Source: an optimization exercise on an open RTL-to-GDS flow (aim: small area and a short achievable clock period). Production flows keep margins and buffers that such runs may drop.
At most, simulation tests tie the RTL to the original design; equivalence was not proved.
The series may have gaps, and a smaller design here may also do less where the tests do not look.
For run 8, only the layout was checked, not whether the RTL still works.
Power figures rest on the tool's default switching activity, not on a simulated workload.

==> design.v <==
module Decoder(
input       wire    [3:0]     ALU_FUN,
output      reg              Arith_EN,Logic_EN,CMP_EN,Shift_EN
);
always @(*)
begin
case (ALU_FUN[3:2])
2'b00:
begin
Arith_EN=1'b1;
Logic_EN=1'b0;
CMP_EN=1'b0;
Shift_EN=1'b0;
end
2'b01:
begin
Arith_EN=1'b0;
Logic_EN=1'b1;
CMP_EN=1'b0;
Shift_EN=1'b0;
end
2'b10:
begin
Arith_EN=1'b0;
Logic_EN=1'b0;
CMP_EN=1'b1;
Shift_EN=1'b0;
end
2'b11:
begin
Arith_EN=1'b0;
Logic_EN=1'b0;
CMP_EN=1'b0;
Shift_EN=1'b1;
end
endcase
end
endmodule
module Arithmetic_Unit(
input    wire     [15:0]    A,B,
input    wire               clk,Arith_EN,
input    wire     [3:0]     ALU_FUN,
input    wire               RST,
output   reg     [15:0]     Arith_OUT,
output   reg                ALU_Carry,
output   reg                Arith_Flag
);
reg [15:0] Arith_OUT_C;
reg        ALU_Carry_C;
reg        Arith_Flag_C;
always @(*)
begin
if(Arith_EN)
begin
case (ALU_FUN[1:0])
2'b00:
begin
{ALU_Carry_C,Arith_OUT_C}=A+B;
Arith_Flag_C=1'b1;
end
2'b01:
begin
Arith_OUT_C=A-B;
Arith_Flag_C=1'b1;
ALU_Carry_C=1'b0;
end
2'b10:
begin
Arith_OUT_C=A*B;
Arith_Flag_C=1'b1;
ALU_Carry_C=1'b0;
end
2'b11:
begin
Arith_OUT_C=(B==16'b0)?16'hFFFF:A/B;
Arith_Flag_C=1'b1;
ALU_Carry_C=1'b0;
end
endcase
end
else
begin
Arith_OUT_C=16'b0;
Arith_Flag_C=1'b0;
ALU_Carry_C=1'b0;
end
end
always @(posedge clk or negedge RST)
begin
if(!RST)
begin
Arith_OUT<=16'b0;
ALU_Carry<=1'b0;
Arith_Flag<=1'b0;
end
else
begin
Arith_OUT<=Arith_OUT_C;
ALU_Carry<=ALU_Carry_C;
Arith_Flag<=Arith_Flag_C;
end
end
endmodule
module Logic_Unit(
input    wire     [15:0]    A,B,
input    wire               clk,Logic_EN,
input    wire     [3:0]     ALU_FUN,
input    wire               RST,
output   reg     [15:0]     Logic_OUT,
output   reg                Logic_Flag
);
reg [15:0] Logic_OUT_C;
reg        Logic_Flag_C;
always @(*)
begin
if(Logic_EN)
begin
case (ALU_FUN[1:0])
2'b00:
begin
Logic_OUT_C=A&B;
Logic_Flag_C=1'b1;
end
2'b01:
begin
Logic_OUT_C=A|B;
Logic_Flag_C=1'b1;
end
2'b10:
begin
Logic_OUT_C=~(A&B);
Logic_Flag_C=1'b1;
end
2'b11:
begin
Logic_OUT_C=~(A|B);
Logic_Flag_C=1'b1;
end
endcase
end
else
begin
Logic_OUT_C=16'b0;
Logic_Flag_C=1'b0;
end
end
always @(posedge clk or negedge RST)
begin
if(!RST)
begin
Logic_OUT<=16'b0;
Logic_Flag<=1'b0;
end
else
begin
Logic_OUT<=Logic_OUT_C;
Logic_Flag<=Logic_Flag_C;
end
end
endmodule
module CMP_Unit(
input    wire     [15:0]     A,B,
input    wire                clk,CMP_EN,
input    wire     [3:0]      ALU_FUN,
input    wire                RST,
output   reg     [15:0]      CMP_OUT,
output   reg                 CMP_Flag
);
reg [15:0] CMP_OUT_C;
reg        CMP_Flag_C;
always @(*)
begin
if(CMP_EN)
begin
case (ALU_FUN[1:0])
2'b00:
begin
CMP_OUT_C=16'b0;
CMP_Flag_C=1'b1;
end
2'b01:
begin
CMP_OUT_C=(A==B)?16'b1:16'b0;
CMP_Flag_C=1'b1;
end
2'b10:
begin
CMP_OUT_C=(A>B)?16'b1:16'b0;
CMP_Flag_C=1'b1;
end
2'b11:
begin
CMP_OUT_C=(A<B)?16'b1:16'b0;
CMP_Flag_C=1'b1;
end
endcase
end
else
begin
CMP_OUT_C=16'b0;
CMP_Flag_C=1'b0;
end
end
always @(posedge clk or negedge RST)
begin
if(!RST)
begin
CMP_OUT<=16'b0;
CMP_Flag<=1'b0;
end
else
begin
CMP_OUT<=CMP_OUT_C;
CMP_Flag<=CMP_Flag_C;
end
end
endmodule
module Shift_Unit(
input    wire     [15:0]     A,B,
input    wire                clk,Shift_EN,
input    wire     [3:0]      ALU_FUN,
input    wire                RST,
output   reg      [15:0]     Shift_OUT,
output   reg                 Shift_Flag
);
reg [15:0] Shift_OUT_C;
reg        Shift_Flag_C;
always @(*)
begin
if(Shift_EN)
begin
case (ALU_FUN[1:0])
2'b00:
begin
Shift_OUT_C=(A>>1);
Shift_Flag_C=1'b1;
end
2'b01:
begin
Shift_OUT_C=(A<<1);
Shift_Flag_C=1'b1;
end
2'b10:
begin
Shift_OUT_C=(B>>1);
Shift_Flag_C=1'b1;
end
2'b11:
begin
Shift_OUT_C=(B<<1);
Shift_Flag_C=1'b1;
end
endcase
end
else
begin
Shift_OUT_C=16'b0;
Shift_Flag_C=1'b0;
end
end
always @(posedge clk or negedge RST)
begin
if(!RST)
begin
Shift_OUT<=16'b0;
Shift_Flag<=1'b0;
end
else
begin
Shift_OUT<=Shift_OUT_C;
Shift_Flag<=Shift_Flag_C;
end
end
endmodule
module ALU_TOP(
input    wire     [15:0]     A,B,
input    wire     [3:0]      ALU_FUN,
input    wire                clk,
input    wire                RST,
output   wire      [15:0]    Arith_OUT,Logic_OUT,CMP_OUT,Shift_OUT,
output   wire                Carry_OUT,
output   wire                Arith_Flag,Logic_Flag,CMP_Flag,Shift_Flag                
);
wire Arith_EN,Logic_EN,CMP_EN,Shift_EN;
Arithmetic_Unit U_Arith(
.A(A),
.B(B),
.RST(RST),
.clk(clk),
.Arith_EN(Arith_EN),
.ALU_FUN(ALU_FUN),
.Arith_OUT(Arith_OUT),
.ALU_Carry(Carry_OUT),
.Arith_Flag(Arith_Flag)
);
Logic_Unit U_logic(
.A(A),
.B(B),
.RST(RST),
.clk(clk),
.Logic_EN(Logic_EN),
.ALU_FUN(ALU_FUN),
.Logic_OUT(Logic_OUT),
.Logic_Flag(Logic_Flag)
);
CMP_Unit U_CMP(
.A(A),
.B(B),
.RST(RST),
.clk(clk),
.CMP_EN(CMP_EN),
.ALU_FUN(ALU_FUN),
.CMP_OUT(CMP_OUT),
.CMP_Flag(CMP_Flag)
);
Shift_Unit U_Shift(
.A(A),
.B(B),
.RST(RST),
.clk(clk),
.Shift_EN(Shift_EN),
.ALU_FUN(ALU_FUN),
.Shift_OUT(Shift_OUT),
.Shift_Flag(Shift_Flag)
);
Decoder U_Decoder(
.ALU_FUN(ALU_FUN),
.Arith_EN(Arith_EN),
.Shift_EN(Shift_EN),
.CMP_EN(CMP_EN),
.Logic_EN(Logic_EN)
);
endmodule
==> run.sh <==
#!/bin/bash
# synth_recipe.tcl (not shown) runs the flow's synth.tcl, then flattens the netlist and writes it again
# the make line also repeats each setting of config.mk as NAME=value (left out here)
make -C /OpenROAD-flow-scripts/flow DESIGN_CONFIG=/design/flow/config.mk WORK_HOME=/design/flow/orfs CLKGATE_MAP_FILE= SYNTH_SCRIPT=/design/flow/synth_recipe.tcl finish
==> config.mk <==
export PLATFORM = sky130hd
export DESIGN_NAME = ALU_TOP
export DESIGN_NICKNAME = ALU_TOP
export VERILOG_FILES = /design/flow/design.v
export SDC_FILE = /design/flow/constraint.sdc
export NUM_CORES = 4
export LEC_CHECK = 0
export CAP_MARGIN = 20
export CORE_MARGIN = 2
export CORE_UTILIZATION = 40
export SLEW_MARGIN = 20
==> constraint.sdc <==
create_clock -name core_clock -period 32.0 [get_ports {clk}]
set_input_delay 6.4000 -clock core_clock [delete_from_list [all_inputs] [get_ports {clk}]]
set_output_delay 6.4000 -clock core_clock [all_outputs]
set_load 0.01 [all_outputs]
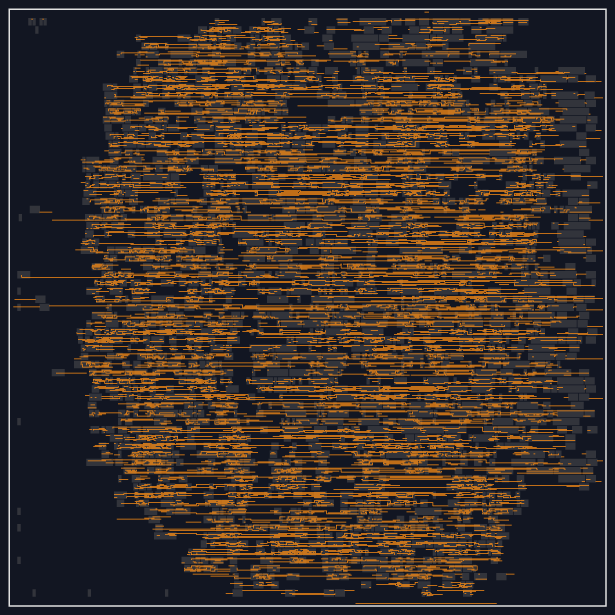
**Above:** run 1 (the metal 1 layer).
(3 px per um) Cells faint in the background.
longest straight run = 56.1 um
share of all routed wire = 41%
wire length on this layer = 23.7 mm
nets with wire on the layer = 2255
main direction = horizontal

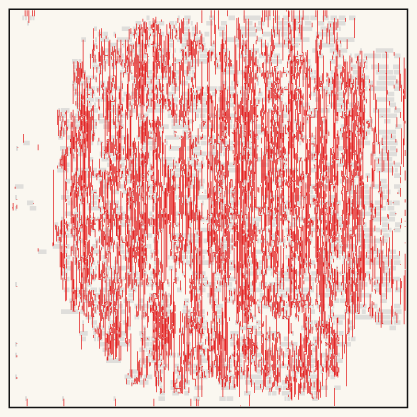
**Above:** run 1 (met2 routing).
(2 px per um) Cells faint in the background.
wire length on this layer = 26.3 mm
longest straight run = 57.1 um
share of all routed wire = 46%
nets with wire on the layer = 2093

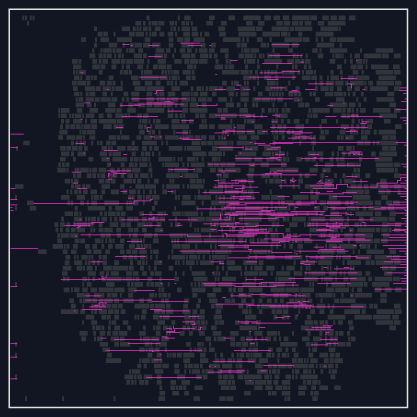
**Above:** run 1 (M3 wires).
(2 px per um) Cells faint in the background.
nets with wire on the layer = 253
longest straight run = 56.6 um
main direction = horizontal

==> results.ini, run 1 <==
[power]
powerDensity_nw_per_um2 = 44.5
power.group.top = combinational cells
swShare = 0.511
p_switching_w = 0.000414
leakage_nw = 8.47
comb_power_share = 0.838
p_int_w = 0.000396
ir_drop_mv = 0.0766
comb_cell_power_w = 0.000678

[timing]
holdWs_ns = 6.24
drv_slew = 0
tns_ns = 0
layout_worst_path_cycle_share = 0.969

[floorplan]
die_w_um = 198
num_rows = 71
die_h_um = 198
die-area_um2 = 39400
num_tap_cells = 511

[yosys]
yosys_warnings = 5
syn_avg_cell_area_um2 = 7.83
synthMuxAreaShare = 0.0511
ys_ff_latch = 54
ys.flop_type = dfrtp_1
synth_top_family_by_area = adder cells
synth-seq-area-share = 0.0894
synth_edf_count = 0
synthAdderAreaFrac = 0.304
async_flop_share = 1.00
synth-simple-area-share = 0.196

[cells_and_area]
multi_input_area_um2 = 13300
multi_input_area_share = 0.731
stdcell_count = 2620
nFillCells = 3678
register_area_um2 = 1350
layout_common_cells = 222 x ha_1, 204 x nor2_1, 187 x nand2_1
multi_input_gates = 1625
layout.nonclk_buf_frac = 0.116
largest_class = multi-input gates
drive_above_1_share = 0.155
n_antenna_cell = 0
nClkBuffers = 5

[run]
cap_viol_max_count = 0

[cts]
cts_num_sinks = 54
cts.clk_slew.worst_paths_ns = 0.08
htreeDepth = 2
clk_path_buf_depth = 2
cts_tree = done
root_buffer = clkbuf_16
hold_buffers = 0

[drt]
drc = 0
avgViaCountPerCell = 5.90
vias = 15500
drtPass1Iterations = 6
wl_mm = 57.6

[worst_setup_path]
start_kind = primary input
critPathCaptureType = register
worst-path-max-fanout = 9
cp_common_cell = ha_1
cp_top_family = compound AO/OA/AOI/OAI gates

[run_status]
outcome = timing/DRC/antenna clean

[worst_hold_path]
worstHoldPathType = in -> async

[global_routing]
grt_pass1_wl_mm = 85.7
grt_pass1_vias = 14900

[place]
port_buffers = 91
gp_congestion = 0.976

## run 1: cells by family (layout without fill, tap and decap cells)
group | count (synthesis) | after routing
multiplexers | 56 | 56
buffers and inverters | 266 | 430
adder cells (fa/ha/maj) | 318 | 318
other | 1 | 15
flip-flops | 54 | 54
XOR/XNOR | 131 | 131
AO/OA/AOI/OAI | 466 | 466
AND/OR/NAND/NOR | 639 | 639
## run 1: worst paths after layout
check | from | to | slack (ns) | cells past startpoint
worst max-delay path | B[12] | U_Arith.Arith_OUT[0] | 1.0 | 115
max in group asynchronous | RST | U_logic.Logic_Flag | 25.31 | 2
worst min-delay path | RST | U_Shift.Shift_OUT[14] | 6.24 | 2
min in group core_clock | ALU_FUN[0] | U_Shift.Shift_OUT[0] | 6.50 | 2
## run 1: synth_stat cells (8+ instances only)
cell      number  area [um2]
a211oi_1      20         150
a21oi_1      119         596
dfrtp_1       54        1350
and3_1        18         113
mux2_2        19         214
o211ai_1      26         195
nor2b_1       28         175
o22ai_1       14        87.6
buf_4         16         120
or2_2          8        50.1
or3_1         17         106
clkbuf_1      61         229
xnor2_1       93         815
nand2_1      189         709
inv_1        166         623
mux2i_1       21         210
a31oi_1       17         106
ha_1         236        2950
o31ai_1        8        60.1
nor2_1       211         792
mux4_2        13         293
nand4_1        9        56.3
o21a_1        39         293
a21boi_0      11        82.6
fa_1          82        1640
o21ai_0       79         395
and2_1        13        81.3
nand2b_1      13        81.3
xor2_1        37         324
nand3_1       37         185
buf_2         10        50.1
a21o_1        37         278
nor3_1        54         270
## run 1: through the flow
stage	util	setup WS [ns]	instance area, um2
after global placement	0.462	-0.589	17300
after floorplan	-	0.0183	15200
after CTS	0.468	0.0178	17500
after global routing	0.487	-0.190	18200
after detailed placement	0.462	-0.949	17300
final	0.487	1.00	18200
## run 1: per-layer routing
| layer | global-route usage | part of all wire |
|---|---|---|
| met3 | 0.0280 | 0.070 |
| met2 | 0.480 | 0.46 |
| met4 | 0.152 | 0.063 |
| met1 | 0.363 | 0.41 |
| met5 | 0 | 0 |
## run 1: registers in the layout (all words and copies together), names as in the netlist
register,flops
U_logic.Logic_OUT,16
U_Shift.Shift_OUT,16
U_Arith.ALU_Carry,1
U_Shift.Shift_Flag,1
U_Arith.Arith_Flag,1
U_Arith.Arith_OUT,16
U_logic.Logic_Flag,1
U_CMP.CMP_Flag,1
U_CMP.CMP_OUT,1
==> run 2: a larger rewrite; changed files in full <==
==> design.v <==
module Decoder(
input       wire    [3:0]     ALU_FUN,
input       wire              VLD,
output      wire              Arith_EN,Logic_EN,CMP_EN,Shift_EN
);
assign Arith_EN = VLD & (ALU_FUN[3:2] == 2'b00);
assign Logic_EN = VLD & (ALU_FUN[3:2] == 2'b01);
assign CMP_EN   = VLD & (ALU_FUN[3:2] == 2'b10);
assign Shift_EN = VLD & (ALU_FUN[3:2] == 2'b11);
endmodule
module Arithmetic_Unit #(parameter W = 16) (
input    wire     [W-1:0]   X,Y,
input    wire               CI,
output   wire     [W-1:0]   S,
output   wire               CO
);
assign {CO,S} = {1'b0,X} + {1'b0,Y} + {{W{1'b0}},CI};
endmodule
module Logic_Unit(
input    wire     [15:0]    A,B,
input    wire     [1:0]     FUN,
input    wire               Logic_EN,
output   wire     [15:0]    Logic_OUT,
output   wire               Logic_Flag
);
wire [15:0] r = FUN[0] ? (A | B) : (A & B);
assign Logic_OUT  = {16{Logic_EN}} & (r ^ {16{FUN[1]}});
assign Logic_Flag = Logic_EN;
endmodule
module CMP_Unit(
input    wire                GE,
input    wire     [15:0]     D,
input    wire     [1:0]      FUN,
input    wire                CMP_EN,
output   wire     [15:0]     CMP_OUT,
output   wire                CMP_Flag
);
wire eq = ~|D;
reg  r;
always @(*)
begin
  case (FUN)
    2'b00: r = 1'b0;
    2'b01: r = eq;
    2'b10: r = GE & ~eq;
    2'b11: r = ~GE;
  endcase
end
assign CMP_OUT  = {15'b0, CMP_EN & r};
assign CMP_Flag = CMP_EN;
endmodule
module Shift_Unit(
input    wire     [15:0]     A,B,
input    wire     [1:0]      FUN,
input    wire                Shift_EN,
output   wire     [15:0]     Shift_OUT,
output   wire                Shift_Flag
);
wire [15:0] v = FUN[1] ? B : A;
assign Shift_OUT  = {16{Shift_EN}} & (FUN[0] ? {v[14:0], 1'b0} : {1'b0, v[15:1]});
assign Shift_Flag = Shift_EN;
endmodule
module ALU_TOP(
input    wire     [15:0]     A,B,
input    wire     [3:0]      ALU_FUN,
input    wire                clk,
input    wire                RST,
output   wire      [15:0]    Arith_OUT,Logic_OUT,CMP_OUT,Shift_OUT,
output   wire                Carry_OUT,
output   wire                Arith_Flag,Logic_Flag,CMP_Flag,Shift_Flag
);
localparam M = 6;    
localparam QW = (16-M > M) ? 16-M : M;
wire is_mul = (ALU_FUN == 4'b0010);
wire is_div = (ALU_FUN == 4'b0011);
wire [15:0] x_in [16:M];
assign x_in[16] = is_mul ? 16'b0 : A;
wire [15:M] q_hi;
genvar i;
generate
for (i = 15; i >= M; i = i - 1) begin : g_row_in
  wire [15-i:0] y = is_mul ? (A[15-i:0] & {(16-i){B[i]}}) : ~B[15-i:0];
  wire          bz;
  if (i == 0) begin : g_bz0
    assign bz = 1'b1;
  end else begin : g_bz
    assign bz = ~|B[15:16-i];
  end
  wire          cout;
  wire [15-i:0] s;
  Arithmetic_Unit #(.W(16-i)) U_row (.X(x_in[i+1][15:i]), .Y(y), .CI(~is_mul), .S(s), .CO(cout));
  assign q_hi[i] = cout & bz;
  wire take = is_mul | (is_div & q_hi[i]);
  if (i == 0) begin : g_x0
    assign x_in[i] = take ? s : x_in[i+1];
  end else begin : g_x
    assign x_in[i] = {take ? s : x_in[i+1][15:i], x_in[i+1][i-1:0]};
  end
end
endgenerate
reg [15:0] X_r, Y_r;
reg [QW-1:0] Q_r;
reg [3:0]  fun_r;
reg        vld_r;
always @(posedge clk or negedge RST)
begin
  if (!RST)
    vld_r <= 1'b0;
  else
    vld_r <= 1'b1;
end
always @(posedge clk)
begin
  X_r   <= x_in[M];
  Y_r   <= is_mul ? A : B;
  Q_r   <= is_div ? q_hi : B[M-1:0];
  fun_r <= ALU_FUN;
end
wire arith_en, logic_en, cmp_en, shift_en;
Decoder U_Decoder (.ALU_FUN(fun_r), .VLD(vld_r),
  .Arith_EN(arith_en), .Logic_EN(logic_en), .CMP_EN(cmp_en), .Shift_EN(shift_en));
wire mul_r = (fun_r[1:0] == 2'b10);
wire div_r = (fun_r[1:0] == 2'b11);
wire add_r = (fun_r[3:2] == 2'b00) && (fun_r[1:0] == 2'b00);
wire sub_r = (fun_r[3:2] == 2'b00) && (fun_r[1:0] == 2'b01);
wire mul_a = (fun_r[3:2] == 2'b00) && mul_r;
wire div_a = (fun_r[3:2] == 2'b00) && div_r;
wire [15:0] x_out [M:0];
assign x_out[M] = X_r;
wire [M-1:0] q_lo;
wire [M-1:0] co;
wire [15:0]  s0;
generate
for (i = M-1; i >= 0; i = i - 1) begin : g_row_out
  wire [15-i:0] y = mul_a ? (Y_r[15-i:0] & {(16-i){Q_r[i]}}) :
                    add_r ? Y_r[15-i:0] : ~Y_r[15-i:0];
  wire          bz;
  if (i == 0) begin : g_bz0
    assign bz = 1'b1;
  end else begin : g_bz
    assign bz = ~|Y_r[15:16-i];
  end
  wire [15-i:0] s;
  Arithmetic_Unit #(.W(16-i)) U_row (.X(x_out[i+1][15:i]), .Y(y), .CI(~mul_a & ~add_r), .S(s), .CO(co[i]));
  assign q_lo[i] = co[i] & bz;
  wire take = mul_a | (div_a & q_lo[i]) | ((i == 0) & (add_r | sub_r));
  if (i == 0) begin : g_x0
    assign x_out[i] = take ? s : x_out[i+1];
    assign s0 = s;
  end else begin : g_x
    assign x_out[i] = {take ? s : x_out[i+1][15:i], x_out[i+1][i-1:0]};
  end
end
endgenerate
wire [15:0] quot = {Q_r[15-M:0], q_lo};
assign Arith_OUT  = {16{arith_en}} & (div_a ? quot : x_out[0]);
assign Carry_OUT  = arith_en & add_r & co[0];
assign Arith_Flag = arith_en;
CMP_Unit U_CMP (.GE(co[0]), .D(s0), .FUN(fun_r[1:0]), .CMP_EN(cmp_en),
  .CMP_OUT(CMP_OUT), .CMP_Flag(CMP_Flag));
Logic_Unit U_logic (.A(X_r), .B(Y_r), .FUN(fun_r[1:0]), .Logic_EN(logic_en),
  .Logic_OUT(Logic_OUT), .Logic_Flag(Logic_Flag));
Shift_Unit U_Shift (.A(X_r), .B(Y_r), .FUN(fun_r[1:0]), .Shift_EN(shift_en),
  .Shift_OUT(Shift_OUT), .Shift_Flag(Shift_Flag));
endmodule
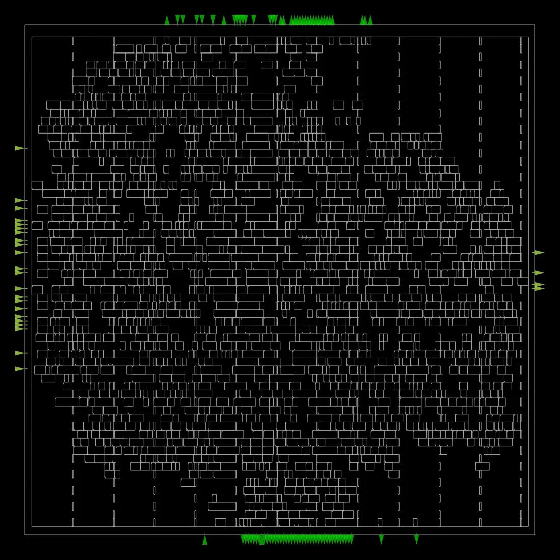
**Above:** run 2 (placement view).
Core Region: 27900 um2
Finished Core Util: 0.455
fraction of area in registers: 0.0745
sequential cell count: 47
Row Count: 61

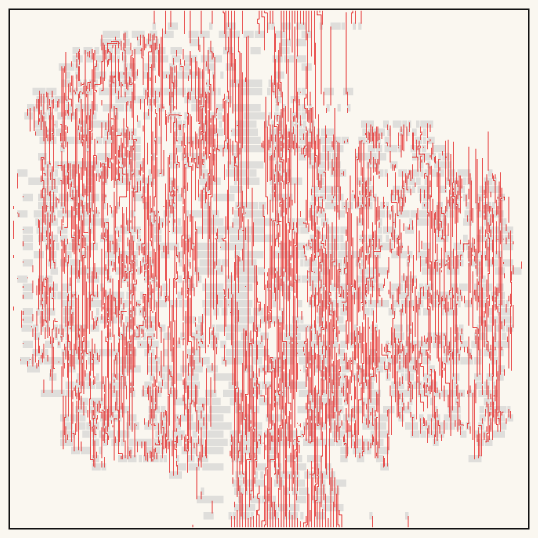
**Above:** run 2 (met2 routing).
(3 px per um) Cells faint in the background.
nets with wire on the layer = 1481
wire length on this layer = 18500 um

==> results.ini, run 2 <==
[power]
ir_drop_mv = 0.0204  ; -73%
powerDensity_nw_per_um2 = 39.0  ; -12%
leakage_nw = 5.93  ; -30%

[cts]
cts.clk_slew.worst_paths_ns = 0.06  ; -0.02 ns
root_buffer = clkbuf_16
htreeDepth = 2  ; unchanged
cts_buffers = 5
cts_tree = done
cts-resized-gates = 0
postCtsSetupBuffers = 0
cts_num_sinks = 47  ; -13%
hold_buffers = 0  ; unchanged
clk_path_buf_depth = 2  ; unchanged

[floorplan]
start_util = 0.407
die_w_um = 173  ; -13%
io_pins = 107
die_h_um = 173  ; -13%
die-area_um2 = 29800  ; -24%

[yosys]
ys_top_cells_by_area = ha_1 12%, a21o_1 10%, dfxtp_1 8.1%
ys_types = 97
synth_top_cell_area_share = 0.121  ; -0.0744
syn_avg_cell_area_um2 = 7.42  ; -5.2%
async_flop_share = 0.0213  ; -0.979
synth.most_common_cell = nand2_1
syn_inst = 1534
synthTopCellsByCount = 164 x nand2_1, 152 x a21o_1, 136 x a21oi_1
ys.flop_type = dfxtp_1
synth-seq-area-share = 0.0831  ; -0.00626
yosys_warnings = 2  ; -3
syn_area_um2 = 11400
ys_ff_latch = 47  ; -13%
yosys.area.top_type = ha_1
synth_edf_count = 0  ; unchanged

[cells_and_area]
nFillCells = 2885  ; -22%
drive_above_1_share = 0.0687  ; -0.0863
layout_common_cells = 164 x nand2_1, 152 x a21o_1, 135 x a21oi_1
nets = 1744
stdcell_count = 1950  ; -26%
area_growth_pct = 11.7
final_common_cell = nand2_1
top_regs = X_r (16), Y_r (16), Q_r (10)

[timing]
layout_worst_path_cycle_share = 0.913  ; -0.0560
setup_viol = 0
tns_ns = 0  ; unchanged
rsz0062_at_grt = false
period_minus_slack_ns = 29.21
setup_slack_ns = 2.79  ; +1.79 ns
fmax_ghz = 0.0342
final-hold-violation-count = 0
max_slew_margin = 0.388
tightest_slew_ns = 0.915
drv_slew = 0  ; unchanged

[global_routing]
gr-total-overflow = 0
grt.total_usage = 0.247
grt_pass1_wl_mm = 59.0  ; -31%
antenna_found_initial = 1
grt_max_degree = 67
grt_pass1_vias = 10800  ; -27%

[worst_setup_path]
cpPeakStageDelay_ns = 0.63
cp_common_cell = a21oi_1
crit_arrival_ns = 22.81
slowest_stage = clkdlybuf4s50_1
crit_start = fun_r[0]
critPathCaptureType = primary output
worst-path-max-fanout = 38  ; +29
path_class = reg -> out
cp.required_ns = 25.60
start_kind = register

[place]
gp_congestion = 0.951  ; -2.6%
port_buffers = 91  ; unchanged
dp_slack_ns = 2.90  ; +3.85 ns
hpwl_mm = 29.9
dp.cells = 1941

[run_status]
outcome = timing/DRC/antenna clean

[drt]
ant_nets = 0
wl_per_cell_um = 19.6
vias = 11300  ; -27%
avgViaCountPerCell = 5.80  ; -1.7%
drtPass1Iterations = 6  ; unchanged
drc = 0  ; unchanged
wl_mm = 38.2  ; -34%
drt_iter0_markers = 795

[worst_hold_path]
worstHoldPathType = in -> async

[run]
cap_viol_max_count = 0  ; unchanged

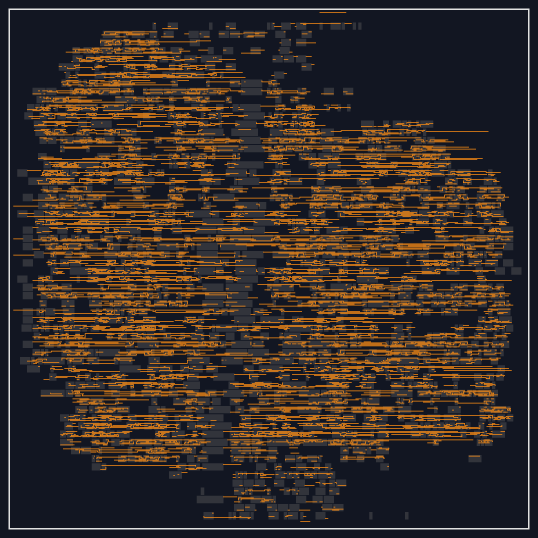
**Above:** run 2 (the metal 1 layer).
(3 px per um) Cells faint in the background.
wire length on this layer = 15700 um
nets with wire on the layer = 1630

run 2: changes by cell type after synthesis, sizes merged, moves of 23 or more:
cell	delta
inv	-93
dfrtp	-53
nor2	-89
ha	-126
dfxtp	+46
maj3	+23
a21o	+115
and2	+29
o21a	-28
nand2	-24
nor3	-40
fa	-56
run 2: cells by family after synthesis:
group / after synthesis / share of synthesized area
compound gates: 502 / 0.295
xor+xnor: 124 / 0.0968
fa+ha+maj: 159 / 0.187
buf+inv: 165 / 0.0608
flops: 47 / 0.0831
mux: 67 / 0.0771
other cells: 2 / 0.000660
simple gates: 468 / 0.199
run 2: worst paths after layout:
kind | cells past startpoint | slack [ns] | endpoint
setup / recovery | 121 | 2.79 | CMP_OUT[0]
max in group asynchronous | 1 | 25.66 | vld_r
hold / removal | 1 | 6.25 | vld_r
min in group core_clock | 1 | 6.71 | fun_r[1]
run 2: cell type report:
class                      count  area, um2  area share
multi-input combinational   1336       9820       0.772
timing repair buffer         106       1020      0.0805
sequential                    47        947      0.0745
tap                          378        473      0.0372
inverter                      74        278      0.0218
clock buffer                   5        125     0.00984
clock inverter                 3       47.5     0.00374
antenna                        1       2.50    0.000197
run 2: stage by stage:
stage               hold WS (ns)  total power (W)  cell area [um2]
detailed placement          6.55         0.000431            12500
finish                      6.25         0.000496            12700
floorplan                   6.10         0.000348            11400
global placement            6.55         0.000429            12500
global route                6.25         0.000540            12700
CTS                         6.24         0.000492            12700
run 2: per-layer routing:
layer  global-route usage  wire length (um)  up-vias
met4                0.102              1440        0
met1                0.316             15700     5339
li1                     -                 -     5485
met5                    0                 0        -
met3               0.0185              2530       75
met2                0.430             18500      415
run 2: report_power, final:
| group | internal (W) | total, W | switching, W |
|---|---|---|---|
| logic | 0.000161 | 0.000361 | 0.000201 |
| clock network | 0.0000372 | 0.0000586 | 0.0000214 |
| registers | 0.0000638 | 0.0000756 | 0.0000118 |
run 2: critical path: cells and delay by family, from the launching register on:
kind                       cells  cell delay (ns)
muxes                          4             1.37
and+or+nand+nor               39             5.69
adders and majority gates      6             1.87
buffers and inverters          6             2.00
AOI/OAI and AO/OA             65            11.17
xor gates and xnor gates       1             0.10
DFF                            1             0.30
==> run 3, diff against run 2 <==
--- a/config.mk
+++ b/config.mk
@@ -9,3 +9,3 @@
 export CORE_MARGIN = 2
-export CORE_UTILIZATION = 40
+export CORE_UTILIZATION = 65
 export SLEW_MARGIN = 20
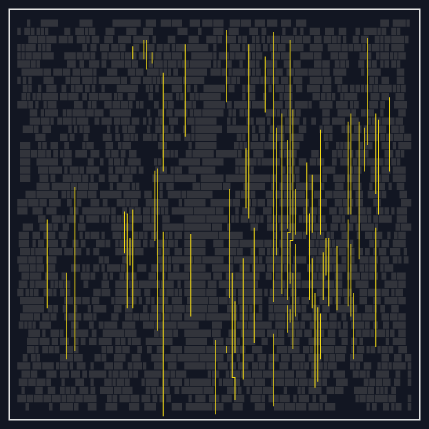
**Above:** run 3 (metal 4).
(3 px per um) Cells faint in the background.
main direction = vertical
nets with wire on the layer = 57
longest straight run = 89.8 um
share of all routed wire = 5.2%

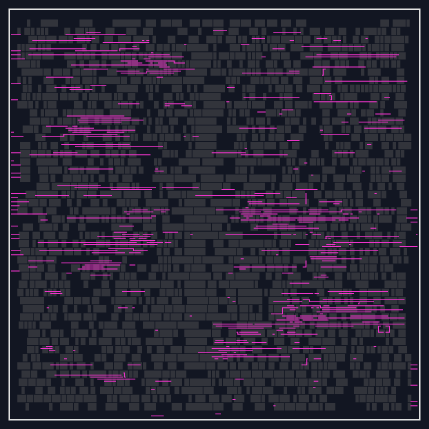
**Above:** run 3 (M3 wires).
(3 px per um) Cells faint in the background.
Final Routed Wirelength: 35.8 mm
detailed-route via count: 11600
GR Util met3: 0.0306

==> results.ini, run 3 <==
[cts]
postCtsSetupBuffers = 0  ; unchanged
cts_buffers = 5  ; unchanged
hold_buffers = 0  ; unchanged
clk_path_buf_depth = 2  ; unchanged
cts_tree = done
cts.clk_slew.worst_paths_ns = 0.06  ; about the same

[run]
cap_viol_max_count = 0  ; unchanged

[worst_setup_path]
slowest_stage = nor3_2
crit_arrival_ns = 23.27  ; +0.46 ns
crit_start = fun_r[0]
cpPeakStageDelay_ns = 0.86  ; +0.23 ns
worst-path-max-fanout = 38  ; unchanged
start_kind = register

[drt]
ant_nets = 0  ; unchanged
drt_iter0_markers = 1044  ; +31%
drc = 0  ; unchanged
drtPass1Iterations = 7  ; +1
avgViaCountPerCell = 6.45  ; +11%

[yosys]
ys_top_cells_by_area = ha_1 12%, a21o_1 10%, dfxtp_1 8.1%
ys.flop_type = dfxtp_1
async_flop_share = 0.0213  ; unchanged
syn_inst = 1534  ; unchanged
syn_area_um2 = 11400  ; unchanged
ys_ff_latch = 47  ; unchanged
syn_avg_cell_area_um2 = 7.42  ; unchanged
synth_edf_count = 0  ; unchanged
synthTopCellsByCount = 164 x nand2_1, 152 x a21o_1, 136 x a21oi_1
synth.most_common_cell = nand2_1
synth_top_cell_area_share = 0.121  ; unchanged

[cells_and_area]
nFillCells = 1473  ; -49%
area_growth_pct = 9.61
layout_common_cells = 164 x nand2_1, 152 x a21o_1, 134 x a21oi_1
nets = 1743  ; -0.057%
stdcell_count = 1794  ; -8.0%
top_regs = X_r (16), Y_r (16), Q_r (10)
final_common_cell = nand2_1
n_antenna_cell = 0  ; -1

[timing]
drv_slew = 0  ; unchanged
rsz0062_at_grt = false
max_slew_margin = 0.330  ; -0.0576
tightest_slew_ns = 0.999  ; +0.0844 ns
fmax_ghz = 0.0337  ; -1.6%
period_minus_slack_ns = 29.67  ; +0.462 ns
tns_ns = 0  ; unchanged
layout_worst_path_cycle_share = 0.927  ; +0.0144

[power]
ir_drop_mv = 0.0232  ; +13%
powerDensity_nw_per_um2 = 39.2  ; +0.56%
leakage_nw = 5.91  ; -0.33%

[global_routing]
grt_pass1_vias = 10800  ; -0.29%
gr-total-overflow = 0  ; unchanged
grt_pass1_wl_mm = 55.8  ; -5.4%
antenna_found_initial = 0  ; -1
grt.total_usage = 0.384  ; +0.137

[place]
gp_congestion = 0.961  ; +1.1%
dp.cells = 1787  ; -7.9%
hpwl_mm = 28.1  ; -5.9%

[floorplan]
start_util = 0.663  ; +0.255
core_um2 = 17200  ; -39%
num_rows = 48  ; -21%
die_w_um = 136  ; -21%
die-area_um2 = 18600  ; -38%

[run_status]
outcome = timing/DRC/antenna clean

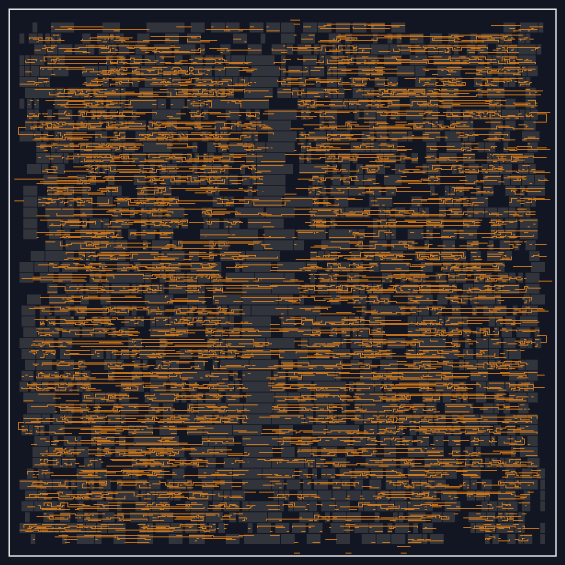
**Above:** run 3 (the metal 1 layer).
(4 px per um) Cells faint in the background.
wire length on this layer = 14300 um
share of all routed wire = 40%
nets with wire on the layer = 1614
main direction = horizontal

## run 3: cells by family (layout without fill, tap and decap cells)
family                   after synthesis  after routing  share of synthesized area
AND/OR/NAND/NOR                      468            468                      0.199
XOR/XNOR                             124            124                     0.0968
other                                  2             16                   0.000660
flip-flops                            47             47                     0.0831
buffers and inverters                165            186                     0.0608
adder cells (fa/ha/maj)              159            159                      0.187
multiplexers                          67             67                     0.0771
AO/OA/AOI/OAI                        502            502                      0.295
## run 3: final timing paths
path | endpoint | slack (ns) | cells after the start
min | vld_r | 6.26 | 1
max in group asynchronous | vld_r | 25.64 | 1
min in group core_clock | fun_r[1] | 6.73 | 1
max | CMP_OUT[0] | 2.33 | 118
## run 3: per-stage QoR
| step | util | hold slack (ns) | area, um2 | worst slack, ns | power (W) |
|---|---|---|---|---|---|
| 2_1_floorplan | - | 6.10 | 11400 | 5.49 | 0.000348 |
| 3_3_place_gp | 0.718 | 6.55 | 12300 | 3.47 | 0.000423 |
| 3_5_place_dp | 0.718 | 6.55 | 12300 | 2.83 | 0.000431 |
| 4_1_cts | 0.726 | 6.26 | 12500 | 2.41 | 0.000481 |
| 5_1_grt | 0.726 | 6.26 | 12500 | 0.288 | 0.000528 |
| 6_report | 0.726 | 6.26 | 12500 | 2.33 | 0.000489 |
## run 3: critical path: cells and delay by family, from the launching register on
kind	cells	cell delay, ns
AOI/OAI and AO/OA	66	11.87
and+or+nand+nor	37	5.85
adders and majority gates	6	1.92
muxes	4	1.52
buffers and inverters	4	1.38
DFF	1	0.30
xor gates and xnor gates	1	0.10
## run 3: final cells by class
| class | count | area (um2) | share of cell area |
|---|---|---|---|
| clock buffer | 6 | 139 | 0.0111 |
| sequential | 47 | 947 | 0.0759 |
| timing repair buffer | 105 | 1020 | 0.0815 |
| clock inverter | 1 | 5.00 | 0.000401 |
| tap | 225 | 282 | 0.0226 |
| multi-input combinational | 1336 | 9810 | 0.786 |
| inverter | 74 | 278 | 0.0223 |
## run 3: power breakdown
group          switching [W]  internal (W)   total, W
registers          0.0000121     0.0000639  0.0000760
clock network      0.0000185     0.0000304  0.0000489
logic               0.000203      0.000161   0.000364
total               0.000234      0.000255   0.000489
## run 3: metal layers
layer,up-vias,track usage,wire length (um)
met2,562,0.655,17100
met4,0,0.207,1860
li1,5480,-,-
met5,-,0,0
met1,5406,0.481,14300
met3,130,0.0306,2640
==> run 4, diff against run 3 <==
--- a/design.v
+++ b/design.v
@@ -16,3 +16,26 @@
 );
-assign {CO,S} = {1'b0,X} + {1'b0,Y} + {{W{1'b0}},CI};
+localparam L = (W <= 1) ? 1 : (W <= 2) ? 1 : (W <= 4) ? 2 : (W <= 8) ? 3 : 4;
+wire [W-1:0] p0 = X ^ Y;
+wire [W-1:0] g  [0:L];
+wire [W-1:0] p  [0:L];
+assign g[0] = (X & Y) | {{(W-1){1'b0}}, p0[0] & CI};
+assign p[0] = p0;
+genvar l, j;
+generate
+for (l = 0; l < L; l = l + 1) begin : g_lvl
+  for (j = 0; j < W; j = j + 1) begin : g_bit
+    if ((j >> l) & 1) begin : g_op
+      localparam integer K = ((j >> l) << l) - 1;
+      assign g[l+1][j] = g[l][j] | (p[l][j] & g[l][K]);
+      assign p[l+1][j] = p[l][j] & p[l][K];
+    end else begin : g_cp
+      assign g[l+1][j] = g[l][j];
+      assign p[l+1][j] = p[l][j];
+    end
+  end
+end
+endgenerate
+wire [W:0] c = {g[L], CI};
+assign S  = p0 ^ c[W-1:0];
+assign CO = g[L][W-1];
 endmodule
@@ -71,3 +94,3 @@
 );
-localparam M = 6;    
+localparam M = 7;    
 localparam QW = (16-M > M) ? 16-M : M;
--- a/config.mk
+++ b/config.mk
@@ -9,3 +9,3 @@
 export CORE_MARGIN = 2
-export CORE_UTILIZATION = 65
+export CORE_UTILIZATION = 40
 export SLEW_MARGIN = 20
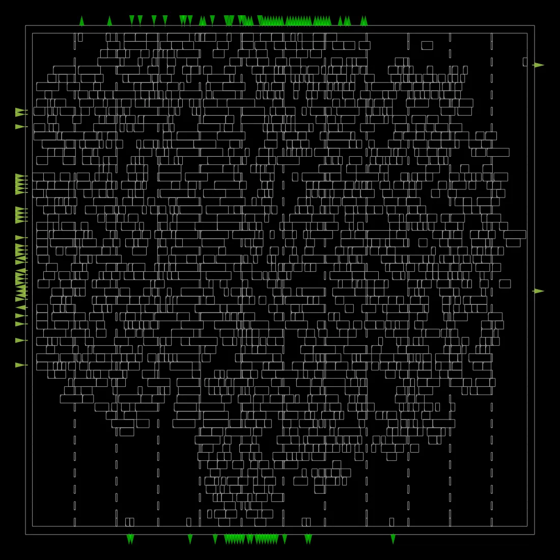
**Above:** run 4 (placement view).
Row Count: 60
sequential cell count: 46
Core Region: 26700 um2
Finished Core Util: 0.453
Final Non-Filler Cells: 1745

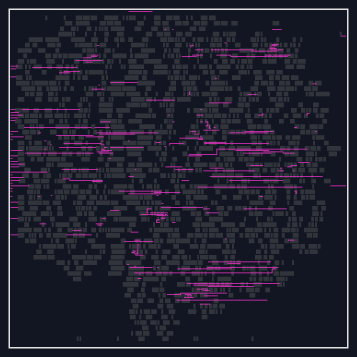
**Above:** run 4 (M3 wires).
(2 px per um) Cells faint in the background.
nets with wire on the layer = 148
longest straight run = 68.8 um
main direction = horizontal

==> results.ini, run 4 <==
[yosys]
yosys_warnings = 18
synthAdderAreaFrac = 0.247  ; +0.0603
synth_edf_count = 0  ; unchanged
synthTopCellsByCount = 123 x a21o_1, 115 x nand2_1, 104 x nor2_1
synth-seq-area-share = 0.0856
ys_top_cells_by_area = fa_1 12%, ha_1 12%, a21o_1 8.5%
ys_types = 89
synth_top_cell_area_share = 0.120  ; -0.000700
syn_inst = 1356  ; -12%
syn_area_um2 = 10800  ; -4.9%
synth-simple-area-share = 0.181  ; -0.0181
synth.most_common_cell = a21o_1
synth_xor_area_frac = 0.0631  ; -0.0336
syn_avg_cell_area_um2 = 7.98  ; +7.6%
yosys.area.top_type = fa_1
synth_top_family_by_area = compound AO/OA/AOI/OAI gates
synth_compound_area_frac = 0.254  ; -0.0417
ys_ff_latch = 46  ; -2.1%
async_flop_share = 0.0217  ; +0.000463
synthMuxAreaShare = 0.103  ; +0.0263
ys.flop_type = dfxtp_1

[floorplan]
die_w_um = 168  ; +24%
start_util = 0.405  ; -0.258
die-area_um2 = 28400  ; +53%
die_h_um = 168

[place]
gp_congestion = 0.910  ; -5.3%
hpwl_mm = 28.2  ; +0.41%
port_buffers = 91

[worst_setup_path]
cp.required_ns = 25.60
slowest_stage = o41ai_4
crit_arrival_ns = 20.28  ; -2.99 ns
critPathCaptureType = primary output
start_kind = register
cpPeakStageDelay_ns = 0.65  ; -0.21 ns
cp_common_cell = fa_1
worst-path-max-fanout = 37  ; -2.6%

[power]
powerDensity_nw_per_um2 = 40.3  ; +2.8%
finalPower_w = 0.000488  ; -0.26%
ir_drop_mv = 0.0197  ; -15%
leakage_nw = 5.59  ; -5.3%

[timing]
holdWs_ns = 6.25  ; -0.00996 ns
period_minus_slack_ns = 26.68  ; -2.99 ns
max_slew_margin = 0.353  ; +0.0234
fmax_ghz = 0.0375  ; +11%
setup_viol = 0
tightest_slew_ns = 0.963  ; -0.0361 ns
rsz0062_at_grt = false
final-hold-violation-count = 0
drv_slew = 0  ; unchanged
layout_worst_path_cycle_share = 0.834  ; -0.0935
tns_ns = 0  ; unchanged

[cells_and_area]
nets = 1608  ; -7.7%
n_antenna_cell = 0  ; unchanged
top_regs = X_r (16), Y_r (16), Q_r (9)
layout_common_cells = 123 x a21o_1, 115 x nand2_1, 104 x nor2_1
final_common_cell = a21o_1
drive_above_1_share = 0.0840
area_growth_pct = 11.8

[global_routing]
grt_pass1_vias = 10200  ; -5.7%
grt_max_degree = 60
gr-total-overflow = 0  ; unchanged
grt_pass1_wl_mm = 55.2  ; -1.1%
grt.total_usage = 0.247  ; -0.137
antenna_found_initial = 0  ; unchanged

[drt]
drc = 0  ; unchanged
avgViaCountPerCell = 5.84  ; -9.5%
ant_nets = 0  ; unchanged
drtPass1Iterations = 7  ; unchanged
wl_per_cell_um = 20.3
vias = 10200  ; -12%
drt_iter0_markers = 737  ; -29%
wl_mm = 35.3  ; -1.4%

[cts]
cts_num_sinks = 46
cts_tree = done
htreeDepth = 2
clk_path_buf_depth = 2  ; unchanged
cts_buffers = 5  ; unchanged
hold_buffers = 0  ; unchanged
cts.clk_slew.worst_paths_ns = 0.07  ; about the same
root_buffer = clkbuf_16
postCtsSetupBuffers = 0  ; unchanged

[run]
cap_viol_max_count = 0  ; unchanged

[worst_hold_path]
worstHoldPathType = in -> async

[run_status]
outcome = timing/DRC/antenna clean

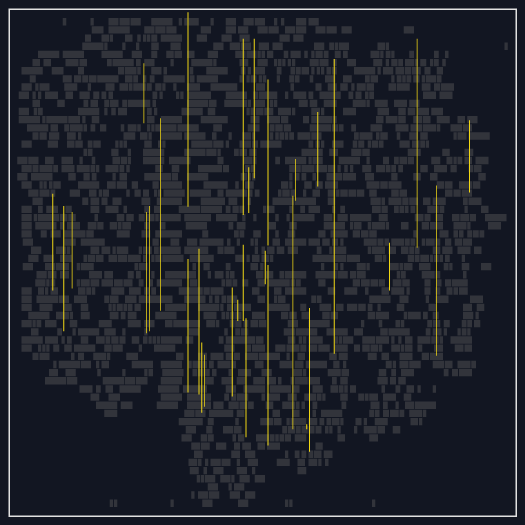
**Above:** run 4 (metal 4).
(3 px per um) Cells faint in the background.
main direction = vertical
share of all routed wire = 3.5%
wire length on this layer = 1240 um
longest straight run = 97.9 um

==> run 4: through the flow <==
step | area, um2 | std cells | util | setup slack [ns]
6_report | 12100 | 1745 | 0.453 | 5.32
5_1_grt | 12100 | 1745 | 0.453 | 3.74
4_1_cts | 12100 | 1745 | 0.453 | 5.53
3_5_place_dp | 12000 | 1737 | 0.447 | 5.91
3_3_place_gp | 12000 | 1737 | 0.447 | 6.38
2_1_floorplan | 10900 | 1370 | - | 8.69
==> run 4: worst max path at each step <==
stage               start         end  slack [ns]  cells after the start
6_report         fun_r[0]  CMP_OUT[0]        5.32                     73
3_3_place_gp   ALU_FUN[3]     X_r[12]        6.38                     75
3_5_place_dp     fun_r[0]  CMP_OUT[0]        5.91                     73
4_1_cts          fun_r[0]  CMP_OUT[0]        5.53                     73
2_1_floorplan    fun_r[0]  CMP_OUT[0]        8.69                     78
5_1_grt          fun_r[0]  CMP_OUT[0]        3.74                     74
==> run 4: kinds of logic (layout without fill, tap and decap cells) <==
kind of cell	count (synthesis)	in the layout
fa+ha+maj	177	177
buf+inv	167	201
flops	46	46
compound gates	401	401
simple gates	395	395
other cells	2	16
mux	90	90
xor+xnor	78	78
==> run 4: per-layer routing <==
metal | GRT usage | up-vias | share of wire
met3 | 0.0166 | 72 | 0.049
met5 | 0 | - | 0
li1 | - | 4853 | -
met1 | 0.312 | 4939 | 0.42
met2 | 0.442 | 329 | 0.50
met4 | 0.0896 | 0 | 0.035
==> run 4: area by class of cell <==
| type | count | area [um2] |
|---|---|---|
| clock inverters | 3 | 23.8 |
| flip-flops and latches | 46 | 927 |
| clock buffers | 5 | 125 |
| inverters | 86 | 323 |
| well taps | 341 | 427 |
| multi-input cells | 1157 | 9240 |
| repair buffers | 107 | 1030 |
| fillers | 2759 | 14600 |
==> run 4: worst max-delay path, delay by kind of cell, from the launching register on <==
| family | cells | cell delay, ns |
|---|---|---|
| adders and majority gates | 10 | 3.53 |
| DFF | 1 | 0.31 |
| AOI/OAI and AO/OA | 26 | 6.93 |
| buffers and inverters | 9 | 2.19 |
| xor gates and xnor gates | 1 | 0.16 |
| muxes | 4 | 1.39 |
| and+or+nand+nor | 23 | 5.47 |
==> run 4: report_power, final <==
group / internal, W / switching (W)
Sequential: 0.0000621 / 0.00000946
Clock: 0.0000291 / 0.0000214
Combinational: 0.000163 / 0.000203
Total: 0.000254 / 0.000234
==> run 5, diff against run 4 <==
--- a/config.mk
+++ b/config.mk
@@ -10,2 +10,3 @@
 export CORE_UTILIZATION = 40
+export SETUP_SLACK_MARGIN = 5
 export SLEW_MARGIN = 20
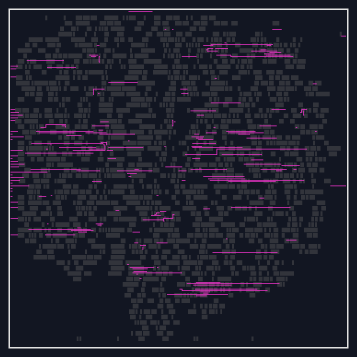
**Above:** run 5 (M3 wires).
(2 px per um) Cells faint in the background.
detailed-route via count: 10200
Final Routed Wirelength: 35.5 mm
GR Util met3: 0.0166

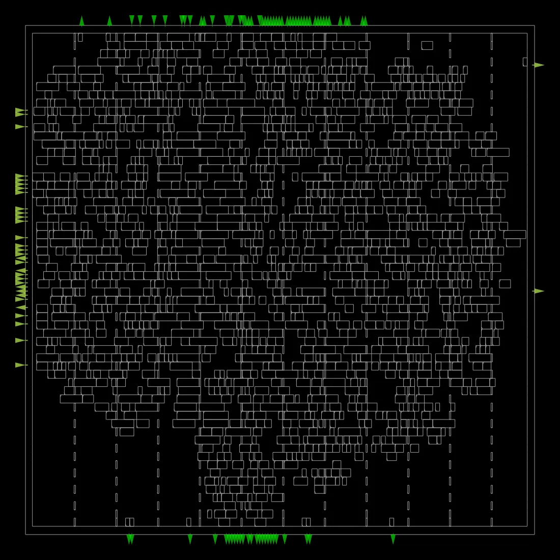
**Above:** run 5 (placement view).
Final Non-Filler Cells: 1746
well tap count: 341
# fillers: 2754
Finished Core Util: 0.455
fraction of area in registers: 0.0763

==> results.ini, run 5 <==
[run_status]
outcome = timing/DRC/antenna clean

[cells_and_area]
drive_above_1_share = 0.0911  ; +0.00706
top_regs = X_r (16), Y_r (16), Q_r (9)
nets = 1609  ; +0.062%
register_area_um2 = 927  ; unchanged
final_common_cell = a21o_1
area_growth_pct = 12.4
layout_common_cells = 123 x a21o_1, 114 x nand2_1, 102 x ha_1

[yosys]
synth_compound_area_frac = 0.254  ; unchanged
synth_xor_area_frac = 0.0631  ; unchanged
ys_top_cells_by_area = fa_1 12%, ha_1 12%, a21o_1 8.5%
synth-seq-area-share = 0.0856  ; unchanged
ys_types = 89  ; unchanged
synth_top_cell_area_share = 0.120  ; unchanged
synth.most_common_cell = a21o_1
synth-simple-area-share = 0.181  ; unchanged
syn_inst = 1356  ; unchanged
yosys.area.top_type = fa_1
synth_edf_count = 0  ; unchanged
ys_ff_latch = 46  ; unchanged
async_flop_share = 0.0217  ; unchanged
syn_area_um2 = 10800  ; unchanged
yosys_warnings = 18  ; unchanged
synth_top_family_by_area = compound AO/OA/AOI/OAI gates

[worst_setup_path]
slowest_stage = clkdlybuf4s50_1
critPathCaptureType = primary output
cp.required_ns = 25.60  ; about the same
crit_arrival_ns = 19.30  ; -0.98 ns
cp_common_cell = inv_1
cpPeakStageDelay_ns = 0.53  ; -0.12 ns
worst-path-max-fanout = 37  ; unchanged
start_kind = register

[drt]
routed-wl-met3_mm = 1.56  ; -9.8%
drc = 0  ; unchanged
top_layer = met4
wl_met2_mm = 17.7  ; +0.91%
avgViaCountPerCell = 5.85  ; +0.14%
wl_per_cell_um = 20.3  ; +0.34%
ant_nets = 0  ; unchanged
drt_iter0_markers = 789  ; +7.1%
wl_met1_mm = 15.0  ; +1.3%

[place]
hpwl_mm = 28.2  ; unchanged
gp_congestion = 0.910  ; unchanged
dp.cells = 1737  ; unchanged
port_buffers = 91  ; unchanged
dp_slack_ns = 5.91  ; unchanged

[global_routing]
gr-total-overflow = 0  ; unchanged
antenna_found_initial = 0  ; unchanged
grt.total_usage = 0.247  ; unchanged

[floorplan]
die-area_um2 = 28400  ; unchanged
die_w_um = 168  ; unchanged
core_um2 = 26700  ; unchanged
num_rows = 60  ; unchanged

[cts]
clk_path_buf_depth = 2  ; unchanged
root_buffer = clkbuf_16
cts.clk_slew.worst_paths_ns = 0.07  ; about the same
cts_num_sinks = 46  ; unchanged
cts_tree = done

[worst_hold_path]
worstHoldPathType = in -> async

[timing]
drv_slew = 0  ; unchanged
rsz0062_at_grt = false
fmax_ghz = 0.0389  ; +3.8%
setup_viol = 0  ; unchanged
tightest_slew_ns = 0.851  ; -0.112 ns
tns_ns = 0  ; unchanged
setup_slack_ns = 6.30  ; +0.980 ns

[run]
cap_viol_max_count = 0  ; unchanged

[power]
finalPower_w = 0.000490  ; +0.49%
powerDensity_nw_per_um2 = 40.3  ; about the same

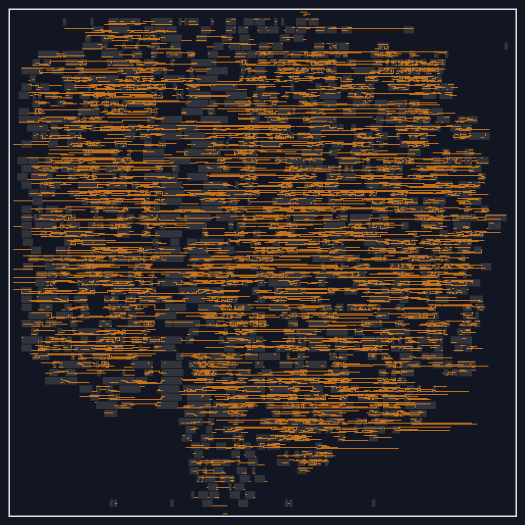
**Above:** run 5 (the metal 1 layer).
(3 px per um) Cells faint in the background.
share of all routed wire = 42%
nets with wire on the layer = 1498
longest straight run = 65.3 um

-- run 5: cell counts after synthesis --
No cell type changed its count.
-- run 5: area by class of cell --
cell class | instances | area share
tap | 341 | 0.0351
timing repair buffer | 108 | 0.0854
clock buffer | 5 | 0.0103
multi-input combinational | 1157 | 0.764
clock inverter | 3 | 0.00196
inverter | 86 | 0.0268
sequential | 46 | 0.0763
-- run 5: worst paths after layout --
path / end / start / depth (start not counted) / slack, ns
setup / recovery: CMP_OUT[0] / fun_r[0] / 75 / 6.30
max in group asynchronous: vld_r / RST / 1 / 25.64
min in group core_clock: fun_r[3] / ALU_FUN[3] / 1 / 6.62
hold / removal: vld_r / RST / 1 / 6.25
-- run 5: critical path, delay by kind of cell (launching register included) --
kind	cells	cell delay, ns
muxes	5	1.68
xor gates and xnor gates	1	0.16
DFF	1	0.31
adders and majority gates	9	2.45
buffers and inverters	12	2.08
AOI/OAI and AO/OA	28	7.43
and+or+nand+nor	20	4.85
-- run 5: per-layer routing --
metal / track usage / vias up
met5: 0 / -
met3: 0.0166 / 63
met2: 0.442 / 287
met1: 0.312 / 4998
met4: 0.0896 / 0
li1: - / 4865
-- run 5: timing repair --
item / CTS / global route
hold buffers: 0 / 0
setup endpoints to repair: 0 / 12
hold endpoints to repair: 0 / 0
gates resized for setup: 0 / 15
buffers inserted: 0 / 1
-- run 5: logic make-up (layout without fill, tap and decap cells) --
| group | Yosys count | after routing |
|---|---|---|
| muxes | 90 | 90 |
| AOI/OAI and AO/OA | 401 | 401 |
| DFF | 46 | 46 |
| and+or+nand+nor | 395 | 395 |
| adders and majority gates | 177 | 177 |
| xor gates and xnor gates | 78 | 78 |
| other | 2 | 16 |
| buffers and inverters | 167 | 202 |
-- run 5: power by group --
group	switching [W]	leakage [nW]	internal (W)
sequential	0.00000957	0.391	0.0000621
clock	0.0000214	0.0664	0.0000291
combinational	0.000205	5.15	0.000163
total	0.000236	5.60	0.000254
-- run 5: per-stage QoR --
stage          instance area (um2)  hold slack [ns]
6_report                     12200             6.25
5_1_grt                      12200             6.25
4_1_cts                      12100             6.25
3_5_place_dp                 12000             6.56
3_3_place_gp                 12000             6.55
2_1_floorplan                10900             6.10
==> run 6: a larger rewrite; changed files in full <==
==> design.v <==
module Decoder(
input       wire    [3:0]     ALU_FUN,
input       wire              VLD,
output      wire              Arith_EN,Logic_EN,CMP_EN,Shift_EN
);
assign Arith_EN = VLD & (ALU_FUN[3:2] == 2'b00);
assign Logic_EN = VLD & (ALU_FUN[3:2] == 2'b01);
assign CMP_EN   = VLD & (ALU_FUN[3:2] == 2'b10);
assign Shift_EN = VLD & (ALU_FUN[3:2] == 2'b11);
endmodule
module Arithmetic_Unit #(parameter W = 16, parameter TOPO = 0) (
input    wire     [W-1:0]   X,Y,
input    wire               CI,
output   wire     [W-1:0]   S,
output   wire               CO,
output   wire               PP
);
localparam L = (W <= 2) ? 1 : (W <= 4) ? 2 : (W <= 8) ? 3 : 4;
wire [W-1:0] p0 = X ^ Y;
wire [W:0]   c;
genvar l, j;
generate
if (TOPO == 3) begin : g_plain
  assign {c[W], S} = {1'b0, X} + {1'b0, Y} + {{W{1'b0}}, CI};
end else if (TOPO == 2) begin : g_bk
  wire [W-1:0] g [0:2*L];
  wire [W-1:0] p [0:2*L];
  assign g[0] = (X & Y) | {{(W-1){1'b0}}, p0[0] & CI};
  assign p[0] = p0;
  for (l = 0; l < L; l = l + 1) begin : g_up
    for (j = 0; j < W; j = j + 1) begin : g_bit
      if (((j + 1) % (1 << (l + 1))) == 0) begin : g_op
        assign g[l+1][j] = g[l][j] | (p[l][j] & g[l][j - (1 << l)]);
        assign p[l+1][j] = p[l][j] & p[l][j - (1 << l)];
      end else begin : g_cp
        assign g[l+1][j] = g[l][j];
        assign p[l+1][j] = p[l][j];
      end
    end
  end
  for (l = L - 1; l >= 0; l = l - 1) begin : g_dn
    for (j = 0; j < W; j = j + 1) begin : g_bit
      if ((((j + 1) % (1 << (l + 1))) == (1 << l)) && (j >= (1 << (l + 1)))) begin : g_op
        assign g[2*L-l][j] = g[2*L-l-1][j] | (p[2*L-l-1][j] & g[2*L-l-1][j - (1 << l)]);
        assign p[2*L-l][j] = p[2*L-l-1][j] & p[2*L-l-1][j - (1 << l)];
      end else begin : g_cp
        assign g[2*L-l][j] = g[2*L-l-1][j];
        assign p[2*L-l][j] = p[2*L-l-1][j];
      end
    end
  end
  assign c = {g[2*L], CI};
end else begin : g_pp
  wire [W-1:0] g [0:L];
  wire [W-1:0] p [0:L];
  assign g[0] = (X & Y) | {{(W-1){1'b0}}, p0[0] & CI};
  assign p[0] = p0;
  for (l = 0; l < L; l = l + 1) begin : g_lvl
    for (j = 0; j < W; j = j + 1) begin : g_bit
      if (TOPO == 1) begin : g_ks
        if (j >= (1 << l)) begin : g_op
          assign g[l+1][j] = g[l][j] | (p[l][j] & g[l][j - (1 << l)]);
          assign p[l+1][j] = p[l][j] & p[l][j - (1 << l)];
        end else begin : g_cp
          assign g[l+1][j] = g[l][j];
          assign p[l+1][j] = p[l][j];
        end
      end else begin : g_sk
        if ((j >> l) & 1) begin : g_op
          assign g[l+1][j] = g[l][j] | (p[l][j] & g[l][((j >> l) << l) - 1]);
          assign p[l+1][j] = p[l][j] & p[l][((j >> l) << l) - 1];
        end else begin : g_cp
          assign g[l+1][j] = g[l][j];
          assign p[l+1][j] = p[l][j];
        end
      end
    end
  end
  assign c = {g[L], CI};
end
endgenerate
generate
if (TOPO != 3) begin : g_sum
  assign S = p0 ^ c[W-1:0];
end
endgenerate
assign CO = c[W];
assign PP = &p0;
endmodule
module Logic_Unit(
input    wire     [15:0]    A,NB,
input    wire     [1:0]     FUN,
input    wire               Logic_EN,
output   wire     [15:0]    Logic_OUT,
output   wire               Logic_Flag
);
wire [15:0] B = ~NB;
wire [15:0] r = FUN[0] ? (A | B) : (A & B);
assign Logic_OUT  = {16{Logic_EN}} & (r ^ {16{FUN[1]}});
assign Logic_Flag = Logic_EN;
endmodule
module CMP_Unit(
input    wire                GE,
input    wire                EQ,
input    wire     [1:0]      FUN,
input    wire                CMP_EN,
output   wire     [15:0]     CMP_OUT,
output   wire                CMP_Flag
);
wire eq = EQ;
reg  r;
always @(*)
begin
  case (FUN)
    2'b00: r = 1'b0;
    2'b01: r = eq;
    2'b10: r = GE & ~eq;
    2'b11: r = ~GE;
  endcase
end
assign CMP_OUT  = {15'b0, CMP_EN & r};
assign CMP_Flag = CMP_EN;
endmodule
module Shift_Unit(
input    wire     [15:0]     A,NB,
input    wire     [1:0]      FUN,
input    wire                Shift_EN,
output   wire     [15:0]     Shift_OUT,
output   wire                Shift_Flag
);
wire [15:0] v = FUN[1] ? ~NB : A;
assign Shift_OUT  = {16{Shift_EN}} & (FUN[0] ? {v[14:0], 1'b0} : {1'b0, v[15:1]});
assign Shift_Flag = Shift_EN;
endmodule
module ALU_TOP(
input    wire     [15:0]     A,B,
input    wire     [3:0]      ALU_FUN,
input    wire                clk,
input    wire                RST,
output   wire      [15:0]    Arith_OUT,Logic_OUT,CMP_OUT,Shift_OUT,
output   wire                Carry_OUT,
output   wire                Arith_Flag,Logic_Flag,CMP_Flag,Shift_Flag
);
localparam M = 7;       
localparam TOPO = 0;    
wire is_mul = (ALU_FUN == 4'b0010);
wire is_div = (ALU_FUN == 4'b0011);
wire is_add = (ALU_FUN == 4'b0000);
wire is_sub = (ALU_FUN == 4'b0001);
wire [15:0] x_in [16:M];
assign x_in[16] = is_mul ? 16'b0 : A;
wire [15:M] q_hi;
genvar i;
generate
for (i = 15; i >= M; i = i - 1) begin : g_row_in
  wire [15-i:0] y = is_mul ? (A[15-i:0] & {(16-i){B[i]}}) : ~B[15-i:0];
  wire          bz = ~|B[15:16-i];
  wire          cout;
  wire [15-i:0] s;
  Arithmetic_Unit #(.W(16-i), .TOPO(TOPO)) U_row (.X(x_in[i+1][15:i]), .Y(y), .CI(~is_mul), .S(s), .CO(cout), .PP());
  assign q_hi[i] = cout & bz;
  wire take = is_mul | (is_div & q_hi[i]);
  assign x_in[i] = {take ? s : x_in[i+1][15:i], x_in[i+1][i-1:0]};
end
endgenerate
reg [15:0]   X_r, Y_r;
reg [15:M]   Q_r;
reg [M-1:0]  G_r;
reg [3:0]    fun_r;
reg          mul_r, div_r, add_r, as_r, ci_r;
reg          vld_r;
always @(posedge clk or negedge RST)
begin
  if (!RST)
    vld_r <= 1'b0;
  else
    vld_r <= 1'b1;
end
always @(posedge clk)
begin
  X_r   <= x_in[M];
  Y_r   <= is_mul ? A : is_add ? B : ~B;
  Q_r   <= q_hi;
  G_r   <= is_mul ? B[M-1:0] : {M{1'b1}};
  fun_r <= ALU_FUN;
  mul_r <= is_mul;
  div_r <= is_div;
  add_r <= is_add;
  as_r  <= is_add | is_sub;
  ci_r  <= ~is_mul & ~is_add;
end
wire arith_en, logic_en, cmp_en, shift_en;
Decoder U_Decoder (.ALU_FUN(fun_r), .VLD(vld_r),
  .Arith_EN(arith_en), .Logic_EN(logic_en), .CMP_EN(cmp_en), .Shift_EN(shift_en));
wire [15:0] x_out [M:0];
assign x_out[M] = X_r;
wire [M-1:0] q_lo;
wire         co0;
wire         eq0;
generate
for (i = M-1; i >= 0; i = i - 1) begin : g_row_out
  wire [15-i:0] y = Y_r[15-i:0] & {(16-i){G_r[i]}};
  wire          bz;
  if (i == 0) begin : g_bz0
    assign bz = 1'b1;
  end else begin : g_bz
    assign bz = ~|(~Y_r[15:16-i]);
  end
  wire          cout, pp;
  wire [15-i:0] s;
  Arithmetic_Unit #(.W(16-i), .TOPO(TOPO)) U_row (.X(x_out[i+1][15:i]), .Y(y), .CI(ci_r), .S(s), .CO(cout), .PP(pp));
  assign q_lo[i] = cout & bz;
  if (i == 0) begin : g_x0
    wire take = mul_r | as_r;
    assign x_out[i] = take ? s : x_out[i+1];
    assign eq0 = pp;
    assign co0 = cout;
  end else begin : g_x
    wire take = mul_r | (div_r & q_lo[i]);
    assign x_out[i] = {take ? s : x_out[i+1][15:i], x_out[i+1][i-1:0]};
  end
end
endgenerate
wire [15:0] quot = {Q_r, q_lo};
assign Arith_OUT  = {16{arith_en}} & (div_r ? quot : x_out[0]);
assign Carry_OUT  = arith_en & add_r & co0;
assign Arith_Flag = arith_en;
CMP_Unit U_CMP (.GE(co0), .EQ(eq0), .FUN(fun_r[1:0]), .CMP_EN(cmp_en),
  .CMP_OUT(CMP_OUT), .CMP_Flag(CMP_Flag));
Logic_Unit U_logic (.A(X_r), .NB(Y_r), .FUN(fun_r[1:0]), .Logic_EN(logic_en),
  .Logic_OUT(Logic_OUT), .Logic_Flag(Logic_Flag));
Shift_Unit U_Shift (.A(X_r), .NB(Y_r), .FUN(fun_r[1:0]), .Shift_EN(shift_en),
  .Shift_OUT(Shift_OUT), .Shift_Flag(Shift_Flag));
endmodule
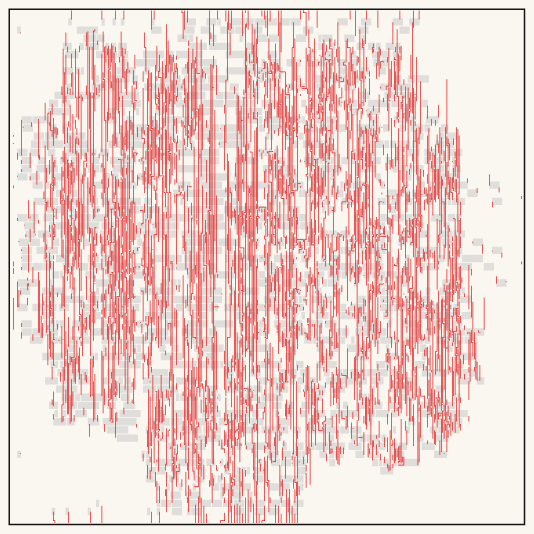
**Above:** run 6 (met2 routing).
(3 px per um) Cells faint in the background.
wire length on this layer = 17700 um
longest straight run = 69.7 um
main direction = vertical
share of all routed wire = 48%

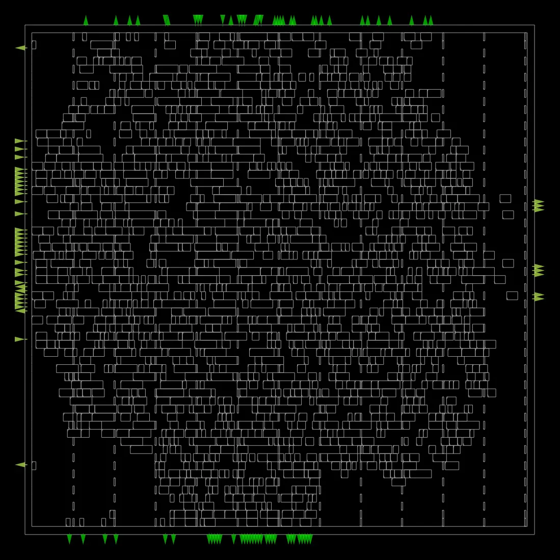
**Above:** run 6 (placement view).
# fillers: 2833
Core Region: 27600 um2

==> results.ini, run 6 <==
[worst_setup_path]
slowest_stage = a311oi_1
path_class = reg -> out
start_kind = register
critPathCaptureType = primary output
cpPeakStageDelay_ns = 0.72  ; +0.19 ns
cp.required_ns = 25.60  ; about the same
cp_common_cell = a21o_1
crit_arrival_ns = 18.51  ; -0.79 ns
worst-path-max-fanout = 21  ; -43%

[cts]
htreeDepth = 3
postCtsSetupBuffers = 0  ; unchanged
clk_path_buf_depth = 2  ; unchanged
hold_buffers = 0  ; unchanged
cts_tree = done
cts_buffers = 9
root_buffer = clkbuf_16
cts_num_sinks = 58  ; +26%
cts.clk_slew.worst_paths_ns = 0.05  ; -0.02 ns
cts-resized-gates = 0  ; unchanged

[drt]
drc = 0  ; unchanged
wl_per_cell_um = 19.6  ; -3.3%
drt_iter0_markers = 897  ; +14%
wl_mm = 36.6  ; +3.0%
drtPass1Iterations = 5
ant_nets = 0  ; unchanged
vias = 10700  ; +4.7%
avgViaCountPerCell = 5.74  ; -1.8%

[worst_hold_path]
worstHoldPathType = in -> async

[timing]
setup_viol = 0  ; unchanged
tightest_slew_ns = 1.05  ; +0.200 ns
drv_slew = 0  ; unchanged
period_minus_slack_ns = 24.91
max_slew_margin = 0.299
fmax_ghz = 0.0402  ; +3.2%
final-hold-violation-count = 0
layout_worst_path_cycle_share = 0.778
tns_ns = 0  ; unchanged
rsz0062_at_grt = false
setup_slack_ns = 7.09  ; +0.793 ns

[run]
cap_viol_max_count = 0  ; unchanged

[floorplan]
start_util = 0.405
die_h_um = 171
io_pins = 107
num_rows = 61  ; +1.7%
die_w_um = 171  ; +1.6%
die-area_um2 = 29300  ; +3.3%

[place]
port_buffers = 91  ; unchanged
gp_congestion = 0.900  ; -1.0%
hpwl_mm = 29.4  ; +4.4%
dp_slack_ns = 7.06  ; +1.15 ns

[cells_and_area]
drive_above_1_share = 0.0682  ; -0.0230
top_regs = X_r (16), Y_r (16), Q_r (9)
nets = 1685  ; +4.7%
layout_common_cells = 128 x nor2_1, 104 x and2_1, 104 x ha_1
final_common_cell = nor2_1
area_growth_pct = 12.7

[yosys]
ys_top_cells_by_area = fa_1 12%, ha_1 12%, dfxtp_1 10%
ys.flop_type = dfxtp_1
synth_edf_count = 0  ; unchanged
syn_avg_cell_area_um2 = 7.78
yosys.area.top_type = fa_1
async_flop_share = 0.0172  ; -0.00450
syn_area_um2 = 11200  ; +3.4%
syn_inst = 1439  ; +6.1%
ys_types = 93  ; +4.5%
yosys_warnings = 18  ; unchanged
synthTopCellsByCount = 129 x nor2_1, 104 x and2_1, 104 x ha_1
synth_top_cell_area_share = 0.116  ; -0.00394
synth-seq-area-share = 0.104  ; +0.0187
ys_ff_latch = 58  ; +26%
synth.most_common_cell = nor2_1

[global_routing]
grt_max_degree = 45
grt.total_usage = 0.253  ; +0.00677
gr-total-overflow = 0  ; unchanged
grt_pass1_vias = 10400
antenna_found_initial = 1  ; +1
grt_pass1_wl_mm = 58.0

[power]
powerDensity_nw_per_um2 = 41.3  ; +2.5%
leakage_nw = 5.58
ir_drop_mv = 0.0240

[run_status]
outcome = timing/DRC/antenna clean

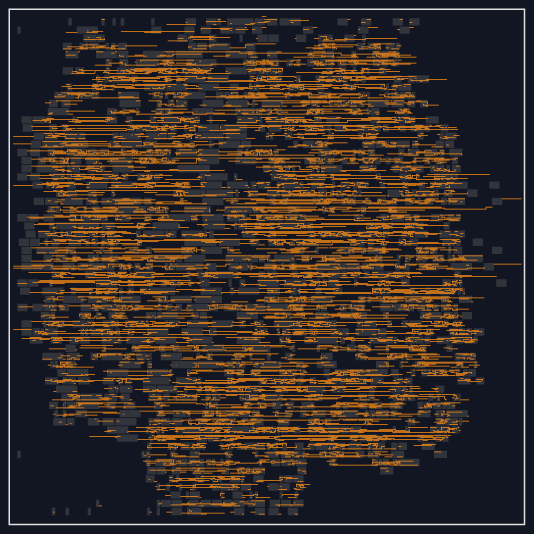
**Above:** run 6 (the metal 1 layer).
(3 px per um) Cells faint in the background.
share of all routed wire = 44%
main direction = horizontal
wire length on this layer = 16100 um

[run 6: cell types whose count changed after synthesis, moves of 11 or more]
cell | previous run | this run
nand2_1 | 115 | 102
and2_1 | 11 | 104
o211ai_1 | 5 | 16
nor2_1 | 104 | 129
nor2b_1 | 44 | 11
o21ai_0 | 63 | 74
dfxtp_1 | 45 | 57
a21o_1 | 123 | 56
[run 6: area by class of cell]
type,count,area [um2],area share
multi-input combinational,1216,9330,0.740
clock inverter,5,80.1,0.00635
sequential,58,1170,0.0926
inverter,94,353,0.0280
antenna,1,2.50,0.000199
clock buffer,10,229,0.0182
tap,378,473,0.0375
timing repair buffer,99,971,0.0770
[run 6: power by group]
part	total (W)	internal, W	switching (W)
logic	0.000331	0.000145	0.000186
clock network	0.0000999	0.0000674	0.0000325
registers	0.0000902	0.0000773	0.0000129
[run 6: cell families after synthesis]
kind of cell               Yosys count  synth area share
DFF                                 58             0.104
AOI/OAI and AO/OA                  404             0.244
buffers and inverters              179            0.0677
xor gates and xnor gates            65            0.0509
other                                2          0.000671
adders and majority gates          177             0.240
and+or+nand+nor                    484             0.221
muxes                               70            0.0711
[run 6: layer usage]
metal,routed length [um],vias to the layer above,track usage,part of all wire
met4,822,0,0.0693,0.022
met5,0,-,0,0
li1,-,5131,-,-
met3,1970,59,0.0228,0.054
met2,17700,365,0.441,0.48
met1,16100,5135,0.335,0.44
[run 6: critical path: cells and delay by family, from the launching register on]
family | cells | cell delay (ns)
xor gates and xnor gates | 1 | 0.14
and+or+nand+nor | 12 | 3.56
AOI/OAI and AO/OA | 31 | 9.27
buffers and inverters | 5 | 1.13
adders and majority gates | 8 | 2.80
DFF | 1 | 0.70
muxes | 1 | 0.54
[run 6: metrics by stage]
step | instances | power, W | area [um2] | hold slack, ns | utilization
floorplan | 1453 | 0.000334 | 11200 | 6.10 | -
global placement | 1845 | 0.000411 | 12300 | 6.55 | 0.445
detailed placement | 1845 | 0.000417 | 12300 | 6.55 | 0.445
CTS | 1860 | 0.000519 | 12600 | 6.20 | 0.456
global route | 1860 | 0.000566 | 12600 | 6.21 | 0.456
finish | 1861 | 0.000521 | 12600 | 6.21 | 0.456
[run 6: final timing paths]
path,from,end,slack (ns),depth (start not counted)
setup / recovery,ci_r,Arith_OUT[15],7.09,58
hold / removal,RST,vld_r,6.21,1
max in group asynchronous,RST,vld_r,25.69,1
min in group core_clock,ALU_FUN[2],fun_r[2],6.67,1
==> run 7, diff against run 6 <==
==> flow/run.sh (new file) <==
#!/bin/bash
# Standard layout, with timing repair aiming for a larger setup margin.
set -euo pipefail
bash standard.sh SETUP_SLACK_MARGIN=10 finish > flow.log 2>&1
==> standard.sh (new file) <==
#!/bin/bash
# synth_recipe.tcl (not shown) runs the flow's synth.tcl, then flattens the netlist and writes it again
# the make line also repeats each setting of config.mk as NAME=value (left out here)
make -C /OpenROAD-flow-scripts/flow DESIGN_CONFIG=/design/flow/config.mk WORK_HOME=/design/flow/orfs CLKGATE_MAP_FILE= SYNTH_SCRIPT=/design/flow/synth_recipe.tcl "${@:-finish}"
--- a/config.mk
+++ b/config.mk
@@ -10,3 +10,2 @@
 export CORE_UTILIZATION = 40
-export SETUP_SLACK_MARGIN = 5
 export SLEW_MARGIN = 20
removed: run.sh
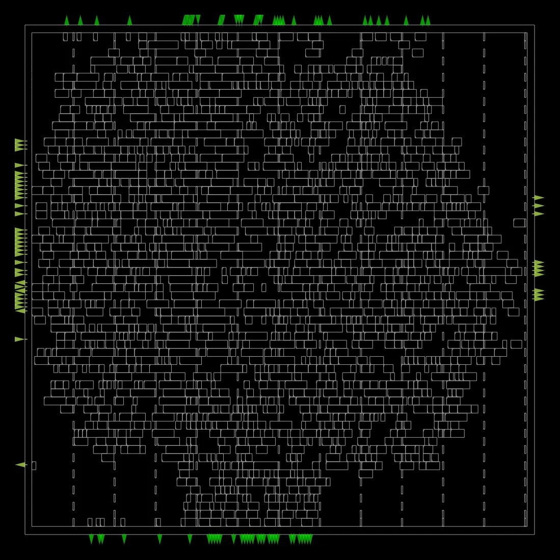
**Above:** run 7 (placement view).
Row Count: 61
well tap count: 378
fraction of area in registers: 0.0848
sequential cell count: 58
Final Non-Filler Cells: 1942

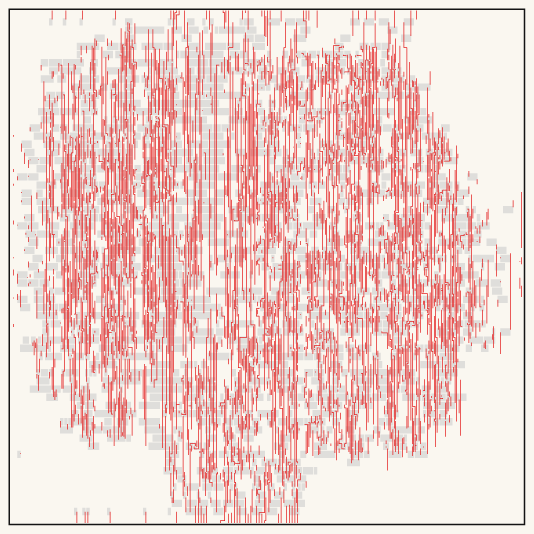
**Above:** run 7 (met2 routing).
(3 px per um) Cells faint in the background.
share of all routed wire = 47%
wire length on this layer = 18300 um

==> results.ini, run 7 <==
[drt]
vias = 11200  ; +4.9%
wl_mm = 39.4  ; +7.7%
drt_iter0_markers = 898  ; +0.11%
wl_per_cell_um = 20.3  ; +3.2%
drtPass1Iterations = 7  ; +2
ant_nets = 0  ; unchanged
avgViaCountPerCell = 5.78  ; +0.56%
drc = 0  ; unchanged

[yosys]
synth_top_cell_area_share = 0.116  ; unchanged
ys_top_cells_by_area = fa_1 12%, ha_1 12%, dfxtp_1 10%
ys_ff_latch = 58  ; unchanged
syn_avg_cell_area_um2 = 7.78  ; unchanged
async_flop_share = 0.0172  ; unchanged
ys.flop_type = dfxtp_1
syn_inst = 1439  ; unchanged
yosys_warnings = 18  ; unchanged
ys_types = 93  ; unchanged
synth.most_common_cell = nor2_1
synth-seq-area-share = 0.104  ; unchanged

[timing]
max_slew_margin = 0.292  ; -0.00789
fmax_ghz = 0.0466  ; +16%
drv_slew = 0  ; unchanged
rsz0062_at_grt = false
setup_viol = 0  ; unchanged
tightest_slew_ns = 1.06  ; +0.0118 ns
tns_ns = 0  ; unchanged
final-hold-violation-count = 0  ; unchanged
period_minus_slack_ns = 21.46  ; -3.44 ns
setup_slack_ns = 10.54  ; +3.44 ns

[cts]
hold_buffers = 0  ; unchanged
clk_path_buf_depth = 2  ; unchanged
cts_num_sinks = 58  ; unchanged
cts.clk_slew.worst_paths_ns = 0.05  ; about the same
htreeDepth = 3  ; unchanged
cts_tree = done
cts_buffers = 9  ; unchanged
root_buffer = clkbuf_16

[place]
dp_slack_ns = 6.80  ; -0.261 ns
hpwl_mm = 29.8  ; +1.2%
postPlaceCellArea_um2 = 12300  ; about the same
dp.cells = 1846  ; +0.054%
port_buffers = 91  ; unchanged

[global_routing]
use_met1 = 0.361  ; +0.0264
gr-usage-met3 = 0.0191  ; -0.00368
grt_max_degree = 45  ; unchanged
top_usage_layer = met2
grt_pass1_wl_mm = 59.9  ; +3.2%
antenna_found_initial = 0  ; -1
grt_util_met2 = 0.436  ; -0.00579
grt_pass1_vias = 10800  ; +3.8%
grt.total_usage = 0.263  ; +0.00980
gr-total-overflow = 0  ; unchanged

[power]
ir_drop_mv = 0.0197  ; -18%
powerDensity_nw_per_um2 = 40.7  ; -1.6%

[worst_setup_path]
cp.depth = 64  ; +10%
worst-path-buf-inv = 7  ; +2
path_class = reg -> out
start_kind = register
cp_top_family = compound AO/OA/AOI/OAI gates
worst-path-max-fanout = 13  ; -38%
critPathCaptureType = primary output
cpPeakStageDelay_ns = 0.48  ; -0.24 ns
cp_common_cell = a21o_1

[cells_and_area]
finish.utilization = 0.500  ; +0.0438
n_antenna_cell = 0  ; -1
register_area_um2 = 1170  ; +0.32%
final_common_cell = nor2_1
final_cell_area_um2 = 13800  ; +9.6%
top_regs = X_r (16), Y_r (16), Q_r (9)
layout_common_cells = 124 x nor2_1, 104 x ha_1, 102 x and2_1
nets = 1766  ; +4.8%
drive_above_1_share = 0.171  ; +0.103

[floorplan]
core_um2 = 27600  ; unchanged
die-area_um2 = 29300  ; unchanged
die_h_um = 171  ; unchanged
io_pins = 107  ; unchanged
die_w_um = 171  ; unchanged

[worst_hold_path]
worstHoldPathType = in -> async

[run_status]
outcome = timing/DRC/antenna clean

[run]
cap_viol_max_count = 0  ; unchanged

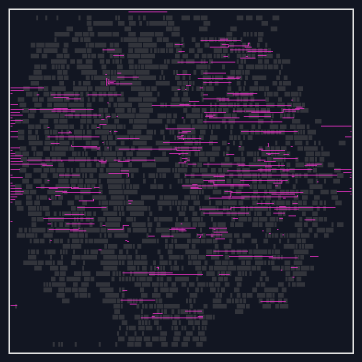
**Above:** run 7 (M3 wires).
(2 px per um) Cells faint in the background.
longest straight run = 75.9 um
share of all routed wire = 5.7%
nets with wire on the layer = 194
wire length on this layer = 2250 um

## run 7: worst paths after layout
path | start | end | slack [ns]
max | G_r[6] | Carry_OUT | 10.54
min | RST | vld_r | 6.22
max in group asynchronous | RST | vld_r | 25.68
min in group core_clock | ALU_FUN[2] | fun_r[2] | 6.28
## run 7: area by class of cell
| class | instances | area share |
|---|---|---|
| Clock inverter | 4 | 0.00534 |
| Inverter | 94 | 0.0258 |
| Multi-Input combinational cell | 1219 | 0.715 |
| Tap cell | 378 | 0.0342 |
| Sequential cell | 58 | 0.0848 |
| Clock buffer | 12 | 0.0186 |
| Timing Repair Buffer | 177 | 0.116 |
## run 7: logic make-up after synthesis
| kind of cell | synth area share |
|---|---|
| adder cells (fa/ha/maj) | 0.240 |
| buffers and inverters | 0.0677 |
| multiplexers | 0.0711 |
| XOR/XNOR | 0.0509 |
| AND/OR/NAND/NOR | 0.221 |
| AO/OA/AOI/OAI | 0.244 |
| other | 0.000671 |
| flip-flops | 0.104 |
## run 7: stage by stage
step                total power (W)  hold WS, ns
global route               0.000603         6.22
finish                     0.000562         6.22
detailed placement         0.000421         6.55
CTS                        0.000536         6.21
floorplan                  0.000334         6.10
global placement           0.000419         6.55
## run 7: report_power, final
group	internal (W)	switching [W]	total, W
logic	0.000162	0.000205	0.000367
registers	0.0000774	0.0000131	0.0000905
clock network	0.0000723	0.0000321	0.000104
## run 7: layer usage
layer,vias to the layer above,part of all wire
met2,464,0.47
met3,91,0.057
met4,0,0.033
met5,-,0
met1,5381,0.44
li1,5282,-
## run 7: repair_timing
item                       CTS  global route
pin swaps                   15            33
gates resized for setup     84            77
buffers inserted            22            53
cloned                       2             3
hold endpoints to repair     0             0
setup endpoints to repair   28            27
==> run 8, diff against run 7 <==
--- a/design.v
+++ b/design.v
@@ -144,3 +144,3 @@
 localparam M = 7;       
-localparam TOPO = 0;    
+localparam TOPO = 2;    
 wire is_mul = (ALU_FUN == 4'b0010);
==> flow/run.sh (replaced) <==
#!/bin/bash
# Standard layout, with timing repair aiming for a larger setup margin.
set -euo pipefail
bash standard.sh SETUP_SLACK_MARGIN=12 finish > flow.log 2>&1
--- a/config.mk
+++ b/config.mk
@@ -7,2 +7,3 @@
 export LEC_CHECK = 0
+export ABC_AREA = 1
 export CAP_MARGIN = 20
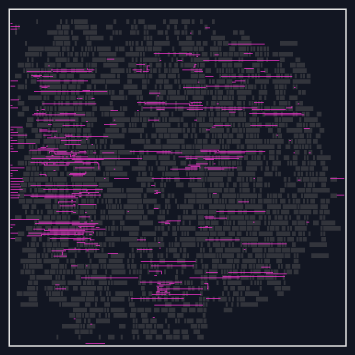
**Above:** run 8 (M3 wires).
(2 px per um) Cells faint in the background.
main direction = horizontal
longest straight run = 57.0 um
nets with wire on the layer = 198
wire length on this layer = 2400 um
share of all routed wire = 5.9%

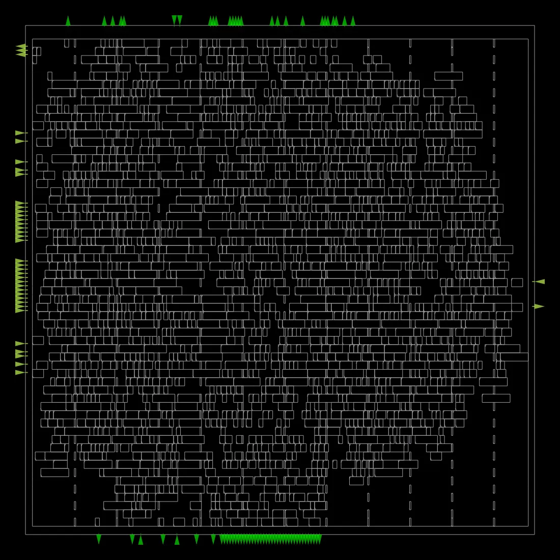
**Above:** run 8 (placement view).
fraction of area in registers: 0.0778
Row Count: 59
Core Region: 26200 um2
Final Non-Filler Cells: 2199
well tap count: 335

==> results.ini, run 8 <==
[global_routing]
grt_pass1_vias = 11300  ; +5.3%
grt_pass1_wl_mm = 59.9  ; about the same
gr-total-overflow = 0  ; unchanged
grt.total_usage = 0.271  ; +0.00774
antenna_found_initial = 0  ; unchanged
grt_max_degree = 50  ; +11%

[place]
port_buffers = 91  ; unchanged
postPlaceCellArea_um2 = 11900  ; -3.6%
hpwl_mm = 28.5  ; -4.3%
gp_congestion = 0.945

[yosys]
async_flop_share = 0.0172  ; unchanged
ys.flop_type = dfxtp_1
ys_types = 57  ; -39%
synth_top_cell_area_share = 0.163  ; +0.0463
yosys_warnings = 18  ; unchanged
ys_ff_latch = 58  ; unchanged
syn_avg_cell_area_um2 = 6.63  ; -15%
syn_inst = 1617  ; +12%
synth-seq-area-share = 0.109  ; +0.00461
ys_top_cells_by_area = fa_1 16%, nand2_1 15%, ha_1 12%
synth.most_common_cell = nand2_1

[cts]
root_buffer = clkbuf_16
htreeDepth = 3  ; unchanged
hold_buffers = 0  ; unchanged
cts_tree = done
cts-resized-gates = 217  ; +160%
clk_path_buf_depth = 2  ; unchanged
cts.clk_slew.worst_paths_ns = 0.05  ; about the same
cts_buffers = 9  ; unchanged
postCtsSetupBuffers = 112  ; +410%
cts_num_sinks = 58  ; unchanged

[drt]
vias = 11700  ; +4.3%
ant_nets = 0  ; unchanged
drtPass1Iterations = 5  ; -2
drc = 0  ; unchanged
wl_per_cell_um = 18.4  ; -9.0%
drt_iter0_markers = 839  ; -6.6%
wl_mm = 40.5  ; +3.0%
avgViaCountPerCell = 5.32  ; -7.9%

[cells_and_area]
nets = 2085  ; +18%
final_common_cell = nand2_1
drive_above_1_share = 0.339  ; +0.168
n_antenna_cell = 0  ; unchanged
final_cell_area_um2 = 15400  ; +11%
top_regs = X_r (16), Y_r (16), Q_r (9)
layout_common_cells = 341 x nand2_1, 221 x inv_1, 164 x buf_4

[worst_setup_path]
cp_common_cell = nand2_2
crit_start = Y_r[0]
crit_arrival_ns = 14.39
cpPeakStageDelay_ns = 0.53  ; +0.05 ns
cp.required_ns = 25.60
critPathCaptureType = primary output
start_kind = register
path_class = reg -> out
worst-path-max-fanout = 8  ; -5

[power]
finalPower_w = 0.000585  ; +4.1%
powerDensity_nw_per_um2 = 38.0  ; -6.5%
p_int_w = 0.000324  ; +4.0%
seqPwrFrac = 0.153  ; -0.008
seq-power_w = 0.0000894  ; -1%
swShare = 0.446  ; +0.000455
comb_cell_power_w = 0.000404  ; +10%
comb_power_share = 0.691  ; +0.038
power_frac_clock = 0.156  ; -0.030
ir_drop_mv = 0.0279  ; +42%
p_clk_w = 0.0000915  ; -12%

[timing]
drv_slew = 0  ; unchanged
fmax_ghz = 0.0481  ; +3.3%
max_slew_margin = 0.175  ; -0.116
setup_viol = 0  ; unchanged
period_minus_slack_ns = 20.79  ; -0.678 ns
rsz0062_at_grt = true
tightest_slew_ns = 1.24  ; +0.173 ns
tns_ns = 0  ; unchanged
final-hold-violation-count = 0  ; unchanged

[floorplan]
die-area_um2 = 28100  ; -4.1%
die_h_um = 168  ; -2.1%
die_w_um = 168  ; -2.1%
io_pins = 107  ; unchanged

[run_status]
outcome = timing/DRC/antenna clean

[worst_hold_path]
hold_path_startpoint = ALU_FUN[2]
worstHoldPathType = in -> reg

[run]
cap_viol_max_count = 0  ; unchanged

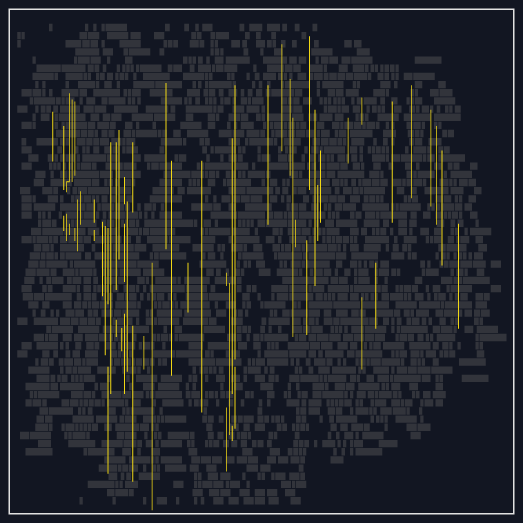
**Above:** run 8 (metal 4).
(3 px per um) Cells faint in the background.
wire length on this layer = 1940 um
share of all routed wire = 4.8%
main direction = vertical
longest straight run = 91.1 um

## run 8: changes by cell type after synthesis, moves of 26 or more
cell,change
a21o_1,-41
and2_1,-100
inv_1,+163
mux2_2,-34
mux2i_1,-28
nand2_1,+319
nand3_1,+75
nor2_1,-44
o21a_1,-26
## run 8: cells by family (layout without fill, tap and decap cells)
group                      count (synthesis)  in the layout  share of synthesized area
AOI/OAI and AO/OA                        286            287                      0.157
xor gates and xnor gates                  57             57                     0.0466
adders and majority gates                187            187                      0.279
buffers and inverters                    348            580                      0.131
DFF                                       58             58                      0.109
muxes                                      3              3                    0.00397
other                                      2             16                   0.000701
and+or+nand+nor                          676            676                      0.272
## run 8: worst paths after layout
path                                  to  slack [ns]
min                             fun_r[2]        6.24
max in group asynchronous          vld_r       25.52
min in group asynchronous          vld_r        6.30
max                        Arith_OUT[11]       11.21
## run 8: through the flow
step	utilization	hold slack (ns)	instances	setup WS [ns]
after floorplan	-	6.10	1631	11.97
after global placement	0.453	6.62	1996	7.29
after detailed placement	0.453	6.62	1996	7.24
after CTS	0.527	6.29	2128	11.18
after global routing	0.587	6.22	2199	10.57
final	0.587	6.24	2199	11.21
## run 8: critical path: cells and delay by family, from the launching register on
family / cells / cell delay, ns
buf+inv: 24 / 2.77
simple gates: 40 / 3.52
flops: 1 / 0.34
xor+xnor: 1 / 0.15
fa+ha+maj: 12 / 3.47
compound gates: 25 / 3.77
## run 8: per-layer routing
layer / track usage / part of all wire / wire length [um] / vias up
met3: 0.0182 / 0.059 / 2400 / 134
met1: 0.334 / 0.39 / 16000 / 5501
met2: 0.485 / 0.50 / 20200 / 476
met5: 0 / 0 / 0 / -
li1: - / - / - / 5585
met4: 0.121 / 0.048 / 1940 / 0
## run 8: final cells by class
| cell class | instances | area, um2 | area share |
|---|---|---|---|
| Multi-Input combinational cell | 1226 | 9870 | 0.641 |
| Timing Repair Buffer | 288 | 2530 | 0.164 |
| Sequential cell | 58 | 1200 | 0.0778 |
| Inverter | 275 | 1080 | 0.0703 |
| Tap cell | 335 | 419 | 0.0272 |
| Clock buffer | 12 | 246 | 0.0160 |
| Clock inverter | 3 | 40.0 | 0.00260 |
| Timing Repair inverter | 2 | 13.8 | 0.000894 |
==> run 9, diff against run 8 <==
--- a/design.v
+++ b/design.v
@@ -144,3 +144,3 @@
 localparam M = 7;       
-localparam TOPO = 2;    
+localparam TOPO = 0;    
 wire is_mul = (ALU_FUN == 4'b0010);
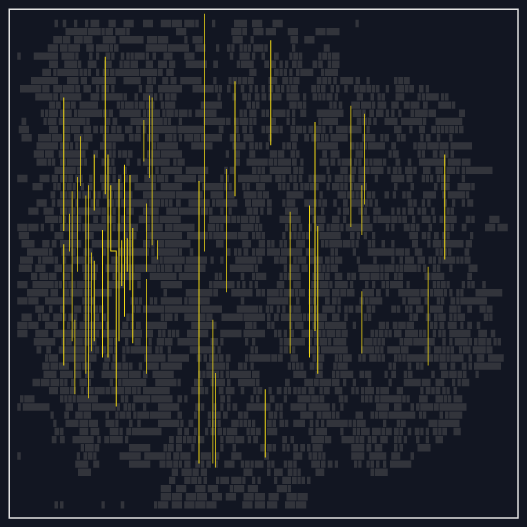
**Above:** run 9 (metal 4).
(3 px per um) Cells faint in the background.
nets with wire on the layer = 42
share of all routed wire = 4.5%
wire length on this layer = 1790 um

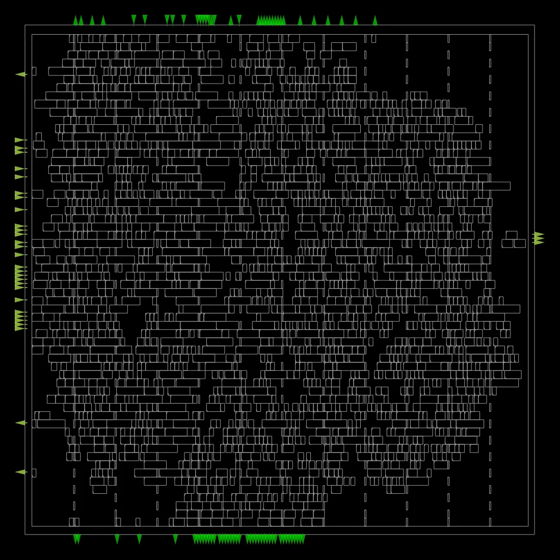
**Above:** run 9 (placement view).
# fillers: 2642
Final Non-Filler Cells: 2264
Row Count: 60
Finished Core Util: 0.531
fraction of area in registers: 0.0826

==> results.ini, run 9 <==
[run_status]
outcome = timing/DRC/antenna clean

[yosys]
yosys_warnings = 18  ; unchanged
syn_area_um2 = 10900
synth-seq-area-share = 0.107  ; -0.00182
ys_types = 53  ; -7.0%
yosys.area.top_type = nand2_1
synth_top_cell_area_share = 0.161  ; -0.00169
syn_avg_cell_area_um2 = 6.23  ; -6.0%
synthTopCellsByCount = 467 x nand2_1, 295 x inv_1, 131 x nand3_1
async_flop_share = 0.0172  ; unchanged
ys.flop_type = dfxtp_1
ys_ff_latch = 58  ; unchanged
ys_top_cells_by_area = nand2_1 16%, fa_1 12%, ha_1 12%
synth.most_common_cell = nand2_1
synth_edf_count = 0
syn_inst = 1749  ; +8.2%

[drt]
drtPass1Iterations = 7  ; +2
ant_nets = 0  ; unchanged
wl_met1_mm = 16.7  ; +4.2%
routed-wl-met3_mm = 2.09  ; -13%
wl_mm = 39.7  ; -2.1%
wl_per_cell_um = 17.5  ; -4.9%
avgViaCountPerCell = 5.25  ; -1.3%
top_layer = met4
drc = 0  ; unchanged
drt_iter0_markers = 921  ; +9.8%
wl_met2_mm = 19.2  ; -5.3%

[worst_setup_path]
cp_common_cell = nand2_1
worst-path-max-fanout = 6  ; -2
path_class = in -> reg
worst-path-buf-inv = 17  ; -29%
critPathCaptureType = register
cp_top_family = simple AND/OR/NAND/NOR gates
cpPeakStageDelay_ns = 0.41  ; -0.12 ns
cp.depth = 99  ; -2.9%
crit_arrival_ns = 19.76  ; +5.37 ns
slowest_stage = fa_2
cp.required_ns = 32.25  ; +6.65 ns
start_kind = primary input

[cts]
cts_num_sinks = 58  ; unchanged
root_buffer = clkbuf_16
hold_buffers = 0  ; unchanged
htreeDepth = 3  ; unchanged
clk_path_buf_depth = 2  ; unchanged
cts_buffers = 9  ; unchanged
cts_tree = done
cts.clk_slew.worst_paths_ns = 0.06  ; about the same

[cells_and_area]
area_growth_pct = 30.9
final_common_cell = nand2_1
nets = 2127  ; +2.0%
top_regs = X_r (16), Y_r (16), Q_r (9)
drive_above_1_share = 0.200  ; -0.139
n_antenna_cell = 0  ; unchanged
layout_common_cells = 429 x nand2_1, 275 x inv_1, 119 x nand3_1

[floorplan]
die_h_um = 169  ; +0.83%
io_pins = 107  ; unchanged
die-area_um2 = 28600  ; +1.7%
start_util = 0.405
die_w_um = 169  ; +0.83%
core_um2 = 26900  ; +2.6%

[global_routing]
top_usage_layer = met2
grt_util_met2 = 0.469  ; -0.0161
antenna_found_initial = 0  ; unchanged
grt_max_degree = 46  ; -8.0%
use_met1 = 0.339  ; +0.00495
grt_pass1_wl_mm = 59.4  ; -0.91%
gr-total-overflow = 0  ; unchanged
grt.total_usage = 0.266  ; -0.00516
grt_pass1_vias = 11100  ; -1.7%

[power]
leakage_nw = 7.51
ir_drop_mv = 0.0276  ; -1.3%
powerDensity_nw_per_um2 = 38.8  ; +2.1%

[timing]
rsz0062_at_grt = false
fmax_ghz = 0.0512  ; +6.5%
setup_viol = 0  ; unchanged
holdWs_ns = 6.20  ; -0.0401 ns
final-hold-violation-count = 0  ; unchanged
max_slew_margin = 0.328  ; +0.152
layout_worst_path_cycle_share = 0.610
period_minus_slack_ns = 19.52  ; -1.27 ns
tightest_slew_ns = 1.00  ; -0.231 ns
tns_ns = 0  ; unchanged
drv_slew = 0  ; unchanged

[worst_hold_path]
worstHoldPathType = in -> async

[place]
gp_congestion = 0.972  ; +2.8%
port_buffers = 91  ; unchanged
hpwl_mm = 29.6  ; +3.9%

[run]
cap_viol_max_count = 0  ; unchanged

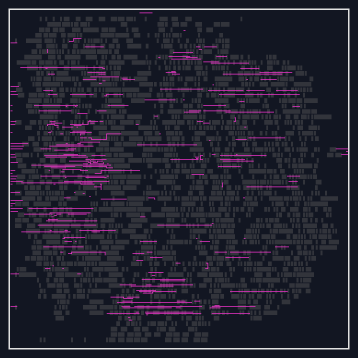
**Above:** run 9 (M3 wires).
(2 px per um) Cells faint in the background.
detailed-route via count: 11900
GR Util met3: 0.0171

==> run 9: cell count changes in the layout (fill, tap and decap cells not counted), sizes merged, moves of 9 or more <==
cell / before / now
xor2: 28 / 37
nor2: 91 / 114
buf: 208 / 122
inv: 269 / 298
nand2: 438 / 483
clkdlybuf4s50: 69 / 83
nand3: 103 / 134
fa: 87 / 65
==> run 9: worst paths after layout <==
kind | from | end | slack (ns)
hold / removal | RST | vld_r | 6.20
max in group asynchronous | RST | vld_r | 25.70
setup / recovery | ALU_FUN[3] | X_r[10] | 12.48
min in group core_clock | ALU_FUN[3] | fun_r[3] | 6.22
==> run 9: cell families after synthesis <==
| group | Yosys count | synth area share |
|---|---|---|
| compound gates | 284 | 0.151 |
| xor+xnor | 65 | 0.0522 |
| fa+ha+maj | 169 | 0.239 |
| buf+inv | 378 | 0.138 |
| flops | 58 | 0.107 |
| mux | 4 | 0.00367 |
| other cells | 2 | 0.000689 |
| simple gates | 789 | 0.308 |
==> run 9: final cells by class <==
cell class / count / area, um2
flip-flops and latches: 58 / 1180
fillers: 2642 / 12600
clock inverters: 3 / 65.1
clock buffers: 11 / 243
inverters: 306 / 1190
multi-input cells: 1329 / 9150
repair buffers: 214 / 2000
well taps: 341 / 427
repair inverters: 2 / 16.3
==> run 9: per-stage QoR <==
| step | std cells | power [W] | utilization | worst slack [ns] | instance area, um2 |
|---|---|---|---|---|---|
| 5_1_grt | 2264 | 0.000600 | 0.531 | 11.77 | 14300 |
| 3_5_place_dp | 2132 | 0.000387 | 0.447 | 8.67 | 12000 |
| 3_3_place_gp | 2132 | 0.000384 | 0.447 | 9.02 | 12000 |
| 6_report | 2264 | 0.000553 | 0.531 | 12.48 | 14300 |
| 2_1_floorplan | 1763 | 0.000313 | - | 12.04 | 11000 |
| 4_1_cts | 2206 | 0.000506 | 0.491 | 12.02 | 13200 |
==> run 9: power breakdown <==
part / internal, W / switching, W / leakage, nW / total, W
sequential: 0.0000770 / 0.0000116 / 0.486 / 0.0000886
clock: 0.0000692 / 0.0000340 / 0.151 / 0.000103
combinational: 0.000155 / 0.000207 / 6.87 / 0.000362
total: 0.000301 / 0.000252 / 7.51 / 0.000553
==> run 9: what timing repair did <==
item                       CTS  global route
gates cloned                 6             1
setup endpoints to repair   28            28
setup buffers               54            57
pin swaps                   25            87
gates resized for setup    103           155
==> run 10, diff against run 9 <==
==> flow/run.sh (replaced) <==
#!/bin/bash
# Standard layout, with timing repair aiming for a larger setup margin.
set -euo pipefail
bash standard.sh SETUP_SLACK_MARGIN=15 finish > flow.log 2>&1
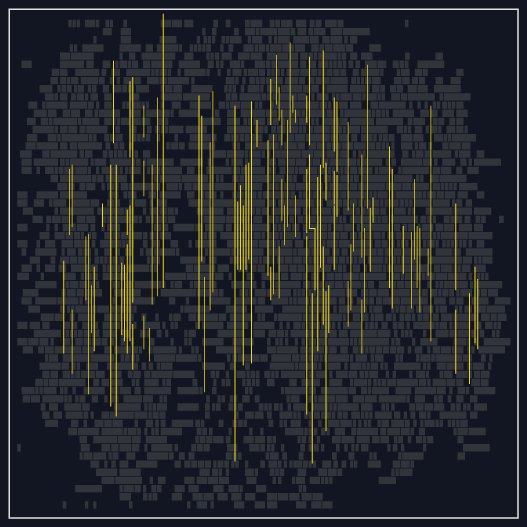
**Above:** run 10 (metal 4).
(3 px per um) Cells faint in the background.
wire length on this layer = 3070 um
nets with wire on the layer = 87

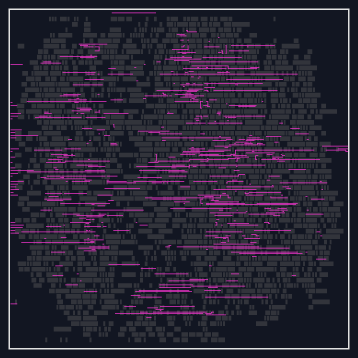
**Above:** run 10 (M3 wires).
(2 px per um) Cells faint in the background.
GR Util met3: 0.0323
detailed-route via count: 13600
Final Routed Wirelength: 48.4 mm

==> results.ini, run 10 <==
[run_status]
outcome = timing/DRC/antenna clean

[power]
powerDensity_nw_per_um2 = 41.1  ; +6.0%
finalPower_w = 0.000725  ; +31%
p_int_w = 0.000389  ; +29%
swShare = 0.463  ; +0.00724
leakage_nw = 8.78  ; +17%
comb_power_share = 0.739  ; +0.086
p_switching_w = 0.000336  ; +33%
seqPwrFrac = 0.122  ; -0.038
power_frac_clock = 0.139  ; -0.048
ir_drop_mv = 0.0358  ; +30%

[floorplan]
die_w_um = 169  ; unchanged
io_pins = 107  ; unchanged
die-area_um2 = 28600  ; unchanged
num_rows = 60  ; unchanged
die_h_um = 169  ; unchanged
core_um2 = 26900  ; unchanged
start_util = 0.405  ; unchanged

[worst_setup_path]
start_kind = primary input
critPathCaptureType = register
cpPeakStageDelay_ns = 0.38  ; -0.03 ns
cp_common_cell = nand2_1
slowest_stage = fa_2
path_class = in -> reg
crit_start = ALU_FUN[3]
crit_arrival_ns = 19.79  ; +0.03 ns
cp.required_ns = 32.27  ; +0.02 ns
worst-path-max-fanout = 7  ; +1

[yosys]
yosys.area.top_type = nand2_1
yosys_warnings = 18  ; unchanged
ys_ff_latch = 58  ; unchanged
ys_top_cells_by_area = nand2_1 16%, fa_1 12%, ha_1 12%
syn_inst = 1749  ; unchanged
synth-seq-area-share = 0.107  ; unchanged
synth_top_cell_area_share = 0.161  ; unchanged
syn_area_um2 = 10900  ; unchanged
ys_types = 53  ; unchanged
async_flop_share = 0.0172  ; unchanged
synthTopCellsByCount = 467 x nand2_1, 295 x inv_1, 131 x nand3_1
synth_edf_count = 0  ; unchanged
synth.most_common_cell = nand2_1
syn_avg_cell_area_um2 = 6.23  ; unchanged
ys.flop_type = dfxtp_1

[timing]
tightest_slew_ns = 1.31  ; +0.303 ns
holdWs_ns = 6.17  ; -0.0314 ns
tns_ns = 0  ; unchanged
layout_worst_path_cycle_share = 0.610  ; about the same
max_slew_margin = 0.127  ; -0.201
rsz0062_at_grt = true
drv_slew = 0  ; unchanged
period_minus_slack_ns = 19.52  ; +0.00620 ns
final-hold-violation-count = 0  ; unchanged
fmax_ghz = 0.0512  ; about the same
setup_viol = 0  ; unchanged

[run]
cap_viol_max_count = 0  ; unchanged

[cts]
root_buffer = clkbuf_16
cts.clk_slew.worst_paths_ns = 0.06  ; about the same
clk_path_buf_depth = 2  ; unchanged
hold_buffers = 0  ; unchanged
cts_tree = done
cts_buffers = 9  ; unchanged
cts_num_sinks = 58  ; unchanged
htreeDepth = 3  ; unchanged

[worst_hold_path]
hold_path_startpoint = ALU_FUN[3]
worstHoldPathType = in -> reg

[global_routing]
antenna_found_initial = 1  ; +1
gr-total-overflow = 0  ; unchanged
grt_max_degree = 46  ; unchanged
grt_pass1_wl_mm = 66.7  ; +12%
grt_pass1_vias = 12400  ; +12%
grt.total_usage = 0.299  ; +0.0331

[place]
port_buffers = 91  ; unchanged
hpwl_mm = 30.3  ; +2.3%
gp_congestion = 0.914  ; -6.0%
dp.cells = 2133  ; +0.047%
postPlaceCellArea_um2 = 12400  ; +3.6%

[cells_and_area]
n_antenna_cell = 0  ; unchanged
drive_above_1_share = 0.429  ; +0.229
nets = 2292  ; +7.8%
final_common_cell = nand2_1
area_growth_pct = 61.9
top_regs = X_r (16), Y_r (16), Q_r (9)
final_cell_area_um2 = 17600  ; +24%
layout_common_cells = 328 x nand2_1, 231 x inv_1, 214 x buf_4

[drt]
avgViaCountPerCell = 5.58  ; +6.3%
wl_per_cell_um = 19.9  ; +13%
drt_iter0_markers = 1358  ; +47%
ant_nets = 0  ; unchanged
drtPass1Iterations = 6  ; -1
drc = 0  ; unchanged

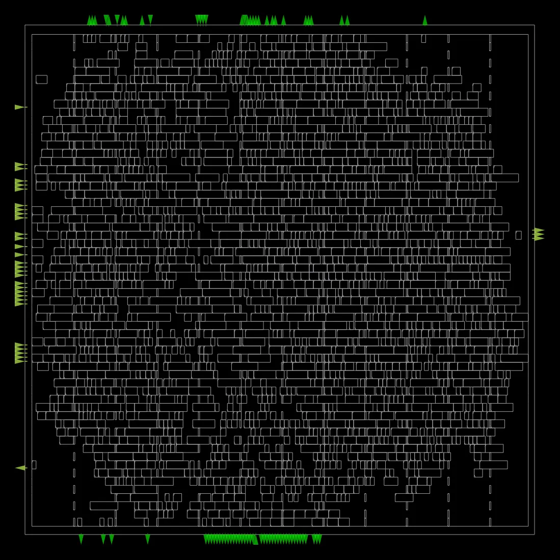
**Above:** run 10 (placement view).
fraction of area in registers: 0.0671
well tap count: 341
Final Non-Filler Cells: 2431
Finished Core Util: 0.656

==> run 10: stage by stage <==
stage                util  setup slack, ns
finish              0.656            12.48
global route        0.656            11.82
CTS                 0.581            12.99
detailed placement  0.463            10.24
global placement    0.463            10.57
floorplan               -            13.11
==> run 10: final timing paths <==
check | end | slack, ns | cells past startpoint
max | X_r[12] | 12.48 | 95
min | fun_r[3] | 6.17 | 1
max in group asynchronous | vld_r | 25.70 | 1
min in group asynchronous | vld_r | 6.20 | 1
==> run 10: kinds of logic after synthesis <==
| kind of cell | after synthesis | synth area share |
|---|---|---|
| AO/OA/AOI/OAI | 284 | 0.151 |
| AND/OR/NAND/NOR | 789 | 0.308 |
| adder cells (fa/ha/maj) | 169 | 0.239 |
| other | 2 | 0.000689 |
| multiplexers | 4 | 0.00367 |
| XOR/XNOR | 65 | 0.0522 |
| buffers and inverters | 378 | 0.138 |
| flip-flops | 58 | 0.107 |
==> run 10: area by class of cell <==
cell class / count / area (um2)
multi-input cells: 1328 / 11000
fillers: 2130 / 9240
repair buffers: 378 / 3400
inverters: 306 / 1230
flip-flops and latches: 58 / 1180
well taps: 341 / 427
clock buffers: 11 / 253
clock inverters: 5 / 62.6
repair inverters: 4 / 47.5
==> run 10: per-layer routing <==
metal / part of all wire / GRT usage / up-vias
met3: 0.071 / 0.0323 / 212
met2: 0.48 / 0.522 / 696
met5: 0 / 0 / -
met1: 0.38 / 0.367 / 6466
met4: 0.064 / 0.145 / 0
li1: - / - / 6189
==> run 10: what timing repair did <==
| action | CTS | global route |
|---|---|---|
| gates resized for setup | 438 | 301 |
| setup endpoints to repair | 29 | 29 |
| setup buffers | 187 | 88 |
| pin swaps | 192 | 207 |
| cloned | 7 | 0 |
==> run 10: worst max-delay path, delay by kind of cell <==
kind	cells	cell delay, ns
AOI/OAI and AO/OA	23	3.49
adders and majority gates	12	3.46
buffers and inverters	18	1.72
muxes	1	0.25
and+or+nand+nor	41	4.43
==> run 10: power groups by stage <==
| stage | combinational (W) | clock, W | sequential, W |
|---|---|---|---|
| finish | 0.000536 | 0.000101 | 0.0000884 |
| global route | 0.000575 | 0.000106 | 0.0000885 |
| CTS | 0.000417 | 0.000101 | 0.0000875 |
| detailed placement | 0.000315 | 0 | 0.0000893 |
| global placement | 0.000312 | 0 | 0.0000892 |
| floorplan | 0.000247 | 0 | 0.0000819 |
==> run 11, diff against run 10 <==
==> flow/run.sh (replaced) <==
#!/bin/bash
# The standard layout (standard.sh), with these settings changed:
#   SETUP_SLACK_MARGIN: timing repair aims for this much setup slack
#   BUFFER_PORTS_ARGS: the port buffers are the smallest buffer cell
set -euo pipefail
bash standard.sh SETUP_SLACK_MARGIN=12 "BUFFER_PORTS_ARGS=-buffer_cell sky130_fd_sc_hd__buf_1" finish > flow.log 2>&1
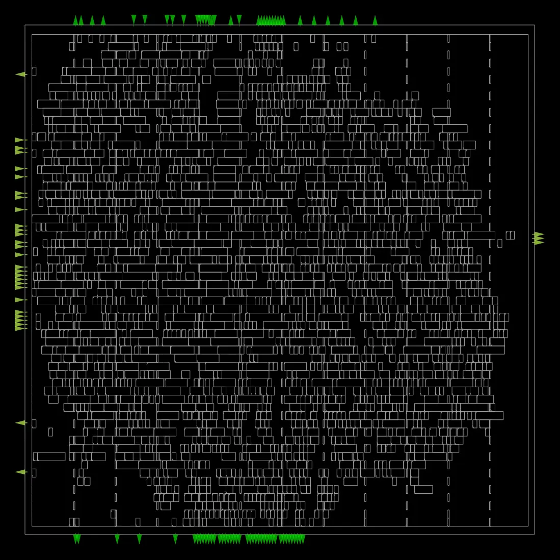
**Above:** run 11 (placement view).
# fillers: 2815
Finished Core Util: 0.504

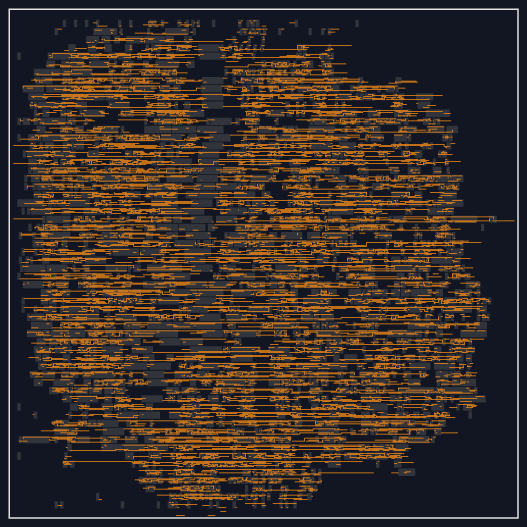
**Above:** run 11 (the metal 1 layer).
(3 px per um) Cells faint in the background.
main direction = horizontal
wire length on this layer = 16600 um

==> results.ini, run 11 <==
[run_status]
outcome = timing/DRC/antenna clean

[drt]
drc = 0  ; unchanged
ant_nets = 0  ; unchanged
avgViaCountPerCell = 5.31  ; -4.8%
drtPass1Iterations = 5  ; -1
wl_per_cell_um = 17.4  ; -13%
drt_iter0_markers = 933  ; -31%

[global_routing]
grt_max_degree = 46  ; unchanged
antenna_found_initial = 0  ; -1
grt_pass1_wl_mm = 57.9  ; -13%
grt.total_usage = 0.259  ; -0.0393
gr-total-overflow = 0  ; unchanged
grt_pass1_vias = 10800  ; -13%

[cells_and_area]
final_common_cell = nand2_1
area_growth_pct = 24.4
layout_common_cells = 427 x nand2_1, 277 x inv_1, 117 x nand3_1
n_antenna_cell = 0  ; unchanged
register_area_um2 = 1180  ; -0.21%
drive_above_1_share = 0.193  ; -0.236
multi_input_area_um2 = 9080  ; -18%
top_regs = X_r (16), Y_r (16), Q_r (9)
nets = 2120  ; -7.5%

[timing]
holdWs_ns = 5.82  ; -0.352 ns
tightest_slew_ns = 1.09  ; -0.221 ns
setup_slack_ns = 12.63  ; +0.148 ns
fmax_ghz = 0.0516  ; +0.76%
setup_viol = 0  ; unchanged
layout_worst_path_cycle_share = 0.605  ; -0.00462
period_minus_slack_ns = 19.37  ; -0.148 ns
rsz0062_at_grt = false
final-hold-violation-count = 0  ; unchanged
tns_ns = 0  ; unchanged
max_slew_margin = 0.275  ; +0.148
drv_slew = 0  ; unchanged

[yosys]
async_flop_share = 0.0172  ; unchanged
syn_inst = 1749  ; unchanged
ys_ff_latch = 58  ; unchanged
synth_top_cell_area_share = 0.161  ; unchanged
synthTopCellsByCount = 467 x nand2_1, 295 x inv_1, 131 x nand3_1
yosys.area.top_type = nand2_1
synth_compound_area_frac = 0.151  ; unchanged
synth_top_family_by_area = simple AND/OR/NAND/NOR gates
syn_area_um2 = 10900  ; unchanged
synth_xor_area_frac = 0.0522  ; unchanged
ys_types = 53  ; unchanged
yosys_warnings = 18  ; unchanged
ys.flop_type = dfxtp_1
synthAdderAreaFrac = 0.239  ; unchanged
synth_edf_count = 0  ; unchanged
syn_avg_cell_area_um2 = 6.23  ; unchanged
synth.most_common_cell = nand2_1
synth-simple-area-share = 0.308  ; unchanged
ys_top_cells_by_area = nand2_1 16%, fa_1 12%, ha_1 12%
synth-seq-area-share = 0.107  ; unchanged
synthMuxAreaShare = 0.00367  ; unchanged

[cts]
htreeDepth = 3  ; unchanged
root_buffer = clkbuf_16
cts_num_sinks = 58  ; unchanged
cts.clk_slew.worst_paths_ns = 0.06  ; about the same
cts_buffers = 9  ; unchanged
clk_path_buf_depth = 2  ; unchanged
cts_tree = done

[power]
p_switching_w = 0.000254  ; -24%
seqPwrFrac = 0.166  ; +0.044
p_int_w = 0.000289  ; -26%
ir_drop_mv = 0.0282  ; -21%
leakage_nw = 7.18  ; -18%
power_frac_clock = 0.198  ; +0.059
powerDensity_nw_per_um2 = 40.1  ; -2.4%
finalPower_w = 0.000543  ; -25%
comb_power_share = 0.636  ; -0.103
swShare = 0.468  ; +0.00506

[floorplan]
die-area_um2 = 28600  ; unchanged
core_um2 = 26900  ; unchanged
die_w_um = 169  ; unchanged
start_util = 0.405  ; unchanged
io_pins = 107  ; unchanged
die_h_um = 169  ; unchanged
num_rows = 60  ; unchanged

[worst_setup_path]
slowest_stage = fa_2
start_kind = primary input
critPathCaptureType = register
path_class = in -> reg
crit_arrival_ns = 19.63  ; -0.16 ns
worst-path-max-fanout = 7  ; unchanged
cpPeakStageDelay_ns = 0.43  ; +0.05 ns
cp.required_ns = 32.26  ; about the same
cp_common_cell = nand2_1

[place]
dp_slack_ns = 9.23  ; -1.01 ns
gp_congestion = 0.954  ; +4.4%
port_buffers = 91  ; unchanged
hpwl_mm = 29.4  ; -3.1%

[run]
cap_viol_max_count = 0  ; unchanged

[worst_hold_path]
worstHoldPathType = in -> async

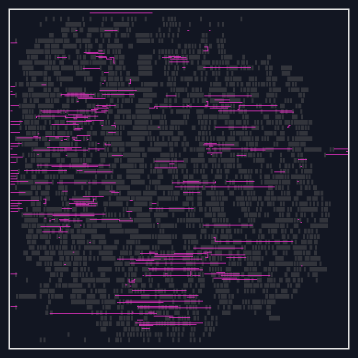
**Above:** run 11 (M3 wires).
(2 px per um) Cells faint in the background.
GR Util met3: 0.0227
Final Routed Wirelength: 39.2 mm
detailed-route via count: 12000

==> run 11: metal layers <==
metal	global-route usage	vias up	part of all wire
met2	0.449	404	0.48
met5	0	-	0
met1	0.339	5680	0.42
li1	-	5832	-
met4	0.0907	0	0.035
met3	0.0227	80	0.057
==> run 11: layout make-up <==
cell class / count / area share
clock buffer: 9 / 0.0166
clock inverter: 7 / 0.00748
inverter: 306 / 0.0876
multi-input combinational: 1330 / 0.670
sequential: 58 / 0.0872
tap: 341 / 0.0315
timing repair buffer: 205 / 0.0978
timing repair inverter: 3 / 0.00175
==> run 11: path summary, 6_finish.rpt <==
| path | start | end | depth (start not counted) | slack [ns] |
|---|---|---|---|---|
| max in group asynchronous | RST | vld_r | 1 | 26.08 |
| min in group core_clock | ALU_FUN[3] | fun_r[3] | 1 | 6.18 |
| setup / recovery | ALU_FUN[1] | X_r[10] | 93 | 12.63 |
| hold / removal | RST | vld_r | 1 | 5.82 |
==> run 11: worst max-delay path, delay by kind of cell <==
| kind | cells | cell delay (ns) |
|---|---|---|
| fa+ha+maj | 12 | 3.76 |
| compound gates | 25 | 3.65 |
| buf+inv | 15 | 1.41 |
| simple gates | 40 | 4.05 |
| mux | 1 | 0.34 |
==> run 11: repair_timing <==
| item | CTS | global route |
|---|---|---|
| hold buffers | 0 | 0 |
| endpoints found under the hold margin | 0 | 0 |
| gates resized for setup | 67 | 161 |
| pin swaps | 10 | 85 |
| cloned | 3 | 5 |
| endpoints found under the setup margin | 28 | 28 |
| buffers inserted | 34 | 72 |
==> run 11: power by group through the flow <==
stage	registers, W	logic (W)	clock network (W)
finish	0.0000902	0.000346	0.000107
global route	0.0000907	0.000388	0.000111
CTS	0.0000899	0.000299	0.000107
detailed placement	0.0000916	0.000289	0
global placement	0.0000915	0.000286	0
floorplan	0.0000819	0.000231	0
==> run 11: cell families (layout without fill, tap and decap cells) <==
family                   Yosys count  count (layout)
other                              2              16
multiplexers                       4               4
adder cells (fa/ha/maj)          169             169
XOR/XNOR                          65              65
AND/OR/NAND/NOR                  789             792
flip-flops                        58              58
buffers and inverters            378             530
AO/OA/AOI/OAI                    284             284
==> run 11: stage by stage <==
| stage | instances | instance area (um2) |
|---|---|---|
| after global placement | 2129 | 11400 |
| after CTS | 2182 | 12300 |
| after floorplan | 1763 | 11000 |
| after global routing | 2259 | 13600 |
| after detailed placement | 2129 | 11400 |
| final | 2259 | 13600 |
==> run 12, diff against run 11 <==
--- a/config.mk
+++ b/config.mk
@@ -10,3 +10,3 @@
 export CORE_MARGIN = 2
-export CORE_UTILIZATION = 40
+export CORE_UTILIZATION = 60
 export SLEW_MARGIN = 20
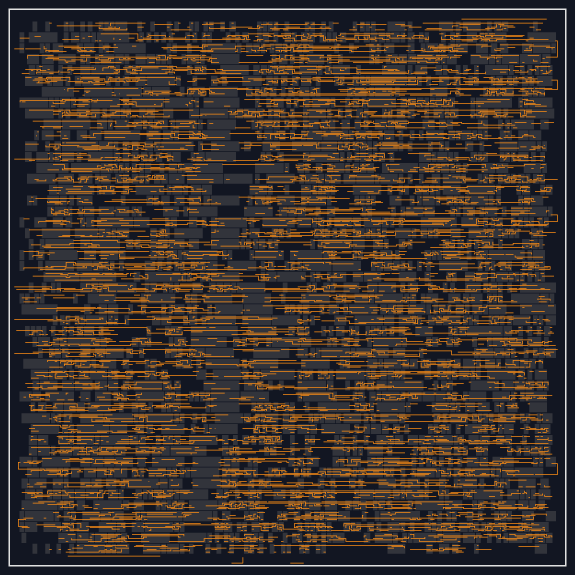
**Above:** run 12 (the metal 1 layer).
(4 px per um) Cells faint in the background.
wire length on this layer = 14500 um
share of all routed wire = 39%
longest straight run = 67.2 um

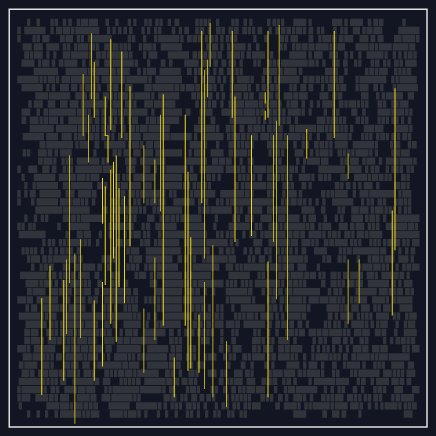
**Above:** run 12 (metal 4).
(3 px per um) Cells faint in the background.
main direction = vertical
share of all routed wire = 5.3%
nets with wire on the layer = 55

==> results.ini, run 12 <==
[run_status]
outcome = timing/DRC/antenna clean

[power]
seqPwrFrac = 0.172  ; +0.006
powerDensity_nw_per_um2 = 39.5  ; -1.5%
p_switching_w = 0.000249  ; -2.2%
leakage_nw = 7.07  ; -1.5%
ir_drop_mv = 0.0282  ; about the same
p_int_w = 0.000272  ; -5.9%
comb_power_share = 0.658  ; +0.022
power_frac_clock = 0.169  ; -0.029
swShare = 0.478  ; +0.00958
finalPower_w = 0.000521  ; -4.2%

[drt]
drc = 0  ; unchanged
avgViaCountPerCell = 5.67  ; +6.8%
drtPass1Iterations = 6  ; +1
vias = 12100  ; +0.73%
drt_iter0_markers = 1011  ; +8.4%
ant_nets = 0  ; unchanged
wl_mm = 37.4  ; -4.7%

[global_routing]
grt_pass1_vias = 10700  ; -0.37%
gr-total-overflow = 0  ; unchanged
grt.total_usage = 0.355  ; +0.0952
grt_max_degree = 46  ; unchanged
antenna_found_initial = 0  ; unchanged

[cells_and_area]
n_antenna_cell = 0  ; unchanged
finish.utilization = 0.737  ; +0.232
final_common_cell = nand2_1
layout_common_cells = 430 x nand2_1, 276 x inv_1, 117 x nand3_1
top_regs = X_r (16), Y_r (16), Q_r (9)
nets = 2104  ; -0.75%
drive_above_1_share = 0.181  ; -0.0126
area_growth_pct = 21.0

[worst_setup_path]
worst-path-buf-inv = 16  ; +1
crit_arrival_ns = 19.90  ; +0.27 ns
worst-path-max-fanout = 6  ; -1
cp.required_ns = 32.21  ; -0.05 ns
start_kind = primary input
cp_common_cell = nand2_2
critPathCaptureType = register
cp_top_family = simple AND/OR/NAND/NOR gates
slowest_stage = fa_2

[timing]
tightest_slew_ns = 1.04  ; -0.0455 ns
rsz0062_at_grt = false
layout_worst_path_cycle_share = 0.615  ; +0.00987
period_minus_slack_ns = 19.69  ; +0.316 ns
max_slew_margin = 0.305  ; +0.0304
drv_slew = 0  ; unchanged
setup_viol = 0  ; unchanged
fmax_ghz = 0.0508  ; -1.6%
tns_ns = 0  ; unchanged
final-hold-violation-count = 0  ; unchanged

[worst_hold_path]
worstHoldPathType = in -> async

[yosys]
syn_avg_cell_area_um2 = 6.23  ; unchanged
synth.most_common_cell = nand2_1
ys_ff_latch = 58  ; unchanged
synth_edf_count = 0  ; unchanged
synthTopCellsByCount = 467 x nand2_1, 295 x inv_1, 131 x nand3_1
async_flop_share = 0.0172  ; unchanged
yosys_warnings = 18  ; unchanged
ys.flop_type = dfxtp_1
ys_types = 53  ; unchanged
synth-seq-area-share = 0.107  ; unchanged
synth_top_cell_area_share = 0.161  ; unchanged
syn_inst = 1749  ; unchanged
yosys.area.top_type = nand2_1
ys_top_cells_by_area = nand2_1 16%, fa_1 12%, ha_1 12%

[cts]
hold_buffers = 0  ; unchanged
cts-resized-gates = 64  ; -4.5%
cts_num_sinks = 58  ; unchanged
clk_path_buf_depth = 2  ; unchanged
postCtsSetupBuffers = 23  ; -32%
root_buffer = clkbuf_16
cts.clk_slew.worst_paths_ns = 0.06  ; about the same
htreeDepth = 3  ; unchanged
cts_buffers = 9  ; unchanged

[place]
hpwl_mm = 27.7  ; -5.8%
port_buffers = 91  ; unchanged

[floorplan]
io_pins = 107  ; unchanged
start_util = 0.609  ; +0.203
die-area_um2 = 19300  ; -33%
die_w_um = 139  ; -18%

[run]
cap_viol_max_count = 0  ; unchanged

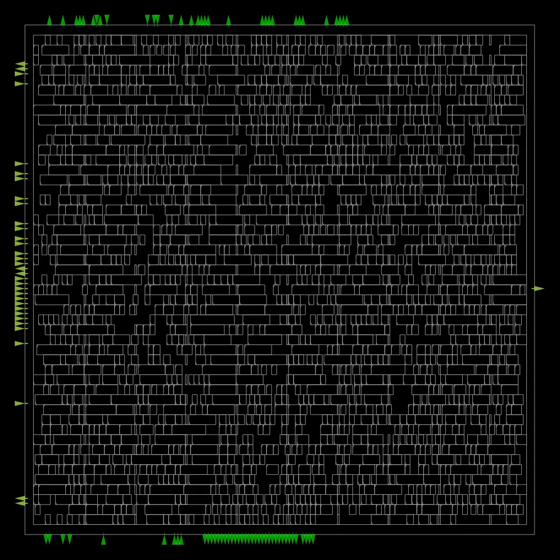
**Above:** run 12 (placement view).
fraction of area in registers: 0.0894
# fillers: 1545
Final Non-Filler Cells: 2131
Core Region: 17900 um2
Row Count: 49

[run 12: changes by cell type in the layout (fill, tap and decap cells not counted), moves of 3 or more]
cell      delta
o21ai_1      +4
nor2_1       -3
nor2_2       +3
nand2_2      -6
nand2_1      +3
clkinv_2     +3
o21ai_2      -4
buf_4       -13
[run 12: metrics by stage]
| step | hold slack [ns] | cells | setup WS (ns) | cell area, um2 |
|---|---|---|---|---|
| final | 5.82 | 2131 | 12.31 | 13200 |
| after detailed placement | 6.17 | 2015 | 9.21 | 11300 |
| after global placement | 6.17 | 2015 | 9.78 | 11300 |
| after CTS | 5.82 | 2057 | 12.02 | 12000 |
| after global routing | 5.82 | 2131 | 11.65 | 13200 |
| after floorplan | 6.10 | 1763 | 12.04 | 11000 |
[run 12: power groups by stage]
stage / clock, W / sequential [W] / combinational, W
2_1_floorplan: 0 / 0.0000819 / 0.000231
3_3_place_gp: 0 / 0.0000907 / 0.000281
3_5_place_dp: 0 / 0.0000908 / 0.000287
4_1_cts: 0.0000876 / 0.0000892 / 0.000294
5_1_grt: 0.0000918 / 0.0000900 / 0.000381
6_report: 0.0000882 / 0.0000898 / 0.000343
[run 12: kinds of logic (layout without fill, tap and decap cells)]
logic type / Yosys count / count (layout) / share of synthesized area
DFF: 58 / 58 / 0.107
and+or+nand+nor: 789 / 791 / 0.308
adders and majority gates: 169 / 169 / 0.239
buffers and inverters: 378 / 515 / 0.138
xor gates and xnor gates: 65 / 65 / 0.0522
AOI/OAI and AO/OA: 284 / 284 / 0.151
other: 2 / 16 / 0.000689
muxes: 4 / 4 / 0.00367
[run 12: worst paths after layout]
path	startpoint	cells after the start	end
min	RST	1	vld_r
min in group core_clock	ALU_FUN[3]	1	fun_r[3]
max	ALU_FUN[1]	94	X_r[7]
max in group asynchronous	RST	1	vld_r
[run 12: final cells by class]
cell class              instances  area (um2)  share of cell area
repair buffers                190        1200              0.0908
inverters                     306        1190              0.0903
flip-flops and latches         58        1180              0.0894
multi-input cells            1329        9030               0.685
repair inverters                3        23.8             0.00180
clock inverters                 5        30.0             0.00228
clock buffers                  11         243              0.0184
well taps                     229         287              0.0217
[run 12: per-layer routing]
layer / global-route usage / up-vias / share of wire
met2: 0.617 / 552 / 0.49
li1: - / 5808 / -
met4: 0.157 / 0 / 0.053
met5: 0 / - / 0
met3: 0.0283 / 128 / 0.074
met1: 0.452 / 5595 / 0.39

==> layout pictures side by side <==
Metal 4.
(a)
(3 px per um) Cells faint in the background.
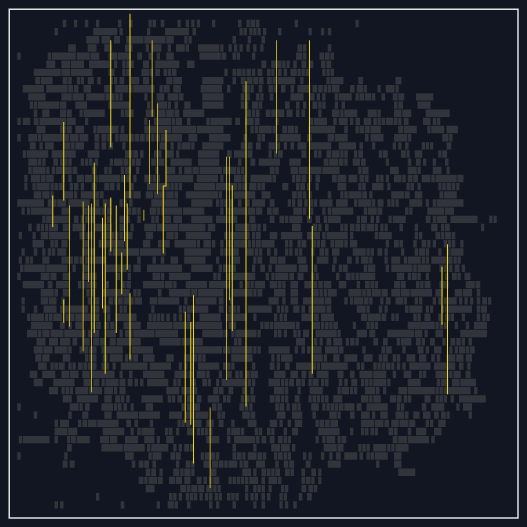
(b)
(3 px per um) Cells faint in the background.
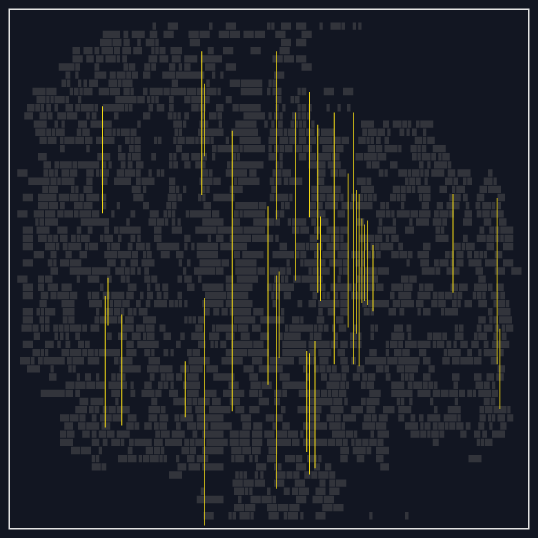
(c)
(3 px per um) Cells faint in the background.
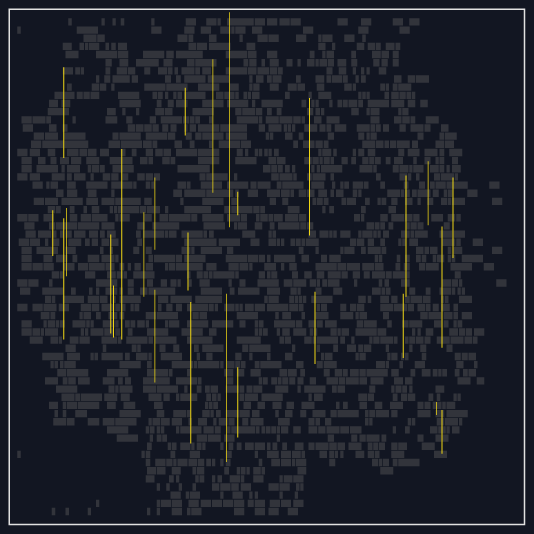
(d)
(2 px per um) Cells faint in the background.
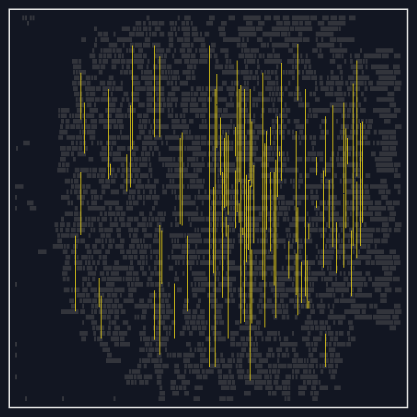
(e)
(3 px per um) Cells faint in the background.
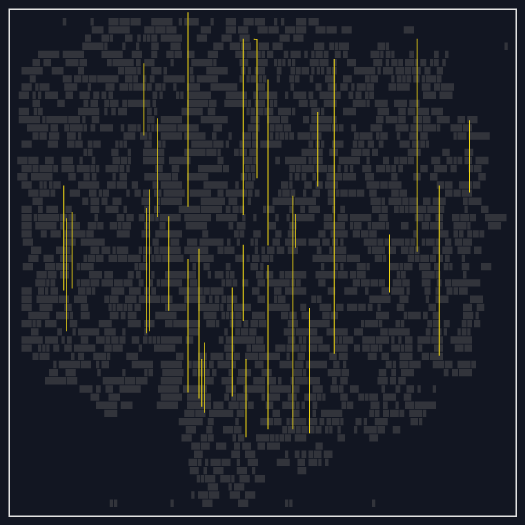
(f)
(3 px per um) Cells faint in the background.
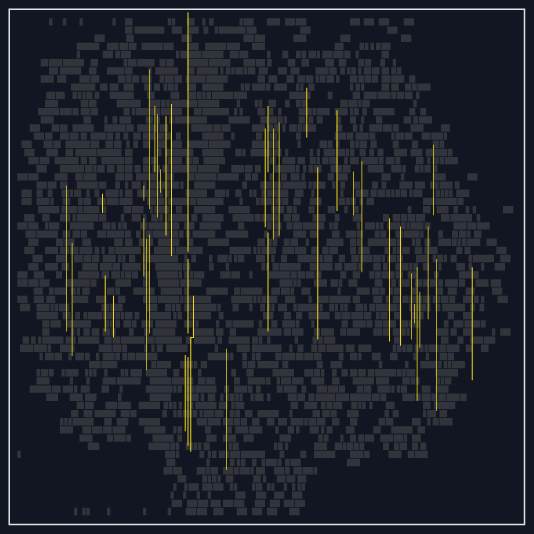
| picture | from |
|---|---|
| (d) | run 1 |
| (a) | run 11 |
| (f) | run 7 |
| (b) | run 2 |
| (c) | run 6 |
| (e) | run 5 |
The one with the largest die is (d).

Key to (b):
share of all routed wire = 3.8%
longest straight run = 93.2 um
main direction = vertical
wire length on this layer = 1440 um


==> gallery <==
M3 wires.
Plate I
(2 px per um) Cells faint in the background.
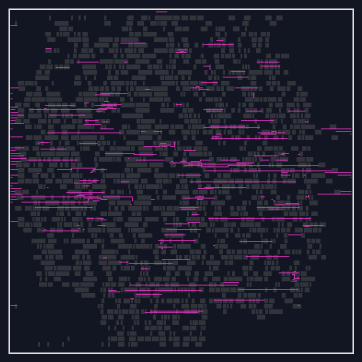
Plate II
(3 px per um) Cells faint in the background.
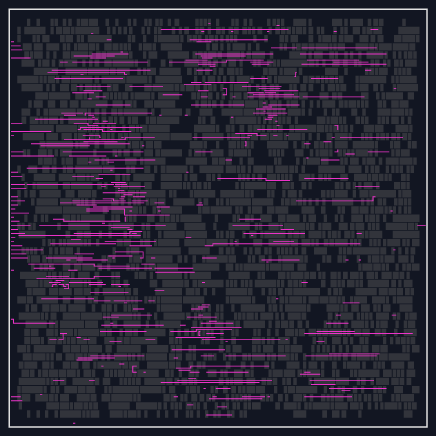
Plate III
(2 px per um) Cells faint in the background.
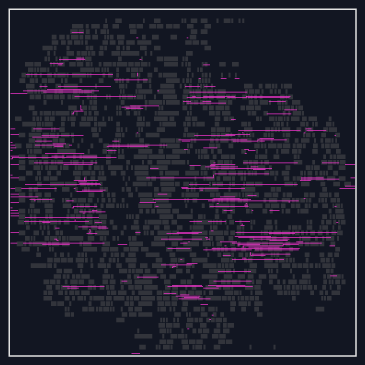
Run 6 is Plate I.
Run 2 is Plate III.
Run 12 is Plate II.
The one with the smallest die is Plate II.

Key to Plate II:
nets with wire on the layer = 239
wire length on this layer = 2770 um

==> static timing again, ports no longer ideal <==
No port has a modelled driver above. Below, the same layouts with a new extraction and two added sets of constraints.
Step 1 (the two cells are an assumption about what drives the block):
set clk [get_ports {clk}]
set_driving_cell -lib_cell sky130_fd_sc_hd__clkbuf_16 $clk
set_driving_cell -lib_cell sky130_fd_sc_hd__buf_2 [delete_from_list [all_inputs] $clk]
Step 2 adds t to the input delays and takes it off the output delays; t is the mean of the earliest and latest rising clock arrival at the registers after step 1. Input paths then give back, and output paths get back, about the clock's delay inside the block.
Three values: ideal ports, drivers, drivers and shift; two values: the first two.
run	shift t [ns]	slack for setup (ns)	clock arrival spread, ns
run 1	0.328	1.000 / 1.009 / 0.681	0.015 / 0.014
run 2	0.325	2.792 / 2.755 / 3.080	0.004 / 0.004
run 3	0.311	2.330 / 2.294 / 2.605	0.005 / 0.005
run 4	0.322	5.320 / 5.285 / 5.606	0.008 / 0.009
run 5	0.322	6.301 / 6.264 / 6.412	0.009 / 0.008
run 6	0.361	7.094 / 7.054 / 6.941	0.006 / 0.007
run 7	0.362	10.537 / 10.495 / 10.345	0.004 / 0.004
run 8	0.352	11.215 / 11.174 / 11.527	0.007 / 0.007
run 9	0.369	12.485 / 12.509 / 12.140	0.013 / 0.014
run 10	0.378	12.478 / 12.485 / 12.107	0.009 / 0.010
run 11	0.373	12.626 / 12.648 / 12.275	0.012 / 0.012
run 12	0.366	12.311 / 12.327 / 11.961	0.008 / 0.009
After both steps every run listed still meets setup and hold. The setup slack of run 10, which loses most, moves by +0.007 ns with the drivers and by -0.371 ns with both steps.
